What follows belongs to an exercise in optimizing a design on an open flow for small area; a production flow would make more cautious choices.
The RTL was checked by simulation tests, not by an equivalence proof against the original design.
Not every run is shown, and edits may drop behaviour that the tests do not exercise.
The flow treats the clock pin as an ideal source, which a real chip does not have.

File: design/flow/config.mk
export PLATFORM = sky130hd
export DESIGN_NAME = timer
export DESIGN_NICKNAME = timer
export VERILOG_FILES = /design/flow/design.v
export SDC_FILE = /design/flow/constraint.sdc
export NUM_CORES = 4
export LEC_CHECK = 0
export CAP_MARGIN = 20
export CORE_MARGIN = 2
export CORE_UTILIZATION = 40
export SLEW_MARGIN = 20
File: design/flow/constraint.sdc
create_clock -name core_clock -period 5.0 [get_ports {clk}]
set_input_delay 1.0000 -clock core_clock [delete_from_list [all_inputs] [get_ports {clk}]]
set_output_delay 1.0000 -clock core_clock [all_outputs]
set_load 0.01 [all_outputs]
File: design/flow/design.v
`default_nettype none
module timer_core (
    input wire clk,
    input wire reset_n,
    input wire [31 : 0] prescaler_init,
    input wire [31 : 0] timer_init,
    input wire          start,
    input wire          stop,
    output wire [31 : 0] curr_timer,
    output wire          running
);
  localparam CTRL_IDLE = 1'h0;
  localparam CTRL_RUNNING = 1'h1;
  reg [31 : 0] prescaler_reg;
  reg [31 : 0] prescaler_new;
  reg          prescaler_we;
  reg          prescaler_set;
  reg          prescaler_dec;
  reg [31 : 0] timer_reg;
  reg [31 : 0] timer_new;
  reg          timer_we;
  reg          timer_set;
  reg          timer_dec;
  reg          core_ctrl_reg;
  reg          core_ctrl_new;
  reg          core_ctrl_we;
  assign curr_timer = timer_reg;
  assign running    = core_ctrl_reg;
  always @(posedge clk) begin : reg_update
    if (!reset_n) begin
      prescaler_reg <= 32'h0;
      timer_reg     <= 32'h0;
      core_ctrl_reg <= CTRL_IDLE;
    end
    else begin
      if (prescaler_we) begin
        prescaler_reg <= prescaler_new;
      end
      if (timer_we) begin
        timer_reg <= timer_new;
      end
      if (core_ctrl_we) begin
        core_ctrl_reg <= core_ctrl_new;
      end
    end
  end   
  always @* begin : prescaler_ctr
    prescaler_new = 32'h0;
    prescaler_we  = 1'h0;
    if (prescaler_set) begin
      prescaler_new = prescaler_init;
      prescaler_we  = 1'h1;
    end
    else if (prescaler_dec) begin
      prescaler_new = prescaler_reg - 1'h1;
      prescaler_we  = 1'h1;
    end
  end
  always @* begin : timer_ctr
    timer_new = 32'h0;
    timer_we  = 1'h0;
    if (timer_set) begin
      timer_new = timer_init;
      timer_we  = 1'h1;
    end
    else if (timer_dec) begin
      timer_new = timer_reg - 1'h1;
      timer_we  = 1'h1;
    end
  end
  always @* begin : core_ctrl
    prescaler_set = 1'h0;
    prescaler_dec = 1'h0;
    timer_set     = 1'h0;
    timer_dec     = 1'h0;
    core_ctrl_new = CTRL_IDLE;
    core_ctrl_we  = 1'h0;
    case (core_ctrl_reg)
      CTRL_IDLE: begin
        if (start) begin
          prescaler_set = 1'h1;
          timer_set     = 1'h1;
          core_ctrl_new = CTRL_RUNNING;
          core_ctrl_we  = 1'h1;
        end
      end
      CTRL_RUNNING: begin
        if (stop) begin
          core_ctrl_new = CTRL_IDLE;
          core_ctrl_we  = 1'h1;
        end
        else begin
          if (prescaler_reg[31 : 1] == 0) begin   
            if (timer_reg[31 : 1] == 0) begin   
              core_ctrl_new = CTRL_IDLE;
              core_ctrl_we  = 1'h1;
            end
            else begin
              prescaler_set = 1'h1;
              timer_dec     = 1'h1;
            end
          end
          else begin
            prescaler_dec = 1'h1;
          end
        end
      end
      default: begin
      end
    endcase   
  end   
endmodule   
`default_nettype none
module timer (
    input wire clk,
    input wire reset_n,
    input wire cs,
    input wire we,
    input  wire [ 7 : 0] address,
    input  wire [31 : 0] write_data,
    output wire [31 : 0] read_data,
    output wire          ready
);
  localparam ADDR_CTRL = 8'h08;
  localparam CTRL_START_BIT = 0;
  localparam CTRL_STOP_BIT = 1;
  localparam ADDR_STATUS = 8'h09;
  localparam STATUS_RUNNING_BIT = 0;
  localparam ADDR_PRESCALER = 8'h0a;
  localparam ADDR_TIMER = 8'h0b;
  reg  [31 : 0] prescaler_reg;
  reg           prescaler_we;
  reg  [31 : 0] timer_reg;
  reg           timer_we;
  reg           start_reg;
  reg           start_new;
  reg           stop_reg;
  reg           stop_new;
  reg  [31 : 0] tmp_read_data;
  reg           tmp_ready;
  wire          core_running;
  wire [31 : 0] core_curr_timer;
  assign read_data = tmp_read_data;
  assign ready     = tmp_ready;
  timer_core core (
      .clk(clk),
      .reset_n(reset_n),
      .prescaler_init(prescaler_reg),
      .timer_init(timer_reg),
      .start(start_reg),
      .stop(stop_reg),
      .curr_timer(core_curr_timer),
      .running(core_running)
  );
  always @(posedge clk) begin : reg_update
    if (!reset_n) begin
      start_reg     <= 1'h0;
      stop_reg      <= 1'h0;
      prescaler_reg <= 32'h0;
      timer_reg     <= 32'h0;
    end
    else begin
      start_reg <= start_new;
      stop_reg  <= stop_new;
      if (prescaler_we) begin
        prescaler_reg <= write_data;
      end
      if (timer_we) begin
        timer_reg <= write_data;
      end
    end
  end   
  always @* begin : api
    start_new     = 1'h0;
    stop_new      = 1'h0;
    prescaler_we  = 1'h0;
    timer_we      = 1'h0;
    tmp_read_data = 32'h0;
    tmp_ready     = 1'h0;
    if (cs) begin
      tmp_ready = 1'h1;
      if (we) begin
        if (address == ADDR_CTRL) begin
          start_new = write_data[CTRL_START_BIT];
          stop_new  = write_data[CTRL_STOP_BIT];
        end
        if (!core_running) begin
          if (address == ADDR_PRESCALER) begin
            prescaler_we = 1'h1;
          end
          if (address == ADDR_TIMER) begin
            timer_we = 1'h1;
          end
        end
      end
      else begin
        if (address == ADDR_STATUS) begin
          tmp_read_data[STATUS_RUNNING_BIT] = core_running;
        end
        if (address == ADDR_PRESCALER) begin
          tmp_read_data = prescaler_reg;
        end
        if (address == ADDR_TIMER) begin
          if (!core_running) begin
            tmp_read_data = timer_reg;
          end
          else begin
            tmp_read_data = core_curr_timer;
          end
        end
      end
    end
  end   
endmodule   
File: design/flow/run.sh
#!/bin/bash
# synth_recipe.tcl (not shown) runs the flow's synth.tcl, then flattens the netlist and writes it again
# the make line also repeats each setting of config.mk as NAME=value (left out here)
make -C /OpenROAD-flow-scripts/flow DESIGN_CONFIG=/design/flow/config.mk WORK_HOME=/design/flow/orfs CLKGATE_MAP_FILE= SYNTH_SCRIPT=/design/flow/synth_recipe.tcl finish
==> flow_summary.toml, run 1 <==
[worst_setup_path]
crit_chain = "clkdlybuf4s50_1, nor3_1, nand4_1, nor2_1, nand2_1, buf_4, a211oi_1, clkdlybuf4s50_1"
timing.rr.start = "core.timer_reg[8]"
r2r_end = "core.prescaler_reg[4]"
number_of_buffer_and_inverter_instances_along_the_worst_setup_path = 3
cp.required_ns = 4.00
flop_to_flop_setup_slack_ns = 1.61
reg2regPathDepth = 7
worst-path-stages = 8
endpoint_kind = "output port"
slowest_stage = "sky130_fd_sc_hd__clkdlybuf4s50_1"
critical-path-top-cell-by-count = "sky130_fd_sc_hd__clkdlybuf4s50_1"
max_stage_delay_ns = 0.59
critPathTopFamily = "buffers and inverters"
largest_fanout_of_any_net_on_the_critical_path = 31
setup.worst_path.class = "in2out"
worst_ep_arrival_time_ns = 3.00
critPathLaunchType = "primary input"

[sta]
min_period_ns = 3.999
setup-tns-final_ns = 0
max_freq_mhz = 250.1
unrepaired_setup_endpoints_after_global_routing = "false"
tightest_slew_ns = 1.145
timing.slew.headroom = 0.2328
final.period_utilization = 0.7998
finalSetupViolations = 0
finalHoldViolCount = 0
final_max_slew_viol_count = 0

[synthesis]
synth_enable_flop_cells = 0
muxShareOfSynthArea = 0.04536
summed_instance_area_of_the_synthesized_netlist_mm2 = 0.006840
synth-async-reset-ratio = 0
synth-compound-area-share = 0.2504
synthFlopType = "sky130_fd_sc_hd__dfxtp_1"
post-synth-top-area-cell = "sky130_fd_sc_hd__dfxtp_1"
post-synth-top-area-fraction = 0.3834
postSynthCellCount = 888
yosysSeqAreaShare = 0.3834
synth-simple-area-share = 0.2539
synth.ff_latch_count = 131
synth_top_cells_by_area = "sky130_fd_sc_hd__dfxtp_1 (38%), sky130_fd_sc_hd__nand2_1 (9.9%), sky130_fd_sc_hd__a21oi_1 (8.0%)"
synth.distinct_cells = 65
main_combinational_cell_family_by_area_after_synthesis = "simple AND/OR/NAND/NOR gates"
synth.net_count = 934
synth_xor_area_frac = 0.02177
synthMostInstantiatedCell = "sky130_fd_sc_hd__nand2_1"
post_synth_fa_ha_maj_area_fraction = 0.003658
avgSynthCellArea_um2 = 7.703
yosys_warnings = 2
synth_common_cells = "sky130_fd_sc_hd__nand2_1 (181), sky130_fd_sc_hd__dfxtp_1 (131), sky130_fd_sc_hd__a21oi_1 (109), sky130_fd_sc_hd__nor2_1 (67), sky130_fd_sc_hd__clkbuf_1 (54)"

[worst_hold_path]
hold_path_class = "reg2reg"
hold_path_end = "timer_reg[31]"
min-delay-start = "timer_reg[31]"
worstHoldPathCells = 2

[clock_network]
tritoncts_num_sinks = 131
cts.path.max_buffers = 2
clkLatencyLatePin_ns = 0.42
clock_tree_from_tritoncts = "done"
clock_slew_at_reported_path_ffs_ns = 0.05
holdBufCountCts = 0
cts-root-buf = "sky130_fd_sc_hd__clkbuf_16"
htree_levels = 4
cts_repair_resize_count = 0
postCtsSetupBuffers = 0

[routing]
ant_nets = 0
route.detailed.drc = 0
drt_pre_antenna_iters = 5
routedWlPerCell_um = 19.33
viasPerCell = 5.733
iter_0_drt_violations = 540

[flow_run]
drv_cap = 0

[cells_and_area]
area_growth_pct = 23.08
finalNetCount = 988
antennaDiodeCount = 0
fraction_of_final_layout_cells_with_drive_strength_greater_than_1 = 0.08168
fillers = 1647
final_util = 0.5059

[run_status]
outcome = "complete, no violations"

[die]
core-area_mm2 = 0.01664
floorplan.rows = 47
die-width_um = 134.8
initial_core_util = 0.4110
floorplan.io_pins = 77
die_h_um = 134.8
fp.dieArea_mm2 = 0.01816

[global_routing]
grt_antenna_before_repair = 0
grt_use_total = 0.2552
grt_overflow = 0
via_count_of_the_first_global_routing_pass = 6406
grt_first_pass_wirelength_um = 35760
globalRoute.busiestLayer = "met2"
pin_count_of_the_biggest_net_entering_global_routing = 47

[place]
buffer_ports.inserted = 76
gp_congestion = 0.8883
place.detailed.hpwl_um = 15650
==> run 1: per-layer routing <==
layer,up-vias,wire length [um]
li1,3312,-
met4,0,403
met2,213,10490
met3,27,1291
met1,3184,10530
met5,-,0
==> run 1: worst max-delay path by stage <==
| stage | from | end | slack [ns] |
|---|---|---|---|
| 2_1_floorplan | address[5] | read_data[10] | 2.00 |
| 3_3_place_gp | address[5] | read_data[30] | 1.04 |
| 3_5_place_dp | address[5] | read_data[4] | 0.99 |
| 4_1_cts | address[5] | read_data[25] | 0.99 |
| 5_1_grt | address[4] | read_data[31] | 0.80 |
| 6_report | address[5] | read_data[30] | 1.00 |
==> run 1: layout by cell type (no fill, tap or decap), types with 4 or more instances in the layout <==
cell type	instances
sky130_fd_sc_hd__buf_4	20
sky130_fd_sc_hd__xnor2_1	13
sky130_fd_sc_hd__o31ai_1	4
sky130_fd_sc_hd__o21a_1	10
sky130_fd_sc_hd__and2_1	4
sky130_fd_sc_hd__o21ai_0	29
sky130_fd_sc_hd__nor2_1	67
sky130_fd_sc_hd__a31oi_1	14
sky130_fd_sc_hd__clkbuf_8	4
sky130_fd_sc_hd__clkdlybuf4s50_1	75
sky130_fd_sc_hd__mux2i_1	31
sky130_fd_sc_hd__nand3_1	13
sky130_fd_sc_hd__a21oi_1	109
sky130_fd_sc_hd__nor3_1	30
sky130_fd_sc_hd__bufinv_16	4
sky130_fd_sc_hd__nor2b_1	5
sky130_fd_sc_hd__nor4_1	18
sky130_fd_sc_hd__nand2_1	181
sky130_fd_sc_hd__or4_1	7
sky130_fd_sc_hd__or2_2	6
sky130_fd_sc_hd__a2bb2oi_1	4
sky130_fd_sc_hd__or3_1	15
sky130_fd_sc_hd__a21o_1	6
sky130_fd_sc_hd__xor2_1	4
sky130_fd_sc_hd__a211oi_1	31
sky130_fd_sc_hd__nand4_1	5
sky130_fd_sc_hd__clkbuf_16	17
sky130_fd_sc_hd__inv_1	7
sky130_fd_sc_hd__o211ai_1	13
sky130_fd_sc_hd__a22oi_1	11
sky130_fd_sc_hd__dfxtp_1	130
sky130_fd_sc_hd__nand2b_1	4
==> run 1: per-stage QoR <==
step / std cells / hold WS (ns) / worst slack (ns) / cell area, um^2
2_1_floorplan: 888 / 0.4360 / 2.000 / 6840
5_1_grt: 1175 / 0.4871 / 0.7967 / 8419
3_5_place_dp: 1143 / 0.4605 / 0.9906 / 7781
3_3_place_gp: 1143 / 0.4513 / 1.040 / 7781
6_report: 1175 / 0.4675 / 1.001 / 8419
4_1_cts: 1175 / 0.4665 / 0.9857 / 8419
==> run 1: worst reg2reg max path, stage by stage, from the launching register on <==
cell                      delay (ns)
sky130_fd_sc_hd__dfxtp_1        0.38
sky130_fd_sc_hd__or4_4          0.59
sky130_fd_sc_hd__or3_1          0.59
sky130_fd_sc_hd__or4_4          0.70
sky130_fd_sc_hd__a21oi_4        0.44
sky130_fd_sc_hd__buf_4          0.30
sky130_fd_sc_hd__o22ai_1        0.09
sky130_fd_sc_hd__a31o_1         0.21
==> run 1: kinds of logic after synthesis <==
family                     Yosys count
AOI/OAI and AO/OA                  264
DFF                                131
adders and majority gates            2
buffers and inverters               69
xor gates and xnor gates            17
muxes                               31
and+or+nand+nor                    374
==> run 1: layout make-up <==
cell class | count | area (um^2) | share of cell area
clock buffers | 23 | 488.0 | 0.05796
clock inverters | 9 | 150.1 | 0.01783
inverters | 8 | 30.03 | 0.003567
multi-input cells | 688 | 3946 | 0.4687
flip-flops and latches | 131 | 2624 | 0.3116
well taps | 220 | 275.3 | 0.03269
repair buffers | 96 | 905.9 | 0.1076
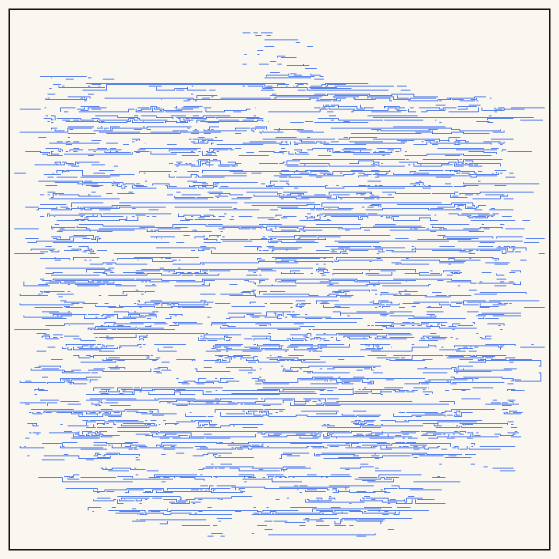
run_1/layer_met1.png
(4 px per um)
wire length on this layer: 10500 um
nets with wire on the layer: 917
detailed-route via count: 6736
met1 demand-to-capacity share in global routing: 0.3475
post-detailed-routing wire length: 22720 um

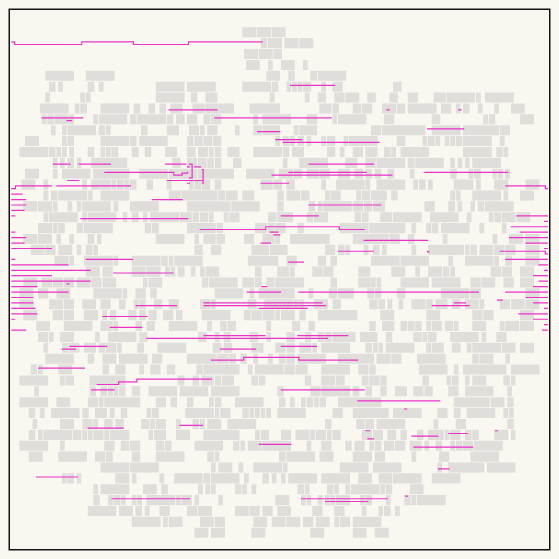
run_1/layer_met3.png
(4 px per um) Cells faint in the background.
longest straight run: 45.1 um
wire length on this layer: 1290 um
share of all routed wire: 5.7%
met3 demand-to-capacity share in global routing: 0.05255

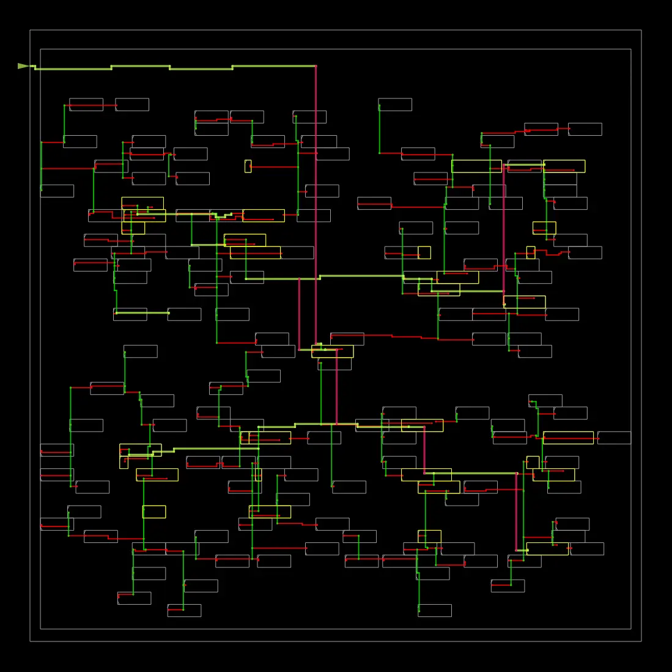
run_1/clocks.png
clock tree buffer count of the final layout: 23
CTS Buf Count: 17
worst clock skew: 0.008413 ns
sequential cells: 131

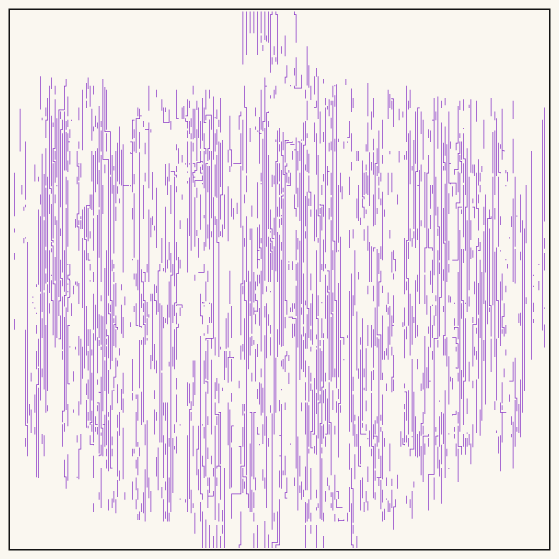
run_1/layer_met2.png
(4 px per um)
wire length on this layer: 10500 um
main direction: vertical
share of all routed wire: 46%
longest straight run: 59.2 um
M2 GR Usage: 0.4089

==> run 2, diff against run 1 <==
==> design/flow/design.v (replaced) <==
`default_nettype none
module timer (
    input wire clk,
    input wire reset_n,
    input wire cs,
    input wire we,
    input  wire [ 7 : 0] address,
    input  wire [31 : 0] write_data,
    output wire [31 : 0] read_data,
    output wire          ready
);
  localparam ADDR_CTRL = 8'h08;
  localparam ADDR_STATUS = 8'h09;
  localparam ADDR_PRESCALER = 8'h0a;
  localparam ADDR_TIMER = 8'h0b;
  reg  [31 : 0] prescaler_reg;
  reg           prescaler_valid;
  reg  [31 : 0] timer_reg;
  reg           timer_valid;
  reg  [31 : 0] prescaler_ctr;
  reg           prescaler_ctr_valid;
  reg  [31 : 0] timer_ctr;
  reg           timer_ctr_valid;
  reg           running_reg;
  reg           pending_reg;
  wire          wr = cs & we;
  wire          rd = cs & ~we;
  wire          wr_ctrl = wr & (address == ADDR_CTRL);
  wire          wr_prescaler = wr & (address == ADDR_PRESCALER) & ~running_reg;
  wire          wr_timer = wr & (address == ADDR_TIMER) & ~running_reg;
  wire          start = pending_reg & ~running_reg;
  wire          stop = pending_reg & running_reg;
  wire          tick = ~prescaler_ctr_valid | (prescaler_ctr[31 : 1] == 31'h0);
  wire          last = ~timer_ctr_valid | (timer_ctr[31 : 1] == 31'h0);
  wire          cont = running_reg & ~stop & ~(tick & last);
  wire          running_new = running_reg ? cont : start;
  wire [31 : 0] timer_new = wr_timer ? write_data : timer_reg;
  always @(posedge clk) begin
    if (wr_prescaler) prescaler_reg <= write_data;
    timer_reg <= timer_new;
    if (!running_reg || tick) begin
      prescaler_ctr       <= prescaler_reg;
      prescaler_ctr_valid <= prescaler_valid;
    end
    else prescaler_ctr <= prescaler_ctr - 1'h1;
    if (!running_new) timer_ctr <= timer_new;
    else if (running_reg && tick) timer_ctr <= timer_ctr - 1'h1;
    if (!reset_n) begin
      prescaler_valid <= 1'h0;
      timer_valid     <= 1'h0;
      timer_ctr_valid <= 1'h0;
      running_reg     <= 1'h0;
      pending_reg     <= 1'h0;
    end
    else begin
      prescaler_valid <= prescaler_valid | wr_prescaler;
      timer_valid     <= timer_valid | wr_timer;
      if (!running_new) timer_ctr_valid <= timer_valid | wr_timer;
      running_reg     <= running_new;
      pending_reg     <= wr_ctrl & (running_new ? write_data[1] : write_data[0]);
    end
  end
  wire sel_status = rd & (address == ADDR_STATUS);
  wire sel_prescaler = rd & (address == ADDR_PRESCALER) & prescaler_valid;
  wire sel_timer = rd & (address == ADDR_TIMER) & timer_ctr_valid;
  assign read_data = ({32{sel_prescaler}} & prescaler_reg) |
                     ({32{sel_timer}} & timer_ctr) |
                     {31'h0, sel_status & running_reg};
  assign ready = cs;
endmodule   
==> flow_summary.toml, run 2 <==
[clock_network]
htree_levels = 4
cts_inserted_buffers = 17
cts-root-buf = "sky130_fd_sc_hd__clkbuf_16"
holdBufCountCts = 0
cts_repair_resize_count = 0
clock_tree_from_tritoncts = "done"
postCtsSetupBuffers = 0
clock_slew_at_reported_path_ffs_ns = 0.05
cts.path.max_buffers = 2

[sta]
finalSetupViolations = 0
final.period_utilization = 0.9168
min_period_ns = 4.584
max_freq_mhz = 218.2
finalWorstSetupSlack_ns = 0.4160
final_max_slew_viol_count = 0
finalHoldViolCount = 0
worst_clock_skew_ns = 0.008454
unrepaired_setup_endpoints_after_global_routing = "false"
timing.slew.headroom = 0.2985
tightest_slew_ns = 1.043

[synthesis]
post-synth-top-area-cell = "sky130_fd_sc_hd__edfxtp_1"
summed_instance_area_of_the_synthesized_netlist_mm2 = 0.006335
avgSynthCellArea_um2 = 11.89
synth_enable_flop_cells = 65
postSynthCellCount = 533
yosys_warnings = 1
yosysSeqAreaShare = 0.5262
synthFlopType = "sky130_fd_sc_hd__dfxtp_1"
synth.distinct_cells = 51
synth_common_cells = "sky130_fd_sc_hd__dfxtp_1 (69), sky130_fd_sc_hd__edfxtp_1 (65), sky130_fd_sc_hd__nand2_1 (49), sky130_fd_sc_hd__xor2_1 (47), sky130_fd_sc_hd__mux2_2 (36)"
synth-async-reset-ratio = 0
synth.net_count = 579
synth_top_cells_by_area = "sky130_fd_sc_hd__edfxtp_1 (31%), sky130_fd_sc_hd__dfxtp_1 (22%), sky130_fd_sc_hd__mux2_4 (6.9%)"
post-synth-top-area-fraction = 0.3081
synth.ff_latch_count = 134

[worst_setup_path]
r2r_end = "timer_ctr[21]"
critPathLaunchType = "primary input"
reg2regPathDepth = 6
worst_ep_arrival_time_ns = 3.58
setup.worst_path.class = "in2out"
timing.rr.start = "timer_ctr[15]"
largest_fanout_of_any_net_on_the_critical_path = 32
cp.required_ns = 4.00
flop_to_flop_setup_slack_ns = 1.32

[cells_and_area]
layoutNonFillerInstCount = 843
fillers = 1403
fraction_of_final_layout_cells_with_drive_strength_greater_than_1 = 0.1818
layout.cells.most_common_list = "sky130_fd_sc_hd__clkdlybuf4s50_1 (76), sky130_fd_sc_hd__dfxtp_1 (69), sky130_fd_sc_hd__edfxtp_1 (65)"
finalNetCount = 660
antennaDiodeCount = 0
mostFrequentLayoutCell = "sky130_fd_sc_hd__clkdlybuf4s50_1"

[routing]
ant_nets = 0
route.detailed.drc = 0
routedWlPerCell_um = 18.42
drt_pre_antenna_iters = 4
viasPerCell = 5.333
iter_0_drt_violations = 222

[global_routing]
via_count_of_the_first_global_routing_pass = 4604
grt_overflow = 0
pin_count_of_the_biggest_net_entering_global_routing = 62
grt_use_total = 0.1942
grt_first_pass_wirelength_um = 24800
grt_antenna_before_repair = 0

[die]
floorplan.io_pins = 77
core-area_mm2 = 0.01566
floorplan.rows = 46
fp.dieArea_mm2 = 0.01686
initial_core_util = 0.4047
die-width_um = 129.8
die_h_um = 129.8

[place]
gp_congestion = 0.7664
place.detailed.hpwl_um = 10410
buffer_ports.inserted = 76
number_of_placed_cells_counting_well_taps = 811

[worst_hold_path]
worstHoldPathCells = 1
min-delay-start = "timer_reg[28]"
hold_path_class = "reg2reg"

[flow_run]
drv_cap = 0

[run_status]
outcome = "complete, no violations"
-- run 2: cell types whose count changed in the layout (fill, tap and decap cells not counted), sizes merged, moves of 28 or more --
cell / change
nor2: -45
mux2i: -30
mux2: +65
edfxtp: +65
a22o: +28
nand2: -132
xor2: +43
dfxtp: -62
a211oi: -31
a21oi: -110
-- run 2: worst max-delay path by stage --
stage                      start       endpoint  slack, ns  depth (start not counted)
6_report              address[5]  read_data[27]       0.42                          7
5_1_grt               address[5]  read_data[10]       0.19                          7
4_1_cts               address[5]  read_data[27]       0.38                          7
3_5_place_dp          address[5]  read_data[14]       0.38                          7
3_3_place_gp          address[5]  read_data[27]       0.44                          7
2_1_floorplan  prescaler_ctr[13]   timer_ctr[0]       0.82                          4
-- run 2: critical path, stage by stage --
cell                              delay [ns]
sky130_fd_sc_hd__clkdlybuf4s50_1        0.41
sky130_fd_sc_hd__nor4_1                 0.33
sky130_fd_sc_hd__nand4_1                0.31
sky130_fd_sc_hd__nor4b_2                0.31
sky130_fd_sc_hd__buf_4                  0.43
sky130_fd_sc_hd__a22o_1                 0.24
sky130_fd_sc_hd__clkdlybuf4s50_1        0.55
-- run 2: routing by layer --
metal  up-vias  part of all wire  GRT usage
met4         0             0.020    0.07843
met3        26             0.038    0.04141
met5         -                 0          0
met2        86              0.49     0.3138
met1      2238              0.45     0.2552
li1       2146                 -          -
-- run 2: per-stage QoR --
step	hold slack (ns)	utilization	instance area, um^2
after global routing	0.4850	0.5060	7921
after CTS	0.4730	0.5060	7921
after floorplan	0.4228	-	6341
after detailed placement	0.4607	0.4695	7351
final	0.4715	0.5060	7921
after global placement	0.4546	0.4695	7351
-- run 2: cell type report --
class	count	area, um^2	share of cell area
tap	216	270.3	0.03412
sequential	134	3333	0.4208
timing repair buffer	85	828.3	0.1046
multi-input combinational	365	2877	0.3631
clock inverter	3	38.79	0.004897
inverter	11	42.54	0.005370
clock buffer	29	531.8	0.06713
-- run 2: cell families (layout without fill, tap and decap cells) --
| logic type | count (synthesis) | in the layout | synth area share |
|---|---|---|---|
| xor gates and xnor gates | 57 | 57 | 0.07881 |
| and+or+nand+nor | 165 | 165 | 0.1442 |
| adders and majority gates | 2 | 2 | 0.003950 |
| buffers and inverters | 34 | 128 | 0.02528 |
| AOI/OAI and AO/OA | 75 | 75 | 0.08730 |
| DFF | 134 | 134 | 0.5262 |
| muxes | 66 | 66 | 0.1343 |
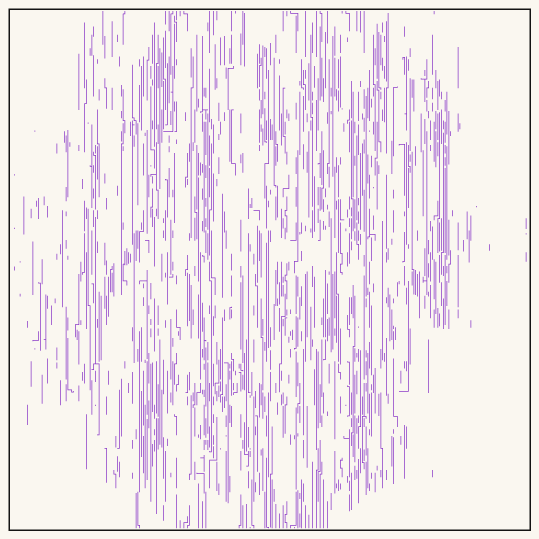
run_2/layer_met2.png
(4 px per um)
wire length on this layer: 7620 um
longest straight run: 50.0 um
share of all routed wire: 49%
detailed-route via count: 4496
M2 GR Usage: 0.3138
post-detailed-routing wire length: 15520 um

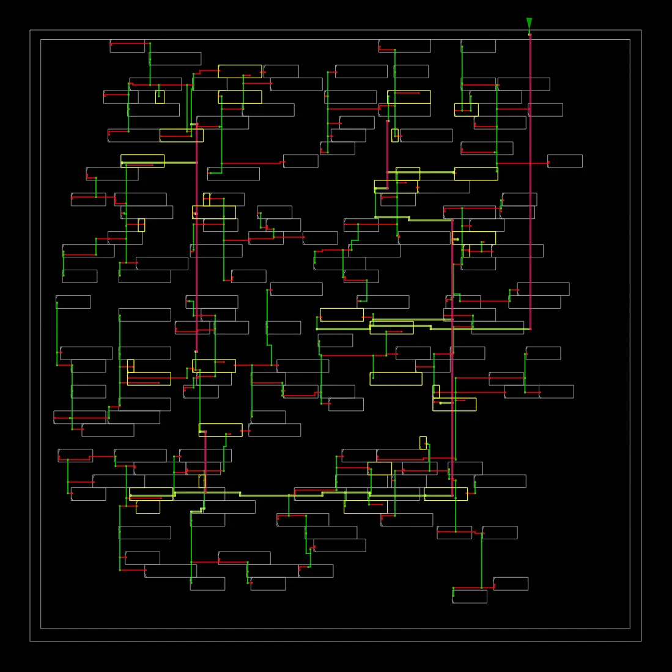
run_2/clocks.png
clock sink count: 134
worst skew pair latency: 0.42 ns
sequential cells: 134
clock tree buffer count of the final layout: 29

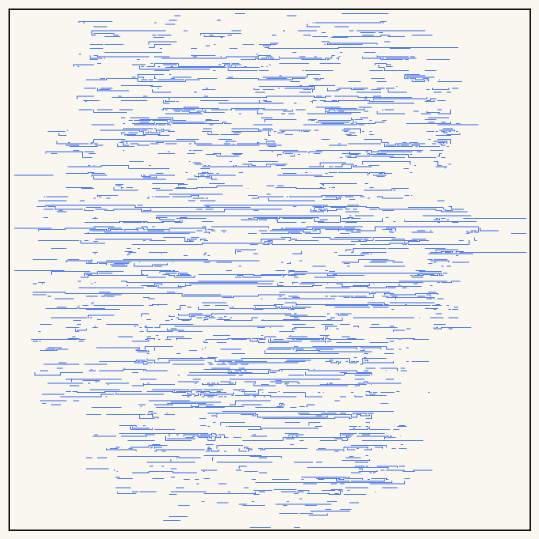
run_2/layer_met1.png
(4 px per um)
main direction: horizontal
share of all routed wire: 45%
wire length on this layer: 7000 um
met1 demand-to-capacity share in global routing: 0.2552

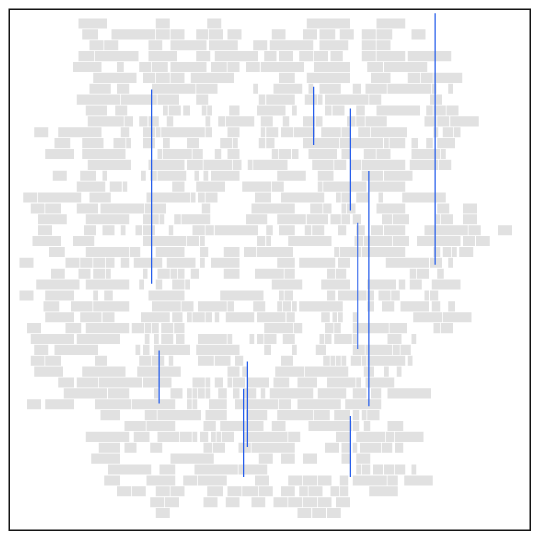
run_2/layer_met4.png
(4 px per um) Cells faint in the background.
main direction: vertical
share of all routed wire: 2.0%
longest straight run: 62.6 um
wire length on this layer: 311 um
nets with wire on the layer: 7

==> run 3, diff against run 2 <==
==> design/flow/flow/run.sh (new file) <==
#!/bin/bash
# Standard ORFS layout with smaller port buffers and a lighter clock tree.
set -euo pipefail
HERE=$(pwd)
export BUFFER_PORTS_ARGS="-buffer_cell sky130_fd_sc_hd__buf_1"
export CTS_ARGS="-sink_clustering_enable -repair_clock_nets -buf_list sky130_fd_sc_hd__clkbuf_8 -root_buf sky130_fd_sc_hd__clkbuf_8 -dont_use_dummy_load -sink_clustering_size 40"
if [[ -f flow/post_resize.tcl ]]; then export POST_RESIZE_TCL=$HERE/flow/post_resize.tcl; fi
bash standard.sh > standard.log 2>&1
==> design/flow/standard.sh (new file) <==
#!/bin/bash
# synth_recipe.tcl (not shown) runs the flow's synth.tcl, then flattens the netlist and writes it again
# the make line also repeats each setting of config.mk as NAME=value (left out here)
make -C /OpenROAD-flow-scripts/flow DESIGN_CONFIG=/design/flow/config.mk WORK_HOME=/design/flow/orfs CLKGATE_MAP_FILE= SYNTH_SCRIPT=/design/flow/synth_recipe.tcl "${@:-finish}"
removed: design/flow/run.sh
==> flow_summary.toml, run 3 <==
[worst_setup_path]
critPathLaunchType = "primary input"
timing.rr.start = "timer_ctr[15]"
setup.worst_path.class = "in2out"
worst_ep_arrival_time_ns = 2.86
cp.required_ns = 4.00
r2r_end = "timer_ctr[23]"
largest_fanout_of_any_net_on_the_critical_path = 17
endpoint_kind = "output port"
reg2regPathDepth = 6
flop_to_flop_setup_slack_ns = 1.42

[synthesis]
postSynthCellCount = 533
summed_instance_area_of_the_synthesized_netlist_mm2 = 0.006335
synthFlopType = "sky130_fd_sc_hd__dfxtp_1"
post-synth-top-area-fraction = 0.3081
post-synth-top-area-cell = "sky130_fd_sc_hd__edfxtp_1"
synth-async-reset-ratio = 0
avgSynthCellArea_um2 = 11.89
synthMostInstantiatedCell = "sky130_fd_sc_hd__dfxtp_1"
synth_common_cells = "sky130_fd_sc_hd__dfxtp_1 (69), sky130_fd_sc_hd__edfxtp_1 (65), sky130_fd_sc_hd__nand2_1 (49), sky130_fd_sc_hd__xor2_1 (47), sky130_fd_sc_hd__mux2_2 (36)"
synth.net_count = 579
yosysSeqAreaShare = 0.5262
yosys_warnings = 1
synth_top_cells_by_area = "sky130_fd_sc_hd__edfxtp_1 (31%), sky130_fd_sc_hd__dfxtp_1 (22%), sky130_fd_sc_hd__mux2_4 (6.9%)"
synth.ff_latch_count = 134
synth_enable_flop_cells = 65
synth.distinct_cells = 51

[routing]
ant_nets = 0
drt_pre_antenna_iters = 5
iter_0_drt_violations = 289
viasPerCell = 5.353
routedWlPerCell_um = 18.63
route.detailed.drc = 0

[die]
core-area_mm2 = 0.01566
die-width_um = 129.8
floorplan.rows = 46
initial_core_util = 0.4047
die_h_um = 129.8
fp.dieArea_mm2 = 0.01686
floorplan.io_pins = 77

[clock_network]
tritoncts_num_sinks = 134
postCtsSetupBuffers = 0
holdBufCountCts = 0
htree_levels = 4
clock_slew_at_reported_path_ffs_ns = 0.07
cts.path.max_buffers = 2
cts_repair_resize_count = 0
cts_inserted_buffers = 17
cts-root-buf = "sky130_fd_sc_hd__clkbuf_8"
clock_tree_from_tritoncts = "done"

[sta]
final_max_slew_viol_count = 0
max_freq_mhz = 258.9
final.period_utilization = 0.7724
tightest_slew_ns = 1.108
setup-tns-final_ns = 0
finalHoldViolCount = 0
min_period_ns = 3.862
finalSetupViolations = 0
unrepaired_setup_endpoints_after_global_routing = "false"
timing.slew.headroom = 0.2552

[worst_hold_path]
hold_path_end = "prescaler_ctr_valid"
min-delay-start = "prescaler_valid"
worstHoldPathCells = 0
hold_path_class = "reg2reg"

[place]
place_area_mm2 = 0.006875
place.detailed.hpwl_um = 10680
gp_congestion = 0.7905
buffer_ports.inserted = 76

[cells_and_area]
finalNetCount = 660
fillers = 1492
layout.cells.most_common_list = "sky130_fd_sc_hd__buf_1 (76), sky130_fd_sc_hd__dfxtp_1 (69), sky130_fd_sc_hd__edfxtp_1 (65)"
register_area_mm2 = 0.003333
area_growth_pct = 12.23
multi_input_comb_area_mm2 = 0.002877
antennaDiodeCount = 0
mostFrequentLayoutCell = "sky130_fd_sc_hd__buf_1"
final_design_area_no_fill_mm2 = 0.007109
fraction_of_final_layout_cells_with_drive_strength_greater_than_1 = 0.1748

[flow_run]
drv_cap = 0

[global_routing]
grt_use_total = 0.1873
grt_antenna_before_repair = 0
via_count_of_the_first_global_routing_pass = 4371
grt_first_pass_wirelength_um = 23580
pin_count_of_the_biggest_net_entering_global_routing = 62
grt_overflow = 0

[run_status]
outcome = "complete, no violations"
-- run 3: kinds of logic after synthesis --
group	Yosys count	share of synthesized area
buf+inv	34	0.02528
fa+ha+maj	2	0.003950
compound gates	75	0.08730
flops	134	0.5262
mux	66	0.1343
simple gates	165	0.1442
xor+xnor	57	0.07881
-- run 3: how the worst max path moves through the flow --
stage / startpoint / to / cells after the start
3_5_place_dp: address[5] / read_data[27] / 7
4_1_cts: address[5] / read_data[27] / 7
6_report: address[5] / read_data[14] / 7
3_3_place_gp: address[5] / read_data[27] / 7
2_1_floorplan: prescaler_ctr[13] / timer_ctr[0] / 4
5_1_grt: address[5] / read_data[14] / 7
-- run 3: layout make-up --
cell class	count	area share
Clock buffer	17	0.03291
Inverter	11	0.005984
Multi-Input combinational cell	365	0.4046
Sequential cell	134	0.4688
Tap cell	216	0.03801
Timing Repair Buffer	85	0.04963
-- run 3: routing by layer --
layer	vias to the layer above	GRT usage	wire, um
met3	21	0.04715	650
met4	0	0.06641	293
li1	2135	-	-
met5	-	0	0
met1	2176	0.2417	6930
met2	100	0.3067	7549
-- run 3: metrics by stage --
stage | worst slack, ns | util | cells | hold WS [ns]
global route | 0.8869 | 0.4541 | 828 | 0.4801
finish | 1.138 | 0.4541 | 828 | 0.4665
floorplan | 0.8163 | - | 533 | 0.4228
global placement | 1.111 | 0.4392 | 811 | 0.4526
CTS | 1.118 | 0.4541 | 828 | 0.4664
detailed placement | 1.127 | 0.4392 | 811 | 0.4566
-- run 3: worst max-delay path: stages --
cell and delay (ns):
sky130_fd_sc_hd__buf_1 0.07, sky130_fd_sc_hd__nor4_1 0.31, sky130_fd_sc_hd__nand4_1 0.30, sky130_fd_sc_hd__nor4b_2 0.44, sky130_fd_sc_hd__buf_4 0.34, sky130_fd_sc_hd__a22o_1 0.22, sky130_fd_sc_hd__buf_1 0.17
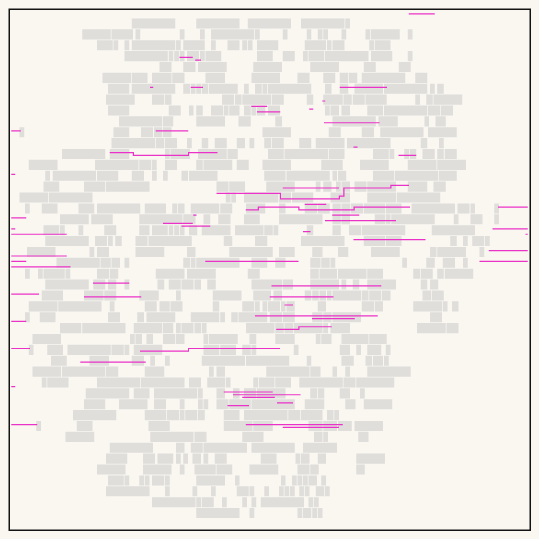
run_3/layer_met3.png
(4 px per um) Cells faint in the background.
wire length on this layer: 651 um
share of all routed wire: 4.2%
nets with wire on the layer: 45
detailed-route via count: 4432
post-detailed-routing wire length: 15420 um

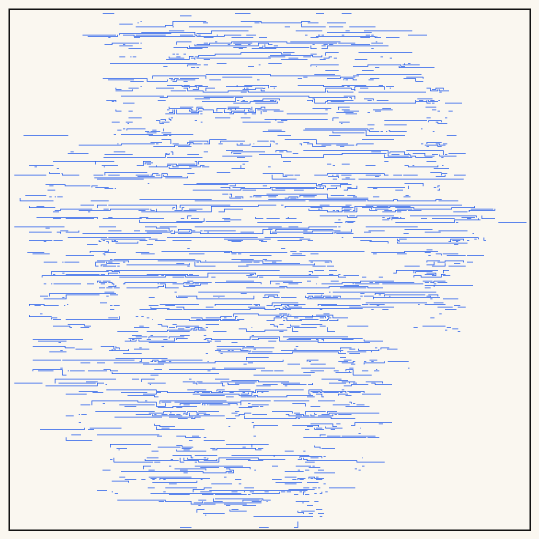
run_3/layer_met1.png
(4 px per um)
longest straight run: 41.4 um
main direction: horizontal
met1 demand-to-capacity share in global routing: 0.2417

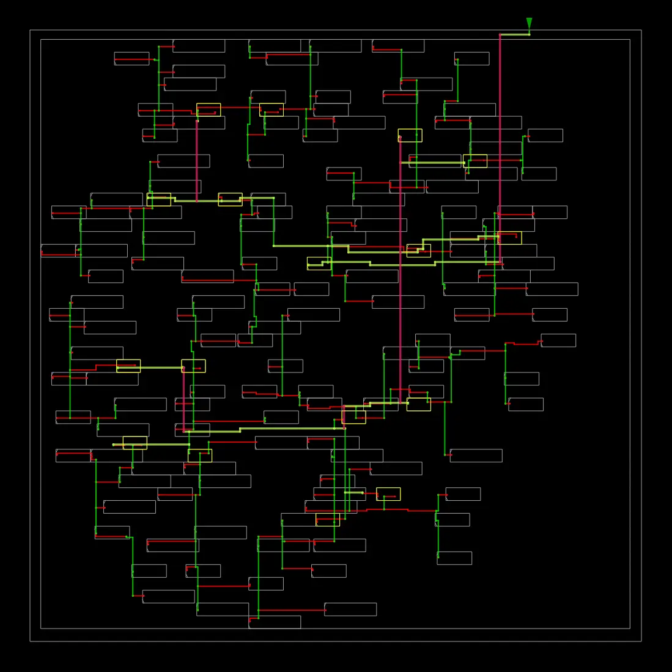
run_3/clocks.png
worst skew pair latency: 0.45 ns
worst clock skew: 0.01961 ns

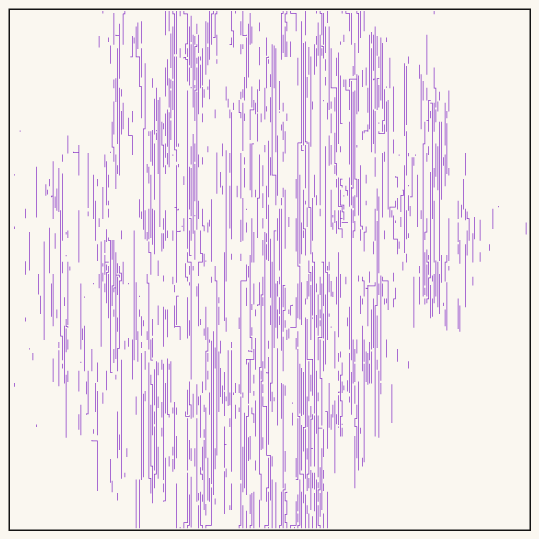
run_3/layer_met2.png
(4 px per um)
wire length on this layer: 7550 um
longest straight run: 43.6 um
main direction: vertical
share of all routed wire: 49%
nets with wire on the layer: 570
M2 GR Usage: 0.3067

==> run 4, diff against run 3 <==
==> design/flow/flow/post_resize.tcl (new file) <==
# Downsize cells off the critical paths to recover area.
repair_timing -recover_power 100 -setup_margin 0.3
==> flow_summary.toml, run 4 <==
[run_status]
outcome = "complete, no violations"

[sta]
finalHoldViolCount = 0
final_max_slew_viol_count = 0
finalSetupViolations = 0
setup-tns-final_ns = 0
max_freq_mhz = 244.7
timing.slew.headroom = 0.2401
min_period_ns = 4.086
tightest_slew_ns = 1.130
unrepaired_setup_endpoints_after_global_routing = "false"
final.period_utilization = 0.8172

[cells_and_area]
layout.cells.most_common_list = "sky130_fd_sc_hd__buf_1 (76), sky130_fd_sc_hd__dfxtp_1 (69), sky130_fd_sc_hd__edfxtp_1 (65)"
mostFrequentLayoutCell = "sky130_fd_sc_hd__buf_1"
fraction_of_final_layout_cells_with_drive_strength_greater_than_1 = 0.1287
multi_input_comb_area_mm2 = 0.002755
area_growth_pct = 10.78
antennaDiodeCount = 0
fillers = 1528
finalNetCount = 662
register_area_mm2 = 0.003333

[global_routing]
grt_use_total = 0.1869
grt_antenna_before_repair = 0
pin_count_of_the_biggest_net_entering_global_routing = 62
via_count_of_the_first_global_routing_pass = 4421
grt_first_pass_wirelength_um = 23670
grt_overflow = 0

[worst_setup_path]
largest_fanout_of_any_net_on_the_critical_path = 17
endpoint_kind = "output port"
cp.required_ns = 4.00
reg2regPathDepth = 7
setup.worst_path.class = "in2out"
critPathLaunchType = "primary input"
worst_ep_arrival_time_ns = 3.09

[synthesis]
yosysSeqAreaShare = 0.5262
synth-async-reset-ratio = 0
yosys_warnings = 1
avgSynthCellArea_um2 = 11.89
synth_top_cells_by_area = "sky130_fd_sc_hd__edfxtp_1 (31%), sky130_fd_sc_hd__dfxtp_1 (22%), sky130_fd_sc_hd__mux2_4 (6.9%)"
synthFlopType = "sky130_fd_sc_hd__dfxtp_1"
synth.ff_latch_count = 134
synthMostInstantiatedCell = "sky130_fd_sc_hd__dfxtp_1"
synth.distinct_cells = 51
postSynthCellCount = 533
post-synth-top-area-fraction = 0.3081
summed_instance_area_of_the_synthesized_netlist_mm2 = 0.006335
synth_common_cells = "sky130_fd_sc_hd__dfxtp_1 (69), sky130_fd_sc_hd__edfxtp_1 (65), sky130_fd_sc_hd__nand2_1 (49), sky130_fd_sc_hd__xor2_1 (47), sky130_fd_sc_hd__mux2_2 (36)"
synth.net_count = 579
post-synth-top-area-cell = "sky130_fd_sc_hd__edfxtp_1"
synth_enable_flop_cells = 65

[die]
initial_core_util = 0.4047
floorplan.rows = 46
core-area_mm2 = 0.01566
fp.dieArea_mm2 = 0.01686
floorplan.io_pins = 77
die-width_um = 129.8
die_h_um = 129.8

[routing]
drt_pre_antenna_iters = 4
routedWlPerCell_um = 18.52
iter_0_drt_violations = 256
route.detailed.drc = 0
viasPerCell = 5.334
ant_nets = 0

[worst_hold_path]
hold_path_class = "reg2reg"
worstHoldPathCells = 1

[clock_network]
clkLatencyLatePin_ns = 0.45
clock_slew_at_reported_path_ffs_ns = 0.07
tritoncts_num_sinks = 134
htree_levels = 4
cts_repair_resize_count = 0
cts-root-buf = "sky130_fd_sc_hd__clkbuf_8"
clock_tree_from_tritoncts = "done"
cts.path.max_buffers = 2
postCtsSetupBuffers = 0
holdBufCountCts = 0
cts_inserted_buffers = 17

[place]
gp_congestion = 0.7905
buffer_ports.inserted = 76
place.detailed.hpwl_um = 10590

[flow_run]
drv_cap = 0
-- run 4: layout make-up --
type                    count  area share
flip-flops and latches    134      0.4750
inverters                  11    0.006062
clock buffers              17     0.03334
well taps                 216     0.03851
multi-input cells         365      0.3926
repair buffers             87     0.05456
-- run 4: per-layer routing --
layer	part of all wire	track usage	routed length (um)
met4	0.017	0.07970	254
met2	0.48	0.3037	7419
met1	0.44	0.2449	6801
met3	0.058	0.03608	895
met5	0	0	0
-- run 4: kinds of logic after synthesis --
| kind of cell | share of synthesized area |
|---|---|
| AND/OR/NAND/NOR | 0.1442 |
| adder cells (fa/ha/maj) | 0.003950 |
| AO/OA/AOI/OAI | 0.08730 |
| flip-flops | 0.5262 |
| buffers and inverters | 0.02528 |
| multiplexers | 0.1343 |
| XOR/XNOR | 0.07881 |
-- run 4: path summary, 6_finish.rpt --
path                      from            end  slack, ns
min              timer_reg[30]  timer_reg[30]       0.47
max                 address[5]  read_data[27]       0.91
min reg2reg      timer_reg[30]  timer_reg[30]       0.47
max reg2reg  prescaler_ctr[13]  timer_ctr[19]       1.23
-- run 4: per-stage QoR --
stage / cell area (um^2) / cells / utilization / worst slack [ns] / hold WS, ns
CTS: 6962 / 828 / 0.4447 / 0.5353 / 0.4694
floorplan: 6341 / 533 / - / 0.8163 / 0.4228
global placement: 6875 / 811 / 0.4392 / 1.111 / 0.4526
detailed placement: 6728 / 811 / 0.4297 / 0.6017 / 0.4537
global route: 7018 / 830 / 0.4483 / 0.7513 / 0.4813
finish: 7018 / 830 / 0.4483 / 0.9138 / 0.4668
-- run 4: critical path, cell delays in order --
cell and delay (ns):
sky130_fd_sc_hd__buf_1 0.07, sky130_fd_sc_hd__nor4_1 0.31, sky130_fd_sc_hd__nand4_1 0.27, sky130_fd_sc_hd__nor4b_1 0.67, sky130_fd_sc_hd__buf_4 0.38, sky130_fd_sc_hd__a22o_1 0.21, sky130_fd_sc_hd__buf_1 0.17
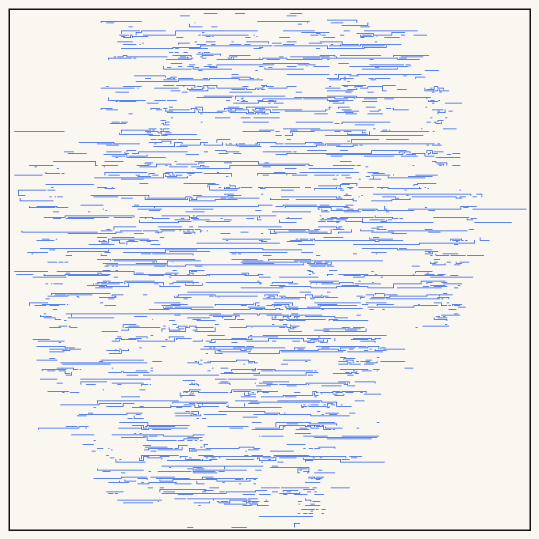
run_4/layer_met1.png
(4 px per um)
wire length on this layer: 6800 um
longest straight run: 55.7 um
share of all routed wire: 44%
main direction: horizontal
nets with wire on the layer: 621
detailed-route via count: 4427
met1 demand-to-capacity share in global routing: 0.2449
post-detailed-routing wire length: 15370 um

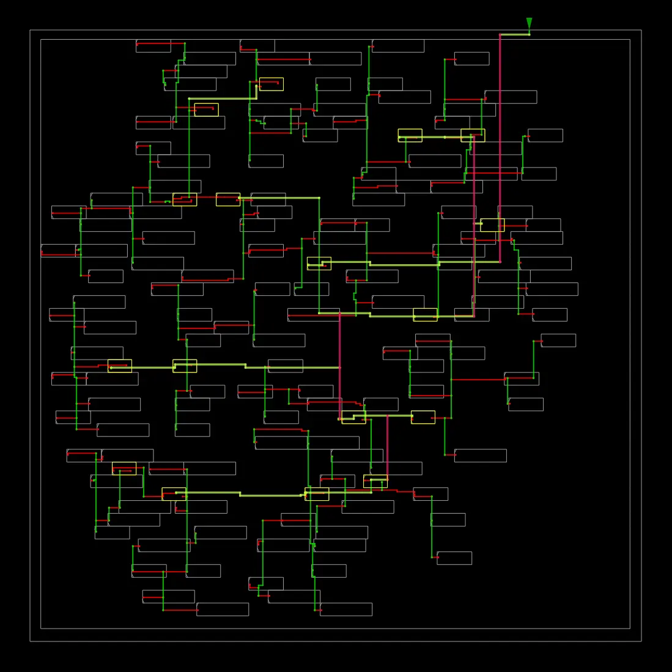
run_4/clocks.png
clock tree buffer count of the final layout: 17
worst clock skew: 0.02373 ns

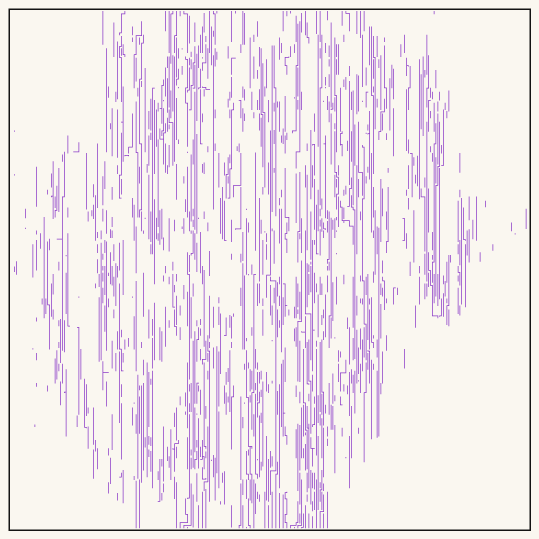
run_4/layer_met2.png
(4 px per um)
longest straight run: 52.0 um
share of all routed wire: 48%
nets with wire on the layer: 578
main direction: vertical
M2 GR Usage: 0.3037

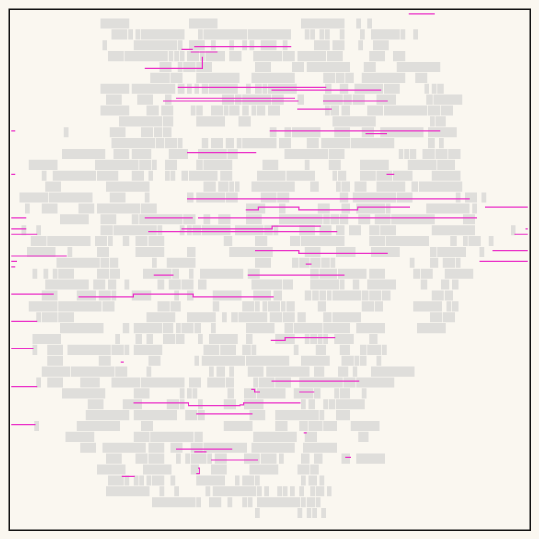
run_4/layer_met3.png
(4 px per um) Cells faint in the background.
nets with wire on the layer: 39
wire length on this layer: 896 um
longest straight run: 70.4 um
main direction: horizontal
share of all routed wire: 5.8%
met3 demand-to-capacity share in global routing: 0.03608

==> run 5, diff against run 4 <==
--- a/design/flow/design.v
+++ b/design/flow/design.v
@@ -35,6 +35,12 @@
   wire          cont = running_reg & ~stop & ~(tick & last);
   wire          running_new = running_reg ? cont : start;
   wire [31 : 0] timer_new = wr_timer ? write_data : timer_reg;
+  reg  [31 : 0] timer_flip;
+  integer i;
+  always @* begin
+    timer_flip[0] = running_reg & tick;
+    for (i = 1; i < 32; i = i + 1) timer_flip[i] = timer_flip[i-1] & ~timer_ctr[i-1];
+  end
   always @(posedge clk) begin
     if (wr_prescaler) prescaler_reg <= write_data;
     timer_reg <= timer_new;
@@ -44,7 +50,7 @@
     end
     else prescaler_ctr <= prescaler_ctr - 1'h1;
     if (!running_new) timer_ctr <= timer_new;
-    else if (running_reg && tick) timer_ctr <= timer_ctr - 1'h1;
+    else timer_ctr <= timer_ctr - {31'h0, running_reg & tick};
     if (!reset_n) begin
       prescaler_valid <= 1'h0;
       timer_valid     <= 1'h0;
==> flow_summary.toml, run 5 <==
[synthesis]
synth-simple-area-share = 0.1476
synth-compound-area-share = 0.08840
post-synth-top-area-fraction = 0.3426
muxShareOfSynthArea = 0.1331
postSynthCellCount = 542
post_synth_fa_ha_maj_area_fraction = 0.006360
post-synth-top-area-cell = "sky130_fd_sc_hd__dfxtp_1"
synth.net_count = 589
synth_enable_flop_cells = 33
synth-async-reset-ratio = 0
avgSynthCellArea_um2 = 10.89
yosys_warnings = 1
yosysSeqAreaShare = 0.5105
main_combinational_cell_family_by_area_after_synthesis = "simple AND/OR/NAND/NOR gates"
summed_instance_area_of_the_synthesized_netlist_mm2 = 0.005902
synth_common_cells = "sky130_fd_sc_hd__dfxtp_1 (101), sky130_fd_sc_hd__mux2_2 (64), sky130_fd_sc_hd__nand2_1 (54), sky130_fd_sc_hd__edfxtp_1 (33), sky130_fd_sc_hd__xor2_1 (33)"
synth_top_cells_by_area = "sky130_fd_sc_hd__dfxtp_1 (34%), sky130_fd_sc_hd__edfxtp_1 (17%), sky130_fd_sc_hd__mux2_2 (12%)"
synth.distinct_cells = 47
synth.ff_latch_count = 134
synthMostInstantiatedCell = "sky130_fd_sc_hd__dfxtp_1"
synth_xor_area_frac = 0.08607
synthFlopType = "sky130_fd_sc_hd__dfxtp_1"

[sta]
setup-tns-final_ns = 0
unrepaired_setup_endpoints_after_global_routing = "false"
finalHoldViolCount = 0
final.period_utilization = 0.8962
timing.slew.headroom = 0.3981
tightest_slew_ns = 0.9028
min_period_ns = 4.481
max_freq_mhz = 223.2
worst_clock_skew_ns = 0.01550
finalSetupViolations = 0
final_max_slew_viol_count = 0

[die]
die_h_um = 125.5
die-width_um = 125.5
fp.dieArea_mm2 = 0.01574
initial_core_util = 0.4076
floorplan.io_pins = 77
core-area_mm2 = 0.01448
floorplan.rows = 44

[cells_and_area]
layout.cells.most_common_list = "sky130_fd_sc_hd__dfxtp_1 (101), sky130_fd_sc_hd__buf_1 (76), sky130_fd_sc_hd__mux2_2 (63)"
area_growth_pct = 11.81
antennaDiodeCount = 0
final_design_area_no_fill_mm2 = 0.006599
finalNetCount = 667
mostFrequentLayoutCell = "sky130_fd_sc_hd__dfxtp_1"
fraction_of_final_layout_cells_with_drive_strength_greater_than_1 = 0.1570
fillers = 1416

[clock_network]
cts-root-buf = "sky130_fd_sc_hd__clkbuf_8"
clock_tree_from_tritoncts = "done"
clock_slew_at_reported_path_ffs_ns = 0.07
clkLatencyLatePin_ns = 0.45
cts_inserted_buffers = 17
cts.path.max_buffers = 2
htree_levels = 4
tritoncts_num_sinks = 134
holdBufCountCts = 0

[run_status]
outcome = "complete, no violations"

[worst_setup_path]
setup.worst_path.class = "reg2reg"
timing.rr.start = "prescaler_ctr[7]"
worst_ep_arrival_time_ns = 4.81
critPathLaunch = "prescaler_ctr[7]"
flop_to_flop_setup_slack_ns = 0.52
endpoint_kind = "register"
largest_fanout_of_any_net_on_the_critical_path = 7
cp.required_ns = 5.33
critical_path.endpoint = "timer_ctr[30]"
r2r_end = "timer_ctr[30]"
critPathLaunchType = "register"
reg2regPathDepth = 12

[global_routing]
via_count_of_the_first_global_routing_pass = 4434
grt_overflow = 0
grt_antenna_before_repair = 0
grt_use_total = 0.1867
pin_count_of_the_biggest_net_entering_global_routing = 46
grt_first_pass_wirelength_um = 22820

[worst_hold_path]
hold_path_class = "reg2reg"
worstHoldPathCells = 1

[routing]
routedWlPerCell_um = 17.49
route.detailed.drc = 0
viasPerCell = 5.389
drt_pre_antenna_iters = 4
ant_nets = 0
iter_0_drt_violations = 254

[flow_run]
drv_cap = 0

[place]
gp_congestion = 0.8341
buffer_ports.inserted = 76
place.detailed.hpwl_um = 9853
place_area_mm2 = 0.006327
==> run 5: changes by cell type after synthesis, sizes merged, moves of 3 or more <==
cell	before	now
nor2	23	29
nand2	49	54
or4	6	10
nor4	23	16
dfxtp	69	101
a31oi	3	0
xor2	47	33
a21oi	0	5
nor3	13	21
nor2b	3	6
xnor2	10	25
nand4	9	2
edfxtp	65	33
==> run 5: area by class of cell <==
class | count | area, um^2 | area share
clock buffer | 17 | 234.0 | 0.03546
inverter | 9 | 33.78 | 0.005119
multi-input combinational | 373 | 2726 | 0.4132
sequential | 134 | 3013 | 0.4566
tap | 184 | 230.2 | 0.03489
timing repair buffer | 85 | 361.6 | 0.05480
==> run 5: cell families after synthesis <==
| kind of cell | count (synthesis) |
|---|---|
| xor+xnor | 58 |
| mux | 69 |
| flops | 134 |
| buf+inv | 35 |
| simple gates | 171 |
| fa+ha+maj | 3 |
| compound gates | 72 |
==> run 5: worst min-delay path by stage <==
stage                    startpoint             endpoint  slack (ns)
finish                timer_reg[25]        timer_reg[25]        0.47
global route          timer_reg[18]        timer_reg[18]        0.49
CTS                   timer_reg[25]        timer_reg[25]        0.47
detailed placement  prescaler_valid  prescaler_ctr_valid        0.45
global placement       timer_reg[6]         timer_reg[6]        0.45
floorplan           prescaler_valid  prescaler_ctr_valid        0.42
==> run 5: critical path, stage by stage, from the launching register on <==
cell and delay [ns]:
sky130_fd_sc_hd__dfxtp_1 0.33, sky130_fd_sc_hd__or4_1 0.56, sky130_fd_sc_hd__or4_1 0.67, sky130_fd_sc_hd__o41ai_2 0.53
sky130_fd_sc_hd__and2_0 0.19, sky130_fd_sc_hd__ha_1 0.19, sky130_fd_sc_hd__ha_1 0.28, sky130_fd_sc_hd__nor2b_1 0.46
sky130_fd_sc_hd__nand3_1 0.19, sky130_fd_sc_hd__or3_1 0.34, sky130_fd_sc_hd__nor4_1 0.24, sky130_fd_sc_hd__xor2_1 0.11
sky130_fd_sc_hd__mux2_2 0.27
==> run 5: what timing repair did <==
action	in CTS	in global routing
setup buffers	0	0
resized for setup	0	1
setup endpoints to repair	0	1
==> run 5: stage by stage <==
| step | hold slack [ns] | utilization | worst slack [ns] | std cells |
|---|---|---|---|---|
| CTS | 0.4697 | 0.4532 | 0.3842 | 801 |
| floorplan | 0.4228 | - | 1.131 | 542 |
| global placement | 0.4510 | 0.4399 | 0.7174 | 784 |
| detailed placement | 0.4532 | 0.4370 | 0.3992 | 784 |
| global route | 0.4921 | 0.4558 | 0.1814 | 802 |
| finish | 0.4683 | 0.4558 | 0.5191 | 802 |
==> run 5: metal layers <==
layer / up-vias / part of all wire / GRT usage
li1: 2092 / - / -
met1: 2109 / 0.47 / 0.2443
met2: 93 / 0.47 / 0.2938
met3: 28 / 0.035 / 0.04108
met4: 0 / 0.024 / 0.08954
met5: - / 0 / 0
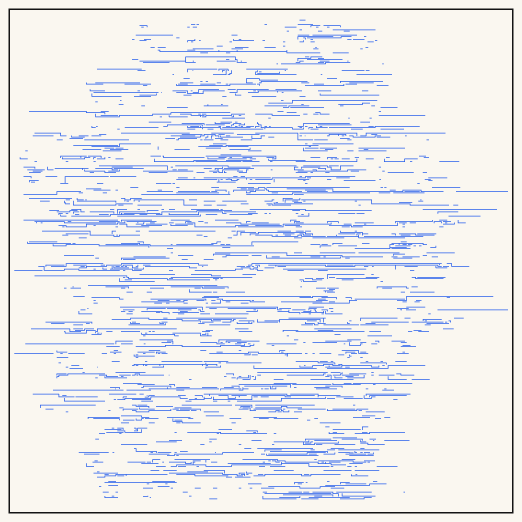
run_5/layer_met1.png
(4 px per um)
nets with wire on the layer: 615
main direction: horizontal
wire length on this layer: 6560 um
met1 demand-to-capacity share in global routing: 0.2443
detailed-route via count: 4322
post-detailed-routing wire length: 14020 um

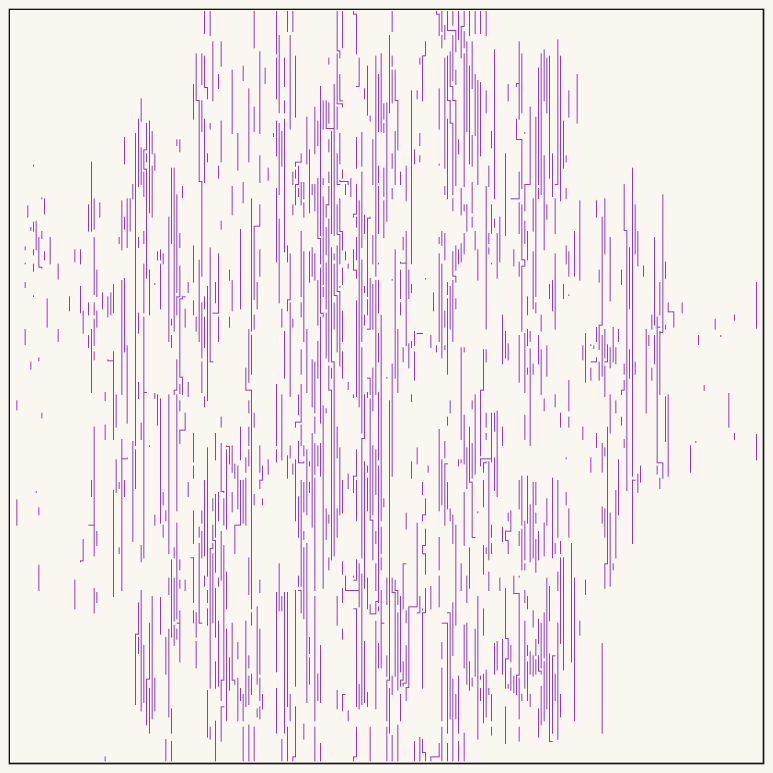
run_5/layer_met2.png
(6 px per um)
wire length on this layer: 6640 um
longest straight run: 52.0 um
share of all routed wire: 47%
main direction: vertical
M2 GR Usage: 0.2938

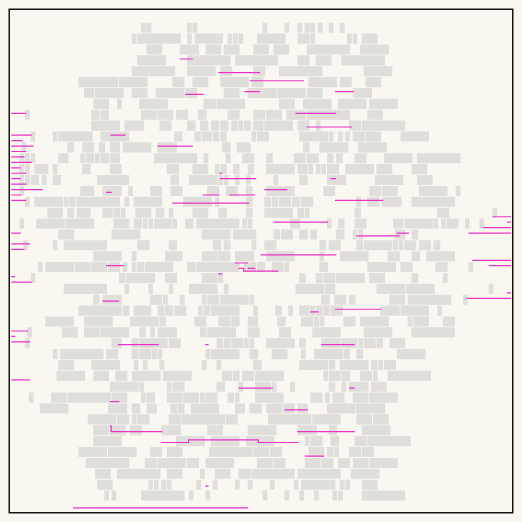
run_5/layer_met3.png
(4 px per um) Cells faint in the background.
nets with wire on the layer: 50
longest straight run: 43.5 um
main direction: horizontal
share of all routed wire: 3.5%
wire length on this layer: 486 um
met3 demand-to-capacity share in global routing: 0.04108

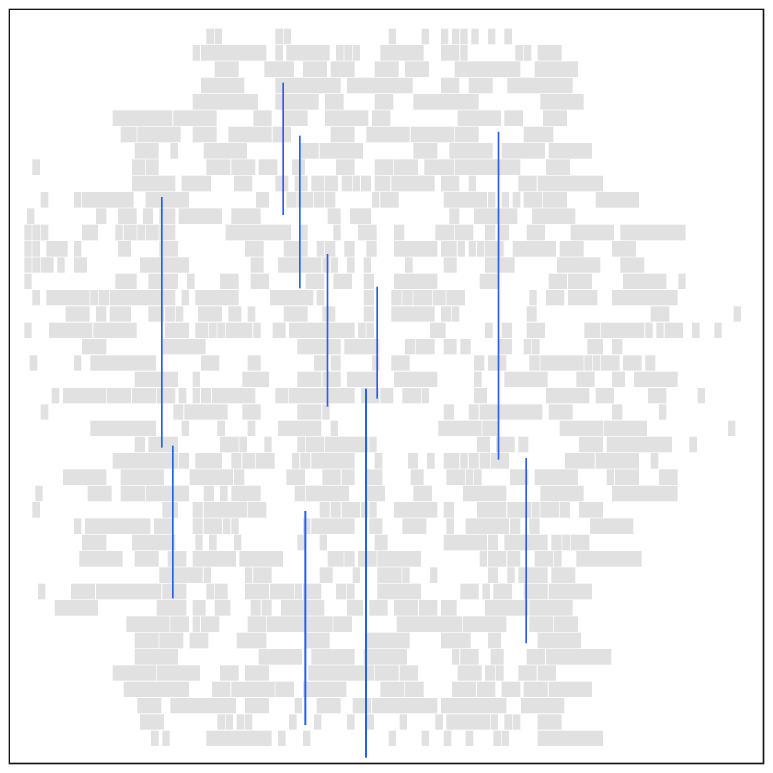
run_5/layer_met4.png
(6 px per um) Cells faint in the background.
longest straight run: 61.2 um
main direction: vertical
nets with wire on the layer: 6
share of all routed wire: 2.4%

==> run 6, diff against run 5 <==
==> design/flow/config.mk (replaced) <==
export PLATFORM = sky130hd
export DESIGN_NAME = timer
export DESIGN_NICKNAME = timer
export VERILOG_FILES = /design/flow/design.v
export SDC_FILE = /design/flow/constraint.sdc
export NUM_CORES = 4
export LEC_CHECK = 0
export CAP_MARGIN = 5
export CORE_MARGIN = 2
export CORE_UTILIZATION = 70
export SLEW_MARGIN = 5
==> flow_summary.toml, run 6 <==
[run_status]
outcome = "complete, no violations"

[die]
floorplan.rows = 33
core-area_mm2 = 0.008175
die_h_um = 95.82
fp.dieArea_mm2 = 0.009181
initial_core_util = 0.7219
die-width_um = 95.82
floorplan.io_pins = 77

[synthesis]
post-synth-top-area-fraction = 0.3426
synth.net_count = 589
post-synth-top-area-cell = "sky130_fd_sc_hd__dfxtp_1"
synth.distinct_cells = 47
postSynthCellCount = 542
avgSynthCellArea_um2 = 10.89
synth-async-reset-ratio = 0
synthMostInstantiatedCell = "sky130_fd_sc_hd__dfxtp_1"
yosys_warnings = 1
synth_top_cells_by_area = "sky130_fd_sc_hd__dfxtp_1 (34%), sky130_fd_sc_hd__edfxtp_1 (17%), sky130_fd_sc_hd__mux2_2 (12%)"
yosysSeqAreaShare = 0.5105
synth.ff_latch_count = 134
synthFlopType = "sky130_fd_sc_hd__dfxtp_1"
synth_common_cells = "sky130_fd_sc_hd__dfxtp_1 (101), sky130_fd_sc_hd__mux2_2 (64), sky130_fd_sc_hd__nand2_1 (54), sky130_fd_sc_hd__edfxtp_1 (33), sky130_fd_sc_hd__xor2_1 (33)"
synth_enable_flop_cells = 33
summed_instance_area_of_the_synthesized_netlist_mm2 = 0.005902

[worst_setup_path]
worst_ep_arrival_time_ns = 4.76
setup.worst_path.class = "reg2reg"
critPathLaunchType = "register"
cp.required_ns = 5.32
flop_to_flop_setup_slack_ns = 0.55
r2r_end = "timer_ctr[30]"
largest_fanout_of_any_net_on_the_critical_path = 7
timing.rr.start = "prescaler_ctr[7]"
endpoint_kind = "register"
reg2regPathDepth = 12

[clock_network]
cts.path.max_buffers = 2
tritoncts_num_sinks = 134
htree_levels = 4
holdBufCountCts = 0
cts_inserted_buffers = 17
cts-root-buf = "sky130_fd_sc_hd__clkbuf_8"
cts_repair_resize_count = 0
postCtsSetupBuffers = 0
clock_tree_from_tritoncts = "done"
clock_slew_at_reported_path_ffs_ns = 0.08

[sta]
finalSetupViolations = 0
holdWs_ns = 0.4657
timing.slew.headroom = 0.1293
finalWorstSetupSlack_ns = 0.5533
setup-tns-final_ns = 0
finalHoldViolCount = 0
worst_clock_skew_ns = 0.03473
tightest_slew_ns = 1.306
final.period_utilization = 0.8893
unrepaired_setup_endpoints_after_global_routing = "false"
final_max_slew_viol_count = 0
max_freq_mhz = 224.9
min_period_ns = 4.447

[routing]
route.detailed.drc = 0
iter_0_drt_violations = 264
viasPerCell = 6.103
routedWlPerCell_um = 19.06
ant_nets = 0
drt_pre_antenna_iters = 6

[worst_hold_path]
min-delay-start = "timer_valid"
worstHoldPathCells = 2
hold_path_end = "timer_valid"
hold_path_class = "reg2reg"

[global_routing]
via_count_of_the_first_global_routing_pass = 4294
grt_first_pass_wirelength_um = 21240
grt_antenna_before_repair = 0
pin_count_of_the_biggest_net_entering_global_routing = 57
grt_use_total = 0.3105
grt_overflow = 0

[place]
gp_congestion = 0.8271
post-place-ws_ns = 0.3690
place.detailed.hpwl_um = 9411
buffer_ports.inserted = 76

[cells_and_area]
final_util = 0.7983
antennaDiodeCount = 0
finalNetCount = 669
layout.cells.most_common_list = "sky130_fd_sc_hd__dfxtp_1 (101), sky130_fd_sc_hd__buf_1 (76), sky130_fd_sc_hd__mux2_2 (61)"
fraction_of_final_layout_cells_with_drive_strength_greater_than_1 = 0.1532
mostFrequentLayoutCell = "sky130_fd_sc_hd__dfxtp_1"
area_growth_pct = 10.58

[flow_run]
drv_cap = 0
[run 6: worst max path at each step]
stage / endpoint / start / slack [ns] / cells after the start
final: timer_ctr[30] / prescaler_ctr[7] / 0.55 / 12
after global routing: timer_ctr[30] / prescaler_ctr[7] / 0.23 / 12
after CTS: timer_ctr[20] / prescaler_ctr[7] / 0.35 / 7
after detailed placement: timer_ctr[11] / prescaler_ctr[7] / 0.37 / 7
after global placement: timer_ctr[30] / prescaler_ctr[7] / 0.82 / 12
after floorplan: timer_ctr[30] / prescaler_ctr[7] / 1.13 / 13
[run 6: layout make-up]
cell class	instances	area, um^2
repair buffers	87	395.4
fillers	574	1649
flip-flops and latches	134	3013
multi-input cells	373	2719
inverters	9	33.78
clock buffers	17	234.0
well taps	105	131.4
[run 6: kinds of logic after synthesis]
| group | share of synthesized area |
|---|---|
| xor gates and xnor gates | 0.08607 |
| DFF | 0.5105 |
| buffers and inverters | 0.02798 |
| AOI/OAI and AO/OA | 0.08841 |
| and+or+nand+nor | 0.1476 |
| muxes | 0.1331 |
| adders and majority gates | 0.006361 |
[run 6: through the flow]
stage	cell area [um^2]	instances
2_1_floorplan	5908	542
3_3_place_gp	6279	706
5_1_grt	6526	725
3_5_place_dp	6226	706
4_1_cts	6460	723
6_report	6526	725
[run 6: worst max-delay path, cell delays in order (launching register included)]
cell and delay (ns):
sky130_fd_sc_hd__dfxtp_1 0.33, sky130_fd_sc_hd__or4_1 0.58, sky130_fd_sc_hd__or4_1 0.66, sky130_fd_sc_hd__o41ai_1 0.53, sky130_fd_sc_hd__and2_1 0.19, sky130_fd_sc_hd__ha_1 0.19, sky130_fd_sc_hd__ha_1 0.27, sky130_fd_sc_hd__nor2b_1 0.43
sky130_fd_sc_hd__nand3_1 0.18, sky130_fd_sc_hd__or3_1 0.35, sky130_fd_sc_hd__nor4_1 0.25, sky130_fd_sc_hd__xor2_1 0.11, sky130_fd_sc_hd__mux2_2 0.27
[run 6: routing by layer]
layer,wire (um),vias up,share of wire,track usage
li1,-,2095,-,-
met1,6162,2121,0.45,0.4242
met2,6483,184,0.47,0.4872
met3,936,25,0.068,0.05951
met4,236,0,0.017,0.1250
met5,0,-,0,0
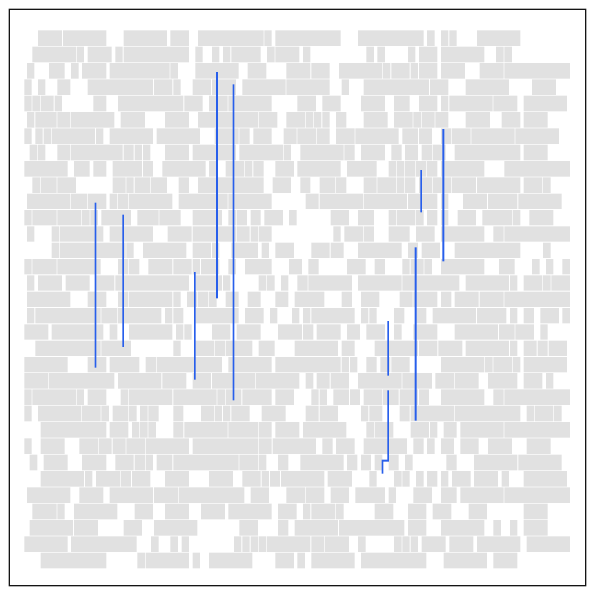
run_6/layer_met4.png
(6 px per um) Cells faint in the background.
longest straight run: 52.4 um
share of all routed wire: 1.7%
wire length on this layer: 237 um
main direction: vertical
post-detailed-routing wire length: 13820 um
detailed-route via count: 4425

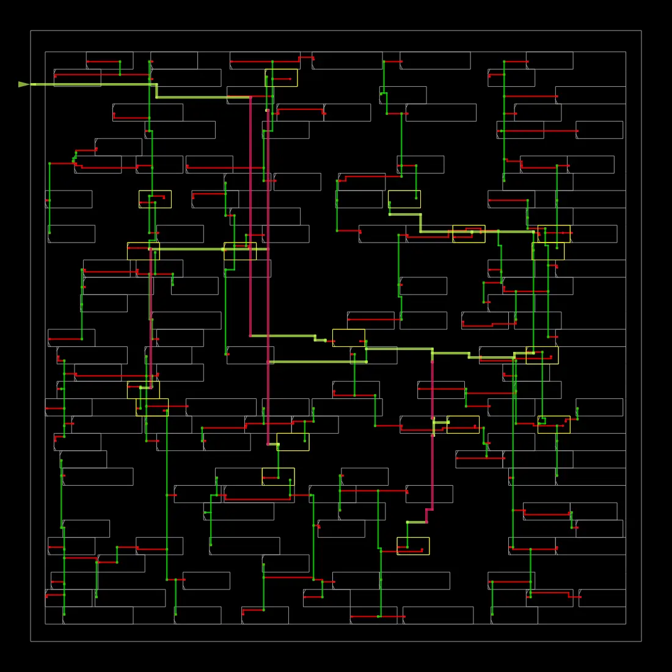
run_6/clocks.png
worst skew pair latency: 0.44 ns

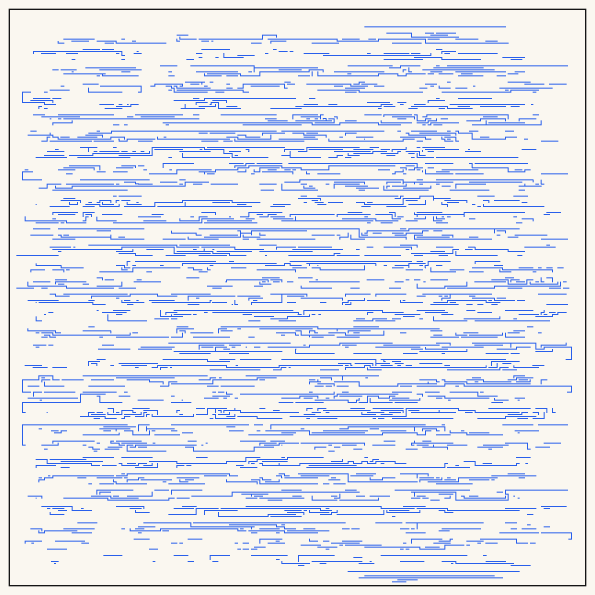
run_6/layer_met1.png
(6 px per um)
longest straight run: 28.5 um
share of all routed wire: 45%
wire length on this layer: 6160 um
nets with wire on the layer: 618
met1 demand-to-capacity share in global routing: 0.4242

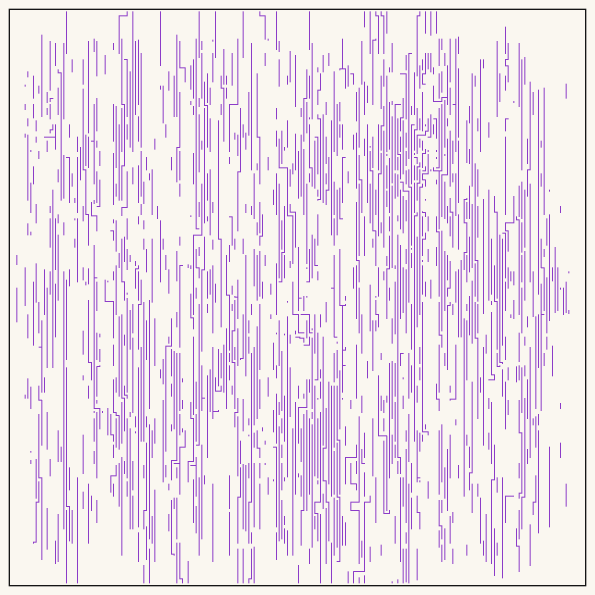
run_6/layer_met2.png
(6 px per um)
longest straight run: 42.8 um
main direction: vertical
M2 GR Usage: 0.4872

==> run 7, diff against run 6 <==
==> design/flow/flow/run.sh (replaced) <==
#!/bin/bash
# Standard ORFS layout (standard.sh) with these changes:
#  - synthesis maps logic with an area-oriented ABC script (flow/synth.tcl, flow/area.abc);
#  - ports are buffered with buf_1;
#  - a lighter clock tree (clkbuf_8, no dummy loads);
#  - after placement repair, cells off the critical paths are downsized (flow/post_resize.tcl).
set -euo pipefail
HERE=$(pwd)
export AREA_ABC_SCRIPT=$HERE/flow/area.abc
export BUFFER_PORTS_ARGS="-buffer_cell sky130_fd_sc_hd__buf_1"
export CTS_ARGS="-sink_clustering_enable -repair_clock_nets -buf_list sky130_fd_sc_hd__clkbuf_8 -root_buf sky130_fd_sc_hd__clkbuf_8 -dont_use_dummy_load -sink_clustering_size 40"
export POST_RESIZE_TCL=$HERE/flow/post_resize.tcl
sed "s#SYNTH_SCRIPT=[^ ]*#SYNTH_SCRIPT=$HERE/flow/synth.tcl#" standard.sh > my_standard.sh
grep -q "SYNTH_SCRIPT=$HERE/flow/synth.tcl" my_standard.sh
bash my_standard.sh > standard.log 2>&1
==> design/flow/flow/area.abc (new file) <==
&get -n
&st
&syn2
&dch
&nf -R 1000
&st
&syn2
&dch
&nf -R 1000
&put
topo
stime -c
==> design/flow/flow/synth.tcl (new file) <==
# synth_recipe.tcl with one change: ABC maps the logic with flow/area.abc, an area-oriented
# script, instead of ORFS's speed script. Registers are mapped before ABC, so they stay the
# same as in the standard synthesis.
proc synth {args} { yosys synth -nofsm -noshare {*}$args }
proc abc {args} {
  set i [lsearch -exact $args -script]
  if { $i >= 0 } { lset args [expr {$i + 1}] $::env(AREA_ABC_SCRIPT) }
  yosys abc {*}$args
}
source $::env(SCRIPTS_DIR)/synth.tcl
# left out here: clear keep_hierarchy, flatten, clean up, hide names made inside functions, write 1_2_yosys.v
==> design/flow/config.mk (replaced) <==
export PLATFORM = sky130hd
export DESIGN_NAME = timer
export DESIGN_NICKNAME = timer
export VERILOG_FILES = /design/flow/design.v
export SDC_FILE = /design/flow/constraint.sdc
export NUM_CORES = 4
export LEC_CHECK = 0
export CAP_MARGIN = 20
export CORE_MARGIN = 2
export CORE_UTILIZATION = 40
export SLEW_MARGIN = 20
==> flow_summary.toml, run 7 <==
[cells_and_area]
antennaDiodeCount = 0
layout.cells.most_common_list = "sky130_fd_sc_hd__nand2_1 (130), sky130_fd_sc_hd__dfxtp_1 (101), sky130_fd_sc_hd__nor2_1 (82)"
final_util = 0.4745
fillers = 1304

[worst_setup_path]
reg2regPathDepth = 15
setup.worst_path.class = "reg2reg"
endpoint_kind = "register"
r2r_end = "timer_ctr[30]"
timing.rr.start = "prescaler_ctr[10]"
flop_to_flop_setup_slack_ns = 0.74
worst_ep_arrival_time_ns = 4.59
largest_fanout_of_any_net_on_the_critical_path = 5

[synthesis]
post-synth-top-area-cell = "sky130_fd_sc_hd__dfxtp_1"
synth-compound-area-share = 0.1380
post-synth-top-area-fraction = 0.3680
yosysSeqAreaShare = 0.5484
avgSynthCellArea_um2 = 9.249
summed_instance_area_of_the_synthesized_netlist_mm2 = 0.005494
muxShareOfSynthArea = 0.001822
yosys_warnings = 1
synthMostInstantiatedCell = "sky130_fd_sc_hd__nand2_1"
synthFlopType = "sky130_fd_sc_hd__dfxtp_1"
synth_common_cells = "sky130_fd_sc_hd__nand2_1 (130), sky130_fd_sc_hd__dfxtp_1 (101), sky130_fd_sc_hd__nor2_1 (84), sky130_fd_sc_hd__a21oi_1 (42), sky130_fd_sc_hd__xnor2_1 (35)"
postSynthCellCount = 594
synth-simple-area-share = 0.2202

[sta]
final.period_utilization = 0.8519
tightest_slew_ns = 0.9754
unrepaired_setup_endpoints_after_global_routing = "false"
finalHoldViolCount = 0
timing.slew.headroom = 0.3497
worst_clock_skew_ns = 0.02844
max_freq_mhz = 234.8
finalSetupViolations = 0
setup-tns-final_ns = 0

[place]
place.detailed.hpwl_um = 9540
buffer_ports.inserted = 76

[worst_hold_path]
worstHoldPathCells = 2
min-delay-start = "timer_reg[11]"

[clock_network]
cts-root-buf = "sky130_fd_sc_hd__clkbuf_8"
htree_levels = 4
tritoncts_num_sinks = 134
holdBufCountCts = 0
cts_repair_resize_count = 0
clock_slew_at_reported_path_ffs_ns = 0.07
cts.path.max_buffers = 2
clock_tree_from_tritoncts = "done"

[routing]
viasPerCell = 5.224
route.detailed.drc = 0
drt_pre_antenna_iters = 6

[die]
die-width_um = 121.2
floorplan.io_pins = 77
floorplan.rows = 42
die_h_um = 121.2

[global_routing]
grt_overflow = 0
grt_first_pass_wirelength_um = 22560
pin_count_of_the_biggest_net_entering_global_routing = 42
via_count_of_the_first_global_routing_pass = 4553
grt_antenna_before_repair = 0

[flow_run]
drv_cap = 0

[run_status]
outcome = "complete, no violations"
## run 7: final cells by class
class / count / area [um^2] / share of cell area
well taps: 176 / 220.2 / 0.03477
flip-flops and latches: 134 / 3013 / 0.4757
repair buffers: 85 / 381.6 / 0.06025
inverters: 10 / 37.54 / 0.005927
clock buffers: 17 / 234.0 / 0.03694
multi-input cells: 449 / 2447 / 0.3864
## run 7: metal layers
metal	up-vias	routed length, um	track usage
met5	-	0	0
met4	0	168	0.06968
met3	13	585	0.05263
met2	91	6492	0.3181
met1	2150	6402	0.2605
li1	2296	-	-
## run 7: stage by stage
stage          hold WS (ns)  worst slack (ns)  cell area [um^2]
2_1_floorplan        0.4109           -0.4062              5494
3_3_place_gp         0.4202            0.8303              6068
3_5_place_dp         0.4283            0.4340              6032
4_1_cts              0.4412            0.4334              6266
5_1_grt              0.4649            0.2854              6334
6_report             0.4418            0.7406              6334
## run 7: logic make-up (layout without fill, tap and decap cells)
family                   count (synthesis)  count (layout)
AO/OA/AOI/OAI                          116             116
flip-flops                             134             134
adder cells (fa/ha/maj)                  3               3
buffers and inverters                   11             112
XOR/XNOR                                48              48
AND/OR/NAND/NOR                        281             281
multiplexers                             1               1
## run 7: worst max-delay path by stage
| stage | start | endpoint | slack (ns) | cells after the start |
|---|---|---|---|---|
| 2_1_floorplan | address[2] | read_data[10] | -0.41 | 6 |
| 3_3_place_gp | prescaler_ctr[10] | timer_ctr[28] | 0.83 | 15 |
| 3_5_place_dp | address[2] | read_data[19] | 0.43 | 9 |
| 4_1_cts | address[2] | read_data[19] | 0.43 | 9 |
| 5_1_grt | prescaler_ctr[10] | timer_ctr[30] | 0.29 | 15 |
| 6_report | prescaler_ctr[10] | timer_ctr[30] | 0.74 | 15 |
## run 7: critical path: stages (launching register included)
cell,delay (ns)
sky130_fd_sc_hd__dfxtp_1,0.33
sky130_fd_sc_hd__or3_1,0.40
sky130_fd_sc_hd__nor4_1,0.38
sky130_fd_sc_hd__nand3_1,0.17
sky130_fd_sc_hd__o21ai_0,0.48
sky130_fd_sc_hd__clkinv_1,0.12
sky130_fd_sc_hd__nor2_1,0.11
sky130_fd_sc_hd__ha_1,0.17
sky130_fd_sc_hd__ha_1,0.18
sky130_fd_sc_hd__nor3b_1,0.49
sky130_fd_sc_hd__nand2_1,0.30
sky130_fd_sc_hd__nor2_1,0.26
sky130_fd_sc_hd__nand3_1,0.21
sky130_fd_sc_hd__nor4_1,0.30
sky130_fd_sc_hd__xnor2_1,0.15
sky130_fd_sc_hd__o21ai_0,0.08
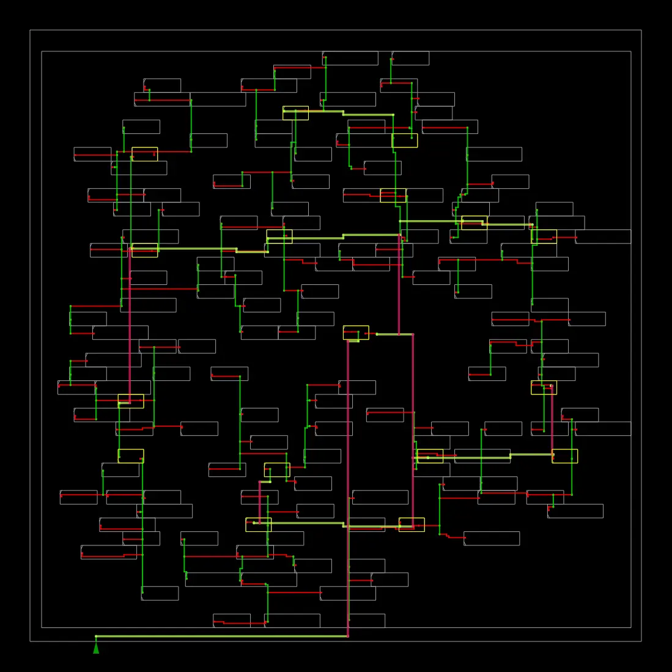
run_7/clocks.png
worst skew pair latency: 0.45 ns

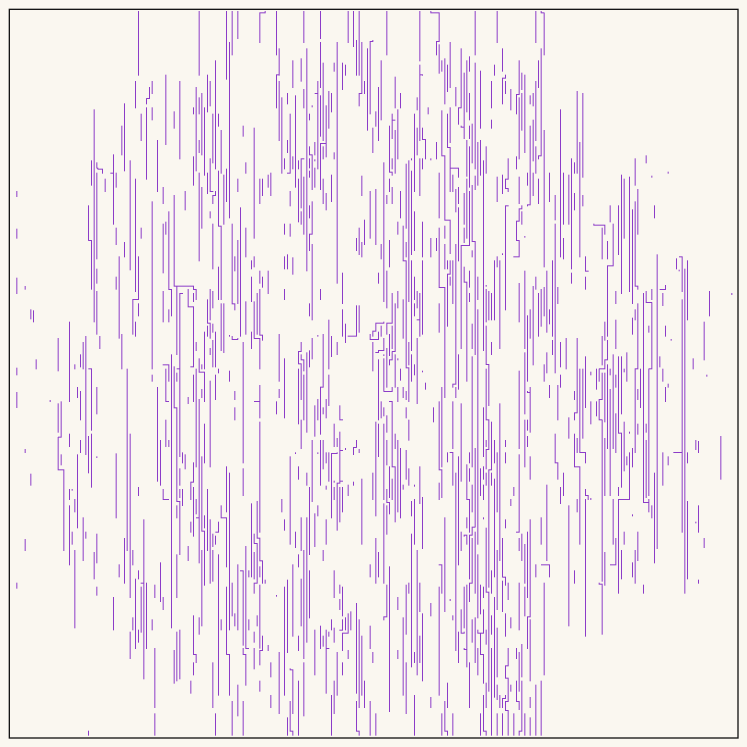
run_7/layer_met2.png
(6 px per um)
longest straight run: 54.1 um
nets with wire on the layer: 609
main direction: vertical
wire length on this layer: 6490 um
share of all routed wire: 48%
post-detailed-routing wire length: 13650 um
detailed-route via count: 4550
M2 GR Usage: 0.3181

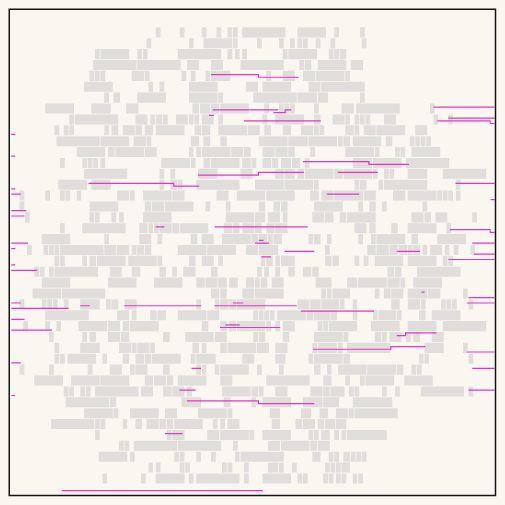
run_7/layer_met3.png
(4 px per um) Cells faint in the background.
wire length on this layer: 585 um
nets with wire on the layer: 51
main direction: horizontal
share of all routed wire: 4.3%
longest straight run: 49.9 um
met3 demand-to-capacity share in global routing: 0.05263

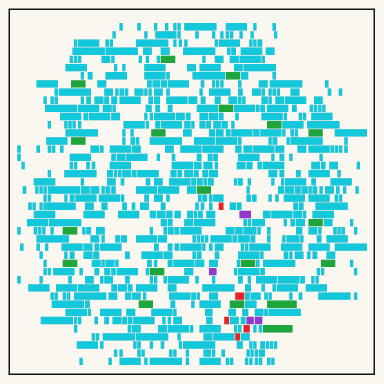
run_7/sizes.png
(3 px per um)
legend:
  red:
    size: _2 cells
    cells: 5
    most_used: clkbuf_2
  green:
    size: _6 and larger
    cells: 19
    most_used: clkbuf_8
  cyan:
    size: _0 and _1 cells
    cells: 667
    most_used: nand2_1
  purple:
    size: _3 and _4 cells
    cells: 4
    most_used: buf_4
post-route design area: 0.006334 mm^2
layout buffer count excluding clock buffers: 85
setup slack of the critical path after layout: 0.7406 ns
area overhead of the layout relative to synthesis: 15.28%

==> run 8, diff against run 7 <==
==> design/flow/flow/run.sh (replaced) <==
#!/bin/bash
# Standard ORFS layout (standard.sh) with these changes:
#  - synthesis maps logic with an area-oriented ABC script (flow/synth.tcl, flow/area.abc);
#  - ports are buffered with buf_1;
#  - a hand-built clock tree (flow/cts_tree.tcl): one clkbuf_8 root driving
#    CLOCK_TREE_LEAVES clkbuf_8 leaves, each driving one cluster of flip-flops;
#  - after placement repair, cells off the critical paths are downsized (flow/post_resize.tcl).
set -euo pipefail
HERE=$(pwd)
export AREA_ABC_SCRIPT=$HERE/flow/area.abc
export BUFFER_PORTS_ARGS="-buffer_cell sky130_fd_sc_hd__buf_1"
export CLOCK_TREE_LEAVES=10
export PRE_CTS_TCL=$HERE/flow/cts_tree.tcl
# TritonCTS then only looks at the clock port's net, which has a single sink, and skips it.
export CTS_ARGS="-clk_nets clk -buf_list sky130_fd_sc_hd__clkbuf_8"
export POST_RESIZE_TCL=$HERE/flow/post_resize.tcl
sed "s#SYNTH_SCRIPT=[^ ]*#SYNTH_SCRIPT=$HERE/flow/synth.tcl#" standard.sh > my_standard.sh
grep -q "SYNTH_SCRIPT=$HERE/flow/synth.tcl" my_standard.sh
bash my_standard.sh > standard.log 2>&1
==> design/flow/flow/cts_tree.tcl (new file) <==
# PRE_CTS hook: build the clock tree by hand. The flip-flops are split into
# CLOCK_TREE_LEAVES k-means clusters of about equal size; each cluster gets a clkbuf_8 at its
# centre, and one clkbuf_8 root at the centre of the leaves drives them all, so the clock
# port drives a single cell pin. TritonCTS then finds no clock net left to buffer.
proc manual_clock_tree { nb cell rootcell } {
  set block [ord::get_db_block]
  set clknet [$block findNet clk]
  set sinks {}
  foreach it [$clknet getITerms] {
    set inst [$it getInst]
    set bb [$inst getBBox]
    lappend sinks [list $it [expr {([$bb xMin] + [$bb xMax]) / 2}] [expr {([$bb yMin] + [$bb yMax]) / 2}]]
  }
  set n [llength $sinks]
  set srt [lsort -integer -command {apply {{a b} {expr {([lindex $a 1]+[lindex $a 2]) - ([lindex $b 1]+[lindex $b 2])}}}} $sinks]
  set cen {}
  for {set g 0} {$g < $nb} {incr g} {
    set s [lindex $srt [expr {(2 * $g + 1) * $n / (2 * $nb)}]]
    lappend cen [list [lindex $s 1] [lindex $s 2]]
  }
  set cap [expr {($n + $nb - 1) / $nb + 2}]
  for {set iter 0} {$iter < 30} {incr iter} {
    # balanced assignment: nearest centre first, with a size cap per cluster
    set pairs {}
    set i 0
    foreach s $sinks {
      set g 0
      foreach c $cen {
        set d [expr {abs([lindex $s 1] - [lindex $c 0]) + abs([lindex $s 2] - [lindex $c 1])}]
        lappend pairs [list $d $i $g]
        incr g
      }
      incr i
    }
    set pairs [lsort -integer -index 0 $pairs]
    set asg [lrepeat $n -1]
    set cnt [lrepeat $nb 0]
    foreach p $pairs {
      lassign $p d i g
      if {[lindex $asg $i] >= 0} continue
      if {[lindex $cnt $g] >= $cap} continue
      lset asg $i $g
      lset cnt $g [expr {[lindex $cnt $g] + 1}]
    }
    set newcen {}
    for {set g 0} {$g < $nb} {incr g} {
      set sx 0; set sy 0; set k 0
      for {set i 0} {$i < $n} {incr i} {
        if {[lindex $asg $i] == $g} {
          set s [lindex $sinks $i]
          set sx [expr {$sx + [lindex $s 1]}]; set sy [expr {$sy + [lindex $s 2]}]; incr k
        }
      }
      if {$k > 0} { lappend newcen [list [expr {$sx / $k}] [expr {$sy / $k}]] } else { lappend newcen [lindex $cen $g] }
    }
    set cen $newcen
  }
  set master [[ord::get_db] findMaster $cell]
  set rx 0; set ry 0
  for {set g 0} {$g < $nb} {incr g} {
    set buf [odb::dbInst_create $block $master "clkbuf_leaf_$g"]
    set net [odb::dbNet_create $block "clknet_leaf_$g"]
    $net setSigType CLOCK
    $buf setLocation [lindex $cen $g 0] [lindex $cen $g 1]
    $buf setPlacementStatus PLACED
    [$buf findITerm X] connect $net
    set rx [expr {$rx + [lindex $cen $g 0]}]; set ry [expr {$ry + [lindex $cen $g 1]}]
  }
  set root [odb::dbInst_create $block [[ord::get_db] findMaster $rootcell] "clkbuf_root"]
  set rnet [odb::dbNet_create $block "clknet_root"]
  $rnet setSigType CLOCK
  $root setLocation [expr {$rx / $nb}] [expr {$ry / $nb}]
  $root setPlacementStatus PLACED
  [$root findITerm X] connect $rnet
  for {set g 0} {$g < $nb} {incr g} {
    [[$block findInst "clkbuf_leaf_$g"] findITerm A] connect $rnet
  }
  for {set i 0} {$i < $n} {incr i} {
    set it [lindex $sinks $i 0]
    $it disconnect
    $it connect [$block findNet "clknet_leaf_[lindex $asg $i]"]
  }
  [$root findITerm A] connect $clknet
  puts "manual clock tree: $n sinks, $nb leaves, cluster sizes $cnt"
}

manual_clock_tree $::env(CLOCK_TREE_LEAVES) sky130_fd_sc_hd__clkbuf_8 sky130_fd_sc_hd__clkbuf_8
--- a/design/flow/config.mk
+++ b/design/flow/config.mk
@@ -5,7 +5,7 @@
 export SDC_FILE = /design/flow/constraint.sdc
 export NUM_CORES = 4
 export LEC_CHECK = 0
-export CAP_MARGIN = 20
+export CAP_MARGIN = 0
 export CORE_MARGIN = 2
 export CORE_UTILIZATION = 40
-export SLEW_MARGIN = 20
+export SLEW_MARGIN = 0
==> flow_summary.toml, run 8 <==
[routing]
route.detailed.drc = 0
drt_pre_antenna_iters = 5
detailroute.wirelength.met2_um = 6508
highest_layer = "met4"
met1Wirelength_um = 6374
iter_0_drt_violations = 289
ant_nets = 0
viasPerCell = 5.220
routed-wl-met3_um = 547
routedWlPerCell_um = 15.72

[cells_and_area]
antennaDiodeCount = 0
final_util = 0.4669
fraction_of_final_layout_cells_with_drive_strength_greater_than_1 = 0.03048
area_growth_pct = 13.44
fillers = 1327
register_area_mm2 = 0.003013
layout.cells.most_common_list = "sky130_fd_sc_hd__nand2_1 (130), sky130_fd_sc_hd__dfxtp_1 (101), sky130_fd_sc_hd__nor2_1 (82)"
multi_input_comb_area_mm2 = 0.002442
finalNetCount = 738
mostFrequentLayoutCell = "sky130_fd_sc_hd__nand2_1"

[worst_setup_path]
largest_fanout_of_any_net_on_the_critical_path = 5
reg2regPathDepth = 15
endpoint_kind = "register"
timing.rr.start = "prescaler_ctr[10]"
setup.worst_path.class = "reg2reg"
critPathLaunch = "prescaler_ctr[10]"
worst_ep_arrival_time_ns = 4.42
critPathLaunchType = "register"
cp.required_ns = 5.27

[clock_network]
clkLatencyLatePin_ns = 0.41
postCtsSetupBuffers = 0
clock_slew_at_reported_path_ffs_ns = 0.10
cts_repair_resize_count = 0
holdBufCountCts = 0

[synthesis]
synth_common_cells = "sky130_fd_sc_hd__nand2_1 (130), sky130_fd_sc_hd__dfxtp_1 (101), sky130_fd_sc_hd__nor2_1 (84), sky130_fd_sc_hd__a21oi_1 (42), sky130_fd_sc_hd__xnor2_1 (35)"
summed_instance_area_of_the_synthesized_netlist_mm2 = 0.005494
synthMostInstantiatedCell = "sky130_fd_sc_hd__nand2_1"
synthFlopType = "sky130_fd_sc_hd__dfxtp_1"
avgSynthCellArea_um2 = 9.249
synth_enable_flop_cells = 33
synth.ff_latch_count = 134
post-synth-top-area-cell = "sky130_fd_sc_hd__dfxtp_1"
synth.distinct_cells = 38
postSynthCellCount = 594
synth_top_cells_by_area = "sky130_fd_sc_hd__dfxtp_1 (37%), sky130_fd_sc_hd__edfxtp_1 (18%), sky130_fd_sc_hd__nand2_1 (8.9%)"
post-synth-top-area-fraction = 0.3680
synth.net_count = 641
synth-async-reset-ratio = 0
yosysSeqAreaShare = 0.5484
yosys_warnings = 1

[sta]
unrepaired_setup_endpoints_after_global_routing = "false"
worst_clock_skew_ns = 0.03003
holdWs_ns = 0.4457
min_period_ns = 4.153
final.period_utilization = 0.8307
finalSetupViolations = 0
timing.slew.headroom = 0.1195
tightest_slew_ns = 1.321
final_max_slew_viol_count = 0
finalWorstSetupSlack_ns = 0.8466
max_freq_mhz = 240.8
finalHoldViolCount = 0

[place]
gp_congestion = 0.8207
post-place-ws_ns = 0.4340
buffer_ports.inserted = 76
place.detailed.hpwl_um = 9540

[run_status]
outcome = "complete, no violations"

[global_routing]
grt_antenna_before_repair = 0
pin_count_of_the_biggest_net_entering_global_routing = 42
grt_use_total = 0.1844
via_count_of_the_first_global_routing_pass = 4536
grt_first_pass_wirelength_um = 22410
grt_overflow = 0

[die]
die-width_um = 121.2
core-area_mm2 = 0.01335
floorplan.rows = 42
die_h_um = 121.2
initial_core_util = 0.4116
fp.dieArea_mm2 = 0.01469
floorplan.io_pins = 77

[worst_hold_path]
hold_path_class = "reg2reg"
min-delay-start = "timer_reg[9]"
worstHoldPathCells = 2

[flow_run]
drv_cap = 0
[run 8: logic make-up after synthesis]
group | count (synthesis) | share of synthesized area
buffers and inverters | 11 | 0.008200
muxes | 1 | 0.001822
xor gates and xnor gates | 48 | 0.07652
AOI/OAI and AO/OA | 116 | 0.1380
adders and majority gates | 3 | 0.006833
DFF | 134 | 0.5484
and+or+nand+nor | 281 | 0.2202
[run 8: metal layers]
metal,up-vias,track usage
met5,-,0
met4,0,0.02514
met3,16,0.01551
met2,85,0.3202
met1,2132,0.2574
li1,2282,-
[run 8: through the flow]
stage               instances  area [um^2]  setup TNS, ns
floorplan                 594         5494         -25.60
global placement          852         6068              0
detailed placement        852         6032              0
CTS                       863         6183              0
global route              865         6232              0
finish                    865         6232              0
[run 8: final cells by class]
class | count | area share
Sequential cell | 134 | 0.4834
Buffer | 11 | 0.02429
Tap cell | 176 | 0.03533
Timing Repair Buffer | 85 | 0.05902
Inverter | 10 | 0.006023
Multi-Input combinational cell | 449 | 0.3919
[run 8: critical path, cell delays in order (launching register included)]
cell                       delay, ns
sky130_fd_sc_hd__dfxtp_1        0.34
sky130_fd_sc_hd__or3_1          0.40
sky130_fd_sc_hd__nor4_1         0.38
sky130_fd_sc_hd__nand3_1        0.16
sky130_fd_sc_hd__o21ai_0        0.37
sky130_fd_sc_hd__clkinv_1       0.11
sky130_fd_sc_hd__nor2_1         0.10
sky130_fd_sc_hd__ha_1           0.17
sky130_fd_sc_hd__ha_1           0.19
sky130_fd_sc_hd__nor3b_1        0.48
sky130_fd_sc_hd__nand2_1        0.30
sky130_fd_sc_hd__nor2_1         0.26
sky130_fd_sc_hd__nand3_1        0.22
sky130_fd_sc_hd__nor4_1         0.30
sky130_fd_sc_hd__xnor2_1        0.15
sky130_fd_sc_hd__o21ai_0        0.08
[run 8: worst paths after layout]
check                        to  slack (ns)
setup / recovery  timer_ctr[30]        0.85
hold / removal     timer_reg[9]        0.45
setup reg to reg  timer_ctr[30]        0.85
hold reg to reg    timer_reg[9]        0.45
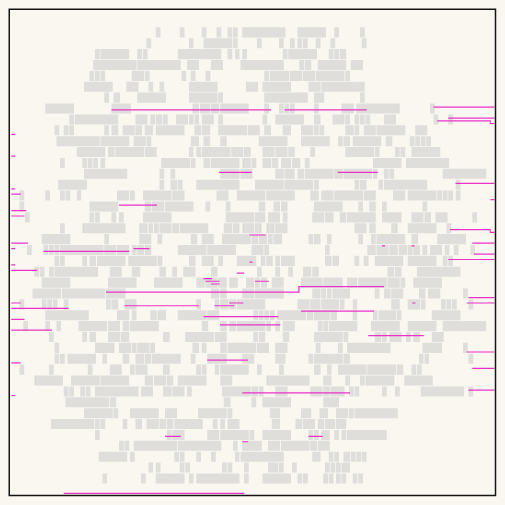
run_8/layer_met3.png
(4 px per um) Cells faint in the background.
wire length on this layer: 547 um
share of all routed wire: 4.0%
nets with wire on the layer: 51
main direction: horizontal
longest straight run: 48.1 um
post-detailed-routing wire length: 13600 um
met3 demand-to-capacity share in global routing: 0.01551
detailed-route via count: 4515

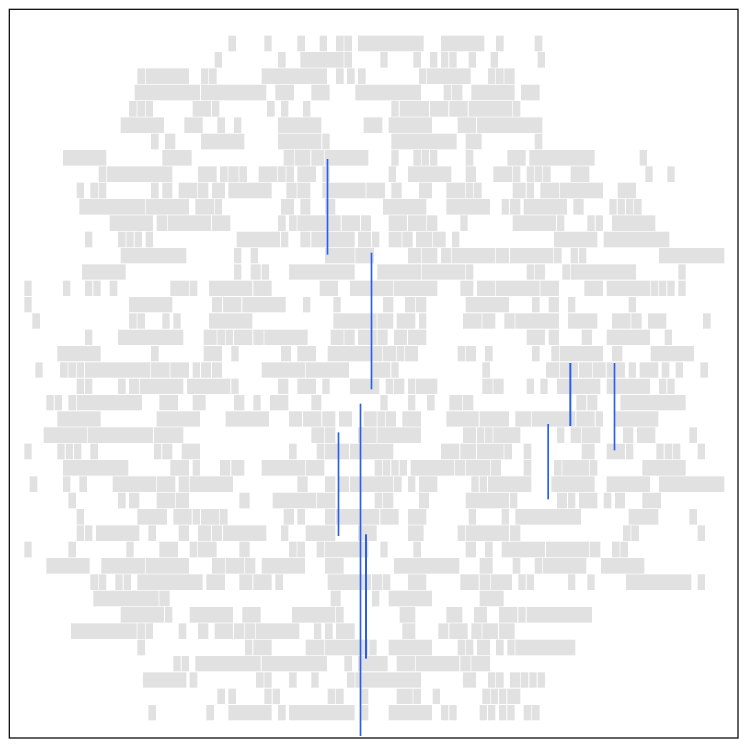
run_8/layer_met4.png
(6 px per um) Cells faint in the background.
main direction: vertical
share of all routed wire: 1.2%
nets with wire on the layer: 3

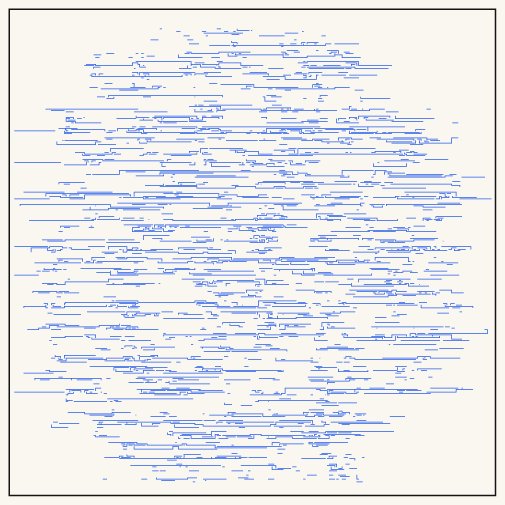
run_8/layer_met1.png
(4 px per um)
nets with wire on the layer: 670
share of all routed wire: 47%
main direction: horizontal
met1 demand-to-capacity share in global routing: 0.2574

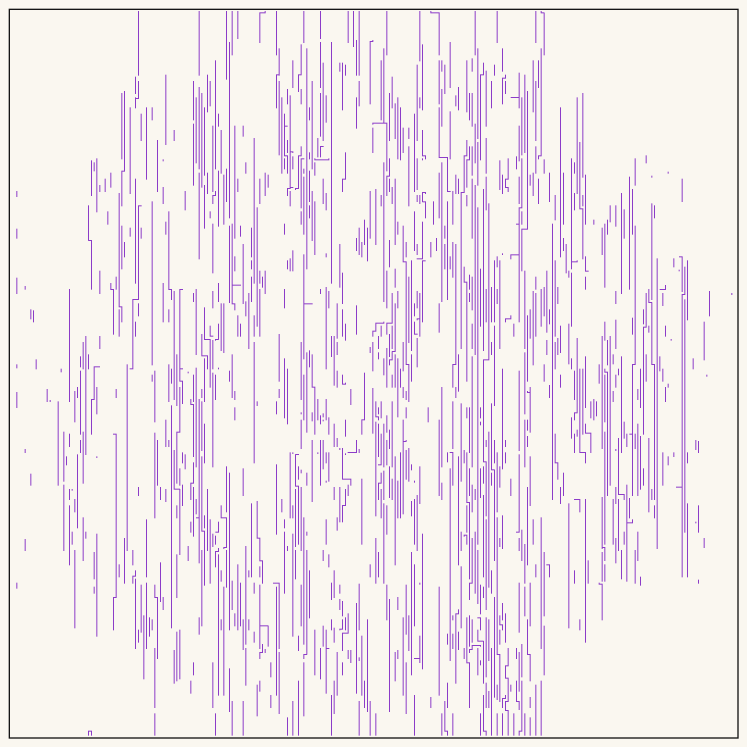
run_8/layer_met2.png
(6 px per um)
nets with wire on the layer: 603
share of all routed wire: 48%
main direction: vertical
wire length on this layer: 6510 um
longest straight run: 56.1 um
M2 GR Usage: 0.3202

==> run 9, diff against run 8 <==
--- a/design/flow/config.mk
+++ b/design/flow/config.mk
@@ -8,4 +8,5 @@
 export CAP_MARGIN = 0
 export CORE_MARGIN = 2
 export CORE_UTILIZATION = 40
+export GPL_TIMING_DRIVEN = 0
 export SLEW_MARGIN = 0
==> flow_summary.toml, run 9 <==
[worst_setup_path]
max_stage_delay_ns = 0.45
setup.worst_path.class = "reg2reg"
endpoint_kind = "register"
flop_to_flop_setup_slack_ns = 0.70
worst_ep_arrival_time_ns = 4.61
largest_fanout_of_any_net_on_the_critical_path = 5
slowest_stage = "sky130_fd_sc_hd__nor4_1"
critPathLaunchType = "register"
crit_chain = "or3_1, nor4_1, nand3_1, o21ai_0, clkinv_1, nor2_1, ha_1, ha_1, nor3b_2, nand2_1, nor2_1, nand3_1, nor4_1, xnor2_1, o21ai_0"
cp.required_ns = 5.30

[sta]
min_period_ns = 4.305
final_max_slew_viol_count = 0
final.period_utilization = 0.8610
max_freq_mhz = 232.3
finalSetupViolations = 0
holdWs_ns = 0.4427
unrepaired_setup_endpoints_after_global_routing = "false"
tightest_slew_ns = 0.9202
finalHoldViolCount = 0
timing.slew.headroom = 0.3818
worst_clock_skew_ns = 0.03173

[synthesis]
synth_common_cells = "sky130_fd_sc_hd__nand2_1 (130), sky130_fd_sc_hd__dfxtp_1 (101), sky130_fd_sc_hd__nor2_1 (84), sky130_fd_sc_hd__a21oi_1 (42), sky130_fd_sc_hd__xnor2_1 (35)"
synth-async-reset-ratio = 0
postSynthCellCount = 594
synthFlopType = "sky130_fd_sc_hd__dfxtp_1"
synth.distinct_cells = 38
avgSynthCellArea_um2 = 9.249
synth_top_cells_by_area = "sky130_fd_sc_hd__dfxtp_1 (37%), sky130_fd_sc_hd__edfxtp_1 (18%), sky130_fd_sc_hd__nand2_1 (8.9%)"
yosysSeqAreaShare = 0.5484
synth.ff_latch_count = 134
post-synth-top-area-fraction = 0.3680
yosys_warnings = 1
summed_instance_area_of_the_synthesized_netlist_mm2 = 0.005494
post-synth-top-area-cell = "sky130_fd_sc_hd__dfxtp_1"
synthMostInstantiatedCell = "sky130_fd_sc_hd__nand2_1"
synth.net_count = 641
synth_enable_flop_cells = 33

[die]
die_h_um = 121.2
initial_core_util = 0.4116
die-width_um = 121.2
fp.dieArea_mm2 = 0.01469
floorplan.io_pins = 77
core-area_mm2 = 0.01335
floorplan.rows = 42

[worst_hold_path]
hold_path_class = "reg2reg"

[routing]
viasPerCell = 5.081
ant_nets = 0
route.detailed.drc = 0
drt_pre_antenna_iters = 4
routedWlPerCell_um = 15.10
iter_0_drt_violations = 250

[clock_network]
clkLatencyLatePin_ns = 0.41
clock_slew_at_reported_path_ffs_ns = 0.10

[global_routing]
grt_use_total = 0.1756
grt_overflow = 0
grt_antenna_before_repair = 0
via_count_of_the_first_global_routing_pass = 4293
grt_first_pass_wirelength_um = 21240
pin_count_of_the_biggest_net_entering_global_routing = 42

[run_status]
outcome = "complete, no violations"

[cells_and_area]
mostFrequentLayoutCell = "sky130_fd_sc_hd__nand2_1"
layoutNonFillerInstCount = 866
antennaDiodeCount = 0
layout.cells.most_common_list = "sky130_fd_sc_hd__nand2_1 (130), sky130_fd_sc_hd__dfxtp_1 (101), sky130_fd_sc_hd__nor2_1 (82)"
fraction_of_final_layout_cells_with_drive_strength_greater_than_1 = 0.03768
finalNetCount = 739

[place]
gp_congestion = 0.7743
place.detailed.hpwl_um = 9223
number_of_placed_cells_counting_well_taps = 855
buffer_ports.inserted = 76
place_area_mm2 = 0.006073

[flow_run]
drv_cap = 0
## run 9: path summary, 6_finish.rpt
check                   startpoint             to  depth (start not counted)
hold reg to reg       timer_reg[2]   timer_reg[2]                          2
setup reg to reg  prescaler_ctr[9]  timer_ctr[28]                         15
hold / removal        timer_reg[2]   timer_reg[2]                          2
setup / recovery  prescaler_ctr[9]  timer_ctr[28]                         15
## run 9: cell type report
cell class	count	area [um^2]
plain buffers	12	158.9
fillers	1366	7101
inverters	10	37.54
multi-input cells	449	2475
flip-flops and latches	134	3013
well taps	176	220.2
repair buffers	85	342.8
## run 9: kinds of logic (layout without fill, tap and decap cells)
| kind of cell | after synthesis | count (layout) | synth area share |
|---|---|---|---|
| AOI/OAI and AO/OA | 116 | 116 | 0.1380 |
| xor gates and xnor gates | 48 | 48 | 0.07652 |
| muxes | 1 | 1 | 0.001822 |
| and+or+nand+nor | 281 | 281 | 0.2202 |
| adders and majority gates | 3 | 3 | 0.006833 |
| DFF | 134 | 134 | 0.5484 |
| buffers and inverters | 11 | 107 | 0.008200 |
## run 9: through the flow
step	worst slack (ns)	utilization	TNS (ns)
2_1_floorplan	-0.4062	-	-25.60
3_3_place_gp	-3.001	0.4495	-185.70
3_5_place_dp	0.4250	0.4550	0
4_1_cts	0.4223	0.4663	0
5_1_grt	0.2729	0.4680	0
6_report	0.6951	0.4680	0
## run 9: repair_timing
action / in CTS / in global routing
setup buffers: 0 / 0
endpoints found under the setup margin: 0 / 1
gates resized for setup: 0 / 1
hold buffers: 0 / 0
## run 9: layer usage
| layer | routed length (um) | track usage |
|---|---|---|
| met3 | 588 | 0.01786 |
| met5 | 0 | 0 |
| met4 | 148 | 0.02155 |
| met2 | 6168 | 0.3027 |
| met1 | 6174 | 0.2459 |
## run 9: worst max-delay path: cells and delay by family (launching register included)
family          cells  cell delay [ns]
xor+xnor            1             0.15
flops               1             0.35
simple gates        9             2.71
fa+ha+maj           2             0.37
compound gates      2             0.51
buf+inv             1             0.12
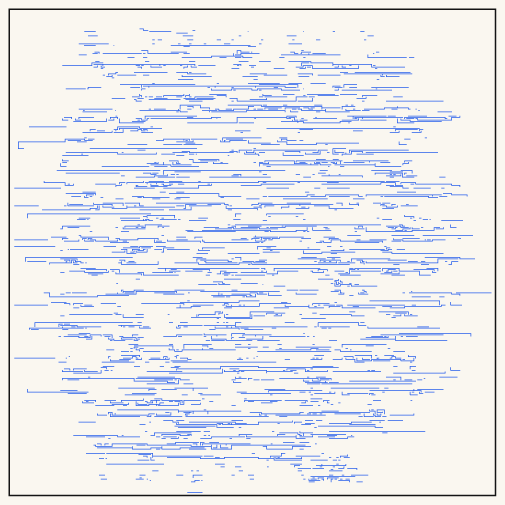
run_9/layer_met1.png
(4 px per um)
nets with wire on the layer: 674
wire length on this layer: 6170 um
longest straight run: 38.2 um
share of all routed wire: 47%
post-detailed-routing wire length: 13080 um
met1 demand-to-capacity share in global routing: 0.2459
detailed-route via count: 4400

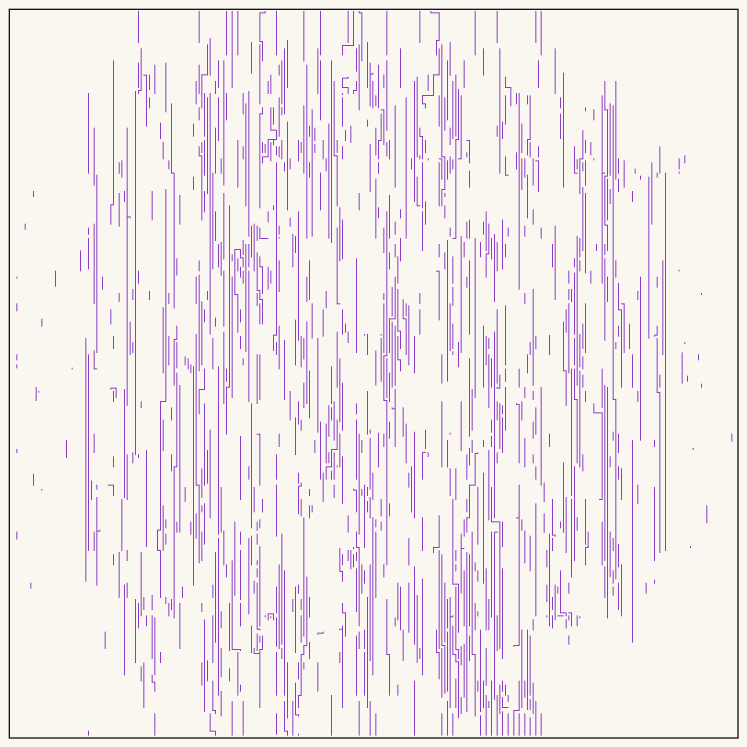
run_9/layer_met2.png
(6 px per um)
nets with wire on the layer: 590
longest straight run: 62.9 um
wire length on this layer: 6170 um
M2 GR Usage: 0.3027

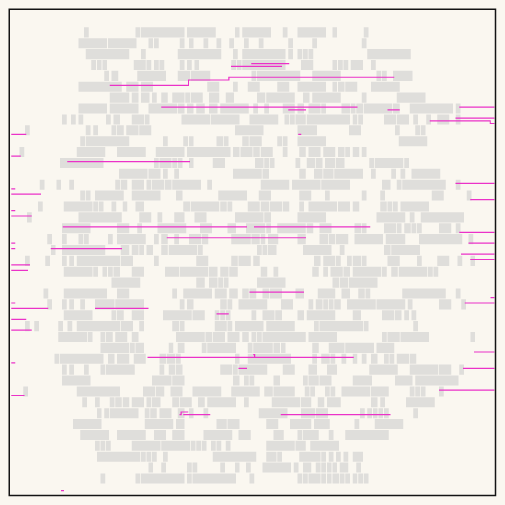
run_9/layer_met3.png
(4 px per um) Cells faint in the background.
nets with wire on the layer: 44
main direction: horizontal
share of all routed wire: 4.5%
longest straight run: 51.3 um
wire length on this layer: 589 um
met3 demand-to-capacity share in global routing: 0.01786

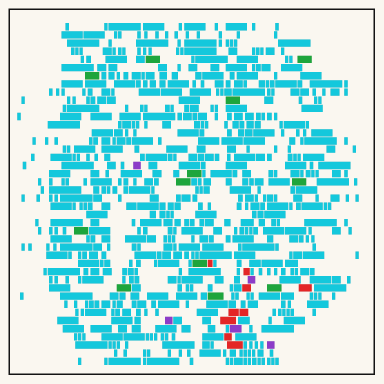
run_9/sizes.png
(3 px per um)
legend:
  cyan:
    size: _0 and _1 cells
    cells: 664
    most_used: nand2_1
  red:
    size: _2 cells
    cells: 9
    most_used: nor4b_2
  green:
    size: _6 and larger
    cells: 12
    most_used: clkbuf_8
  purple:
    size: _3 and _4 cells
    cells: 5
    most_used: buf_4
setup slack of the critical path after layout: 0.6951 ns
post-route design area: 0.006247 mm^2
area overhead of the layout relative to synthesis: 13.71%

==> run 10, diff against run 9 <==
--- a/design/flow/flow/run.sh
+++ b/design/flow/flow/run.sh
@@ -9,7 +9,7 @@
 HERE=$(pwd)
 export AREA_ABC_SCRIPT=$HERE/flow/area.abc
 export BUFFER_PORTS_ARGS="-buffer_cell sky130_fd_sc_hd__buf_1"
-export CLOCK_TREE_LEAVES=10
+export CLOCK_TREE_LEAVES=8
 export PRE_CTS_TCL=$HERE/flow/cts_tree.tcl
 # TritonCTS then only looks at the clock port's net, which has a single sink, and skips it.
 export CTS_ARGS="-clk_nets clk -buf_list sky130_fd_sc_hd__clkbuf_8"
--- a/design/flow/config.mk
+++ b/design/flow/config.mk
@@ -8,5 +8,4 @@
 export CAP_MARGIN = 0
 export CORE_MARGIN = 2
 export CORE_UTILIZATION = 40
-export GPL_TIMING_DRIVEN = 0
 export SLEW_MARGIN = 0
==> flow_summary.toml, run 10 <==
[run_status]
outcome = "complete, no violations"

[worst_hold_path]
min-delay-start = "timer_reg[8]"
hold_path_class = "reg2reg"
worstHoldPathCells = 2
hold_path_end = "timer_reg[8]"

[global_routing]
pin_count_of_the_biggest_net_entering_global_routing = 42
globalRoute.busiestLayer = "met2"
grt_use_met2 = 0.3188
grt_use_total = 0.1847
grt_first_pass_wirelength_um = 22430
grt_overflow = 0
via_count_of_the_first_global_routing_pass = 4481
grt_antenna_before_repair = 0

[sta]
tightest_slew_ns = 1.306
final.period_utilization = 0.8376
max_freq_mhz = 238.8
min_period_ns = 4.188
final_max_slew_viol_count = 0
timing.slew.headroom = 0.1294
finalSetupViolations = 0
unrepaired_setup_endpoints_after_global_routing = "false"
finalHoldViolCount = 0

[synthesis]
muxShareOfSynthArea = 0.001822
post_synth_fa_ha_maj_area_fraction = 0.006832
post-synth-top-area-fraction = 0.3680
synth_common_cells = "sky130_fd_sc_hd__nand2_1 (130), sky130_fd_sc_hd__dfxtp_1 (101), sky130_fd_sc_hd__nor2_1 (84), sky130_fd_sc_hd__a21oi_1 (42), sky130_fd_sc_hd__xnor2_1 (35)"
synth.net_count = 641
synth_enable_flop_cells = 33
synth_top_cells_by_area = "sky130_fd_sc_hd__dfxtp_1 (37%), sky130_fd_sc_hd__edfxtp_1 (18%), sky130_fd_sc_hd__nand2_1 (8.9%)"
postSynthCellCount = 594
summed_instance_area_of_the_synthesized_netlist_mm2 = 0.005494
synth-async-reset-ratio = 0
yosysSeqAreaShare = 0.5484
post-synth-top-area-cell = "sky130_fd_sc_hd__dfxtp_1"
main_combinational_cell_family_by_area_after_synthesis = "simple AND/OR/NAND/NOR gates"
synthMostInstantiatedCell = "sky130_fd_sc_hd__nand2_1"
synthFlopType = "sky130_fd_sc_hd__dfxtp_1"
yosys_warnings = 1
synth-compound-area-share = 0.1380
synth.ff_latch_count = 134
synth-simple-area-share = 0.2202
avgSynthCellArea_um2 = 9.249
synth_xor_area_frac = 0.07652
synth.distinct_cells = 38

[cells_and_area]
mostFrequentLayoutCell = "sky130_fd_sc_hd__nand2_1"
fraction_of_final_layout_cells_with_drive_strength_greater_than_1 = 0.02766
layout.cells.most_common_list = "sky130_fd_sc_hd__nand2_1 (130), sky130_fd_sc_hd__dfxtp_1 (101), sky130_fd_sc_hd__nor2_1 (82)"
final_design_area_no_fill_mm2 = 0.006205
layoutNonFillerInstCount = 863
antennaDiodeCount = 0
finalNetCount = 736
final_util = 0.4648
area_growth_pct = 12.94

[routing]
route.detailed.drc = 0
ant_nets = 0
routedWlPerCell_um = 15.75
viasPerCell = 5.189
drt_pre_antenna_iters = 5
iter_0_drt_violations = 288

[die]
floorplan.io_pins = 77
core-area_mm2 = 0.01335
floorplan.rows = 42
initial_core_util = 0.4116
die-width_um = 121.2
fp.dieArea_mm2 = 0.01469
die_h_um = 121.2

[clock_network]
postCtsSetupBuffers = 0
clock_slew_at_reported_path_ffs_ns = 0.11
holdBufCountCts = 0
cts_repair_resize_count = 0

[worst_setup_path]
flop_to_flop_setup_slack_ns = 0.81
endpoint_kind = "register"
setup.worst_path.class = "reg2reg"
r2r_end = "timer_ctr[30]"
critPathLaunchType = "register"
cp.required_ns = 5.27
reg2regPathDepth = 15
largest_fanout_of_any_net_on_the_critical_path = 5
worst_ep_arrival_time_ns = 4.46
timing.rr.start = "prescaler_ctr[10]"

[place]
place.detailed.hpwl_um = 9540
gp_congestion = 0.8207
buffer_ports.inserted = 76
place_area_mm2 = 0.006032
number_of_placed_cells_counting_well_taps = 852

[flow_run]
drv_cap = 0
[run 10: cell types whose count changed in the layout (fill, tap and decap cells not counted), sizes merged]
cell,delta
clkbuf,-3
[run 10: worst max-delay path by stage]
stage | depth (start not counted) | slack (ns) | end | start
floorplan | 6 | -0.41 | read_data[10] | address[2]
global placement | 15 | 0.83 | timer_ctr[28] | prescaler_ctr[10]
detailed placement | 9 | 0.43 | read_data[19] | address[2]
CTS | 9 | 0.43 | read_data[19] | address[2]
global route | 15 | 0.35 | timer_ctr[30] | prescaler_ctr[10]
finish | 15 | 0.81 | timer_ctr[30] | prescaler_ctr[10]
[run 10: layer usage]
layer / vias up / part of all wire
met1: 2103 / 0.48
met5: - / 0
met3: 12 / 0.039
met4: 0 / 0.011
li1: 2283 / -
met2: 80 / 0.47
[run 10: cell type report]
| class | instances | area, um^2 |
|---|---|---|
| fillers | 1331 | 7143 |
| flip-flops and latches | 134 | 3013 |
| multi-input cells | 449 | 2442 |
| repair buffers | 85 | 367.9 |
| well taps | 176 | 220.2 |
| plain buffers | 9 | 123.9 |
| inverters | 10 | 37.54 |
[run 10: metrics by stage]
stage	worst slack [ns]	hold slack, ns	setup TNS (ns)
5_1_grt	0.3549	0.4694	0
6_report	0.8118	0.4482	0
2_1_floorplan	-0.4062	0.4109	-25.60
3_5_place_dp	0.4340	0.4283	0
4_1_cts	0.4334	0.4298	0
3_3_place_gp	0.8303	0.4202	0
[run 10: kinds of logic after synthesis]
logic type,count (synthesis)
AO/OA/AOI/OAI,116
XOR/XNOR,48
adder cells (fa/ha/maj),3
buffers and inverters,11
flip-flops,134
multiplexers,1
AND/OR/NAND/NOR,281
[run 10: worst max-delay path, cell delays in order (launching register included)]
cell	delay, ns
sky130_fd_sc_hd__dfxtp_1	0.35
sky130_fd_sc_hd__or3_1	0.40
sky130_fd_sc_hd__nor4_1	0.39
sky130_fd_sc_hd__nand3_1	0.17
sky130_fd_sc_hd__o21ai_0	0.37
sky130_fd_sc_hd__clkinv_1	0.11
sky130_fd_sc_hd__nor2_1	0.10
sky130_fd_sc_hd__ha_1	0.17
sky130_fd_sc_hd__ha_1	0.19
sky130_fd_sc_hd__nor3b_1	0.48
sky130_fd_sc_hd__nand2_1	0.30
sky130_fd_sc_hd__nor2_1	0.26
sky130_fd_sc_hd__nand3_1	0.22
sky130_fd_sc_hd__nor4_1	0.33
sky130_fd_sc_hd__xnor2_1	0.15
sky130_fd_sc_hd__o21ai_0	0.08
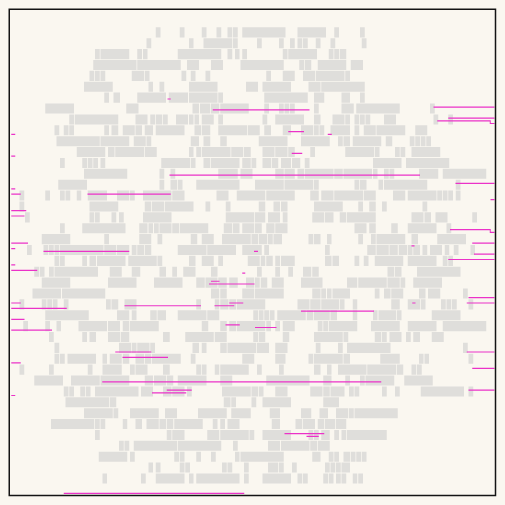
run_10/layer_met3.png
(4 px per um) Cells faint in the background.
main direction: horizontal
share of all routed wire: 3.9%
wire length on this layer: 531 um
longest straight run: 69.5 um
nets with wire on the layer: 49
detailed-route via count: 4478
post-detailed-routing wire length: 13600 um
met3 demand-to-capacity share in global routing: 0.01692

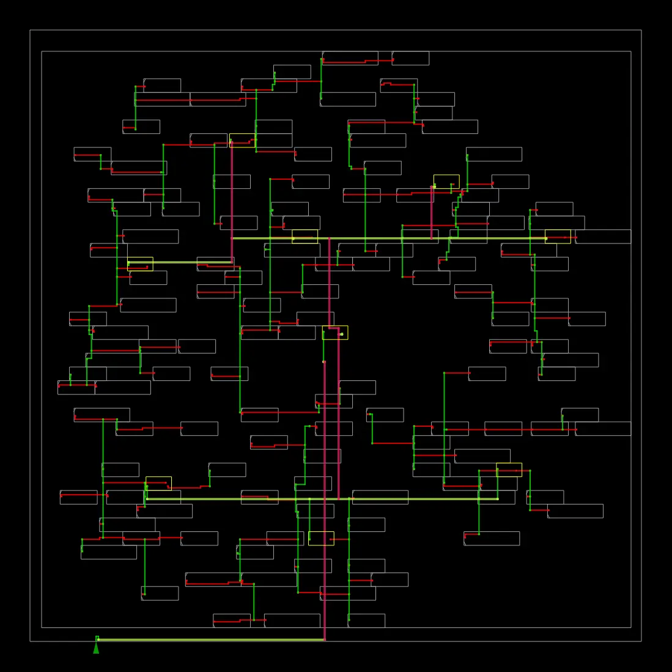
run_10/clocks.png
worst clock skew: 0.02866 ns
worst skew pair latency: 0.40 ns

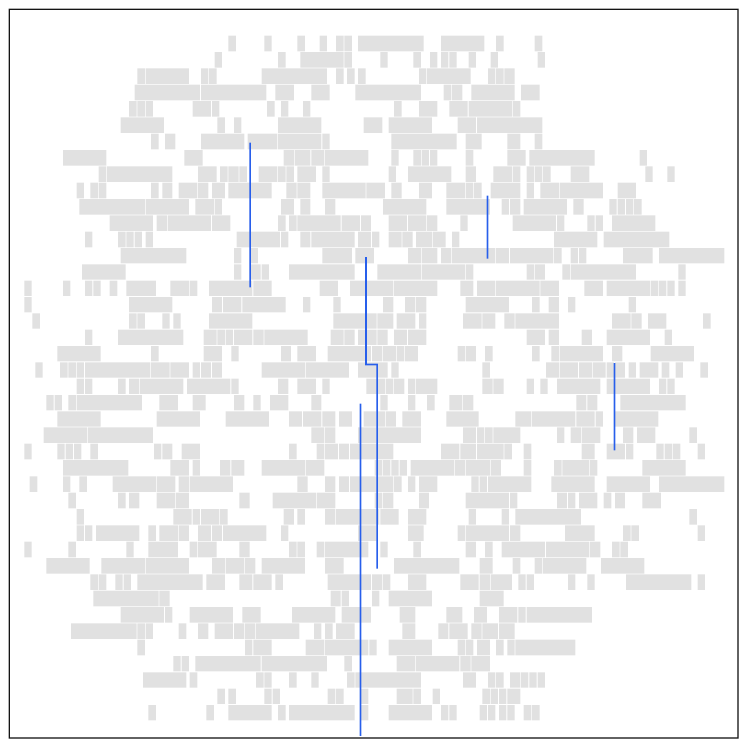
run_10/layer_met4.png
(6 px per um) Cells faint in the background.
nets with wire on the layer: 3
wire length on this layer: 157 um
share of all routed wire: 1.2%
longest straight run: 55.1 um
main direction: vertical

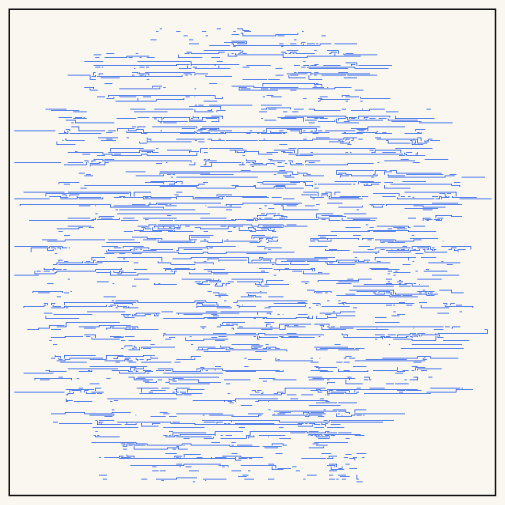
run_10/layer_met1.png
(4 px per um)
wire length on this layer: 6510 um
share of all routed wire: 48%
longest straight run: 33.1 um
met1 demand-to-capacity share in global routing: 0.2610

-- what the ideal ports hide --
The results above use ideal ports. As a check the final layouts listed here were re-extracted and re-timed, cells and wires unchanged.
Step 1 (the two cells are an assumption about what drives the block):
set clk [get_ports {clk}]
set_driving_cell -lib_cell sky130_fd_sc_hd__clkbuf_16 $clk
set_driving_cell -lib_cell sky130_fd_sc_hd__buf_2 [delete_from_list [all_inputs] $clk]
Step 2, shift: input delay + t, output delay - t, t = (earliest + latest rising clock arrival at the registers) / 2. This alone moves slack from input paths to output paths.
a / b / c = ideal / step 1 / step 2; a / b = the first two.
| run | shift t [ns] | slack for setup (ns) | worst setup path at the end |
|---|---|---|---|
| run 1 | 0.465 | 1.001 / 0.979 / 0.979 | input to output |
| run 2 | 0.460 | 0.416 / 0.384 / 0.384 | input to output |
| run 3 | 0.472 | 1.138 / 1.110 / 1.110 | input to output |
| run 4 | 0.472 | 0.914 / 0.887 / 0.887 | input to output |
| run 5 | 0.476 | 0.519 / 0.519 / 0.519 | register to register |
| run 6 | 0.453 | 0.553 / 0.553 / 0.553 | register to register |
| run 7 | 0.471 | 0.741 / 0.741 / 0.741 | register to register |
| run 8 | 0.429 | 0.847 / 0.847 / 0.847 | register to register |
| run 9 | 0.430 | 0.695 / 0.695 / 0.695 | register to register |
| run 10 | 0.419 | 0.812 / 0.812 / 0.812 | register to register |
After both steps every run listed still meets setup and hold. For run 2, which loses most, drivers alone change the setup slack by -0.032 ns; drivers and shift together by -0.032 ns.
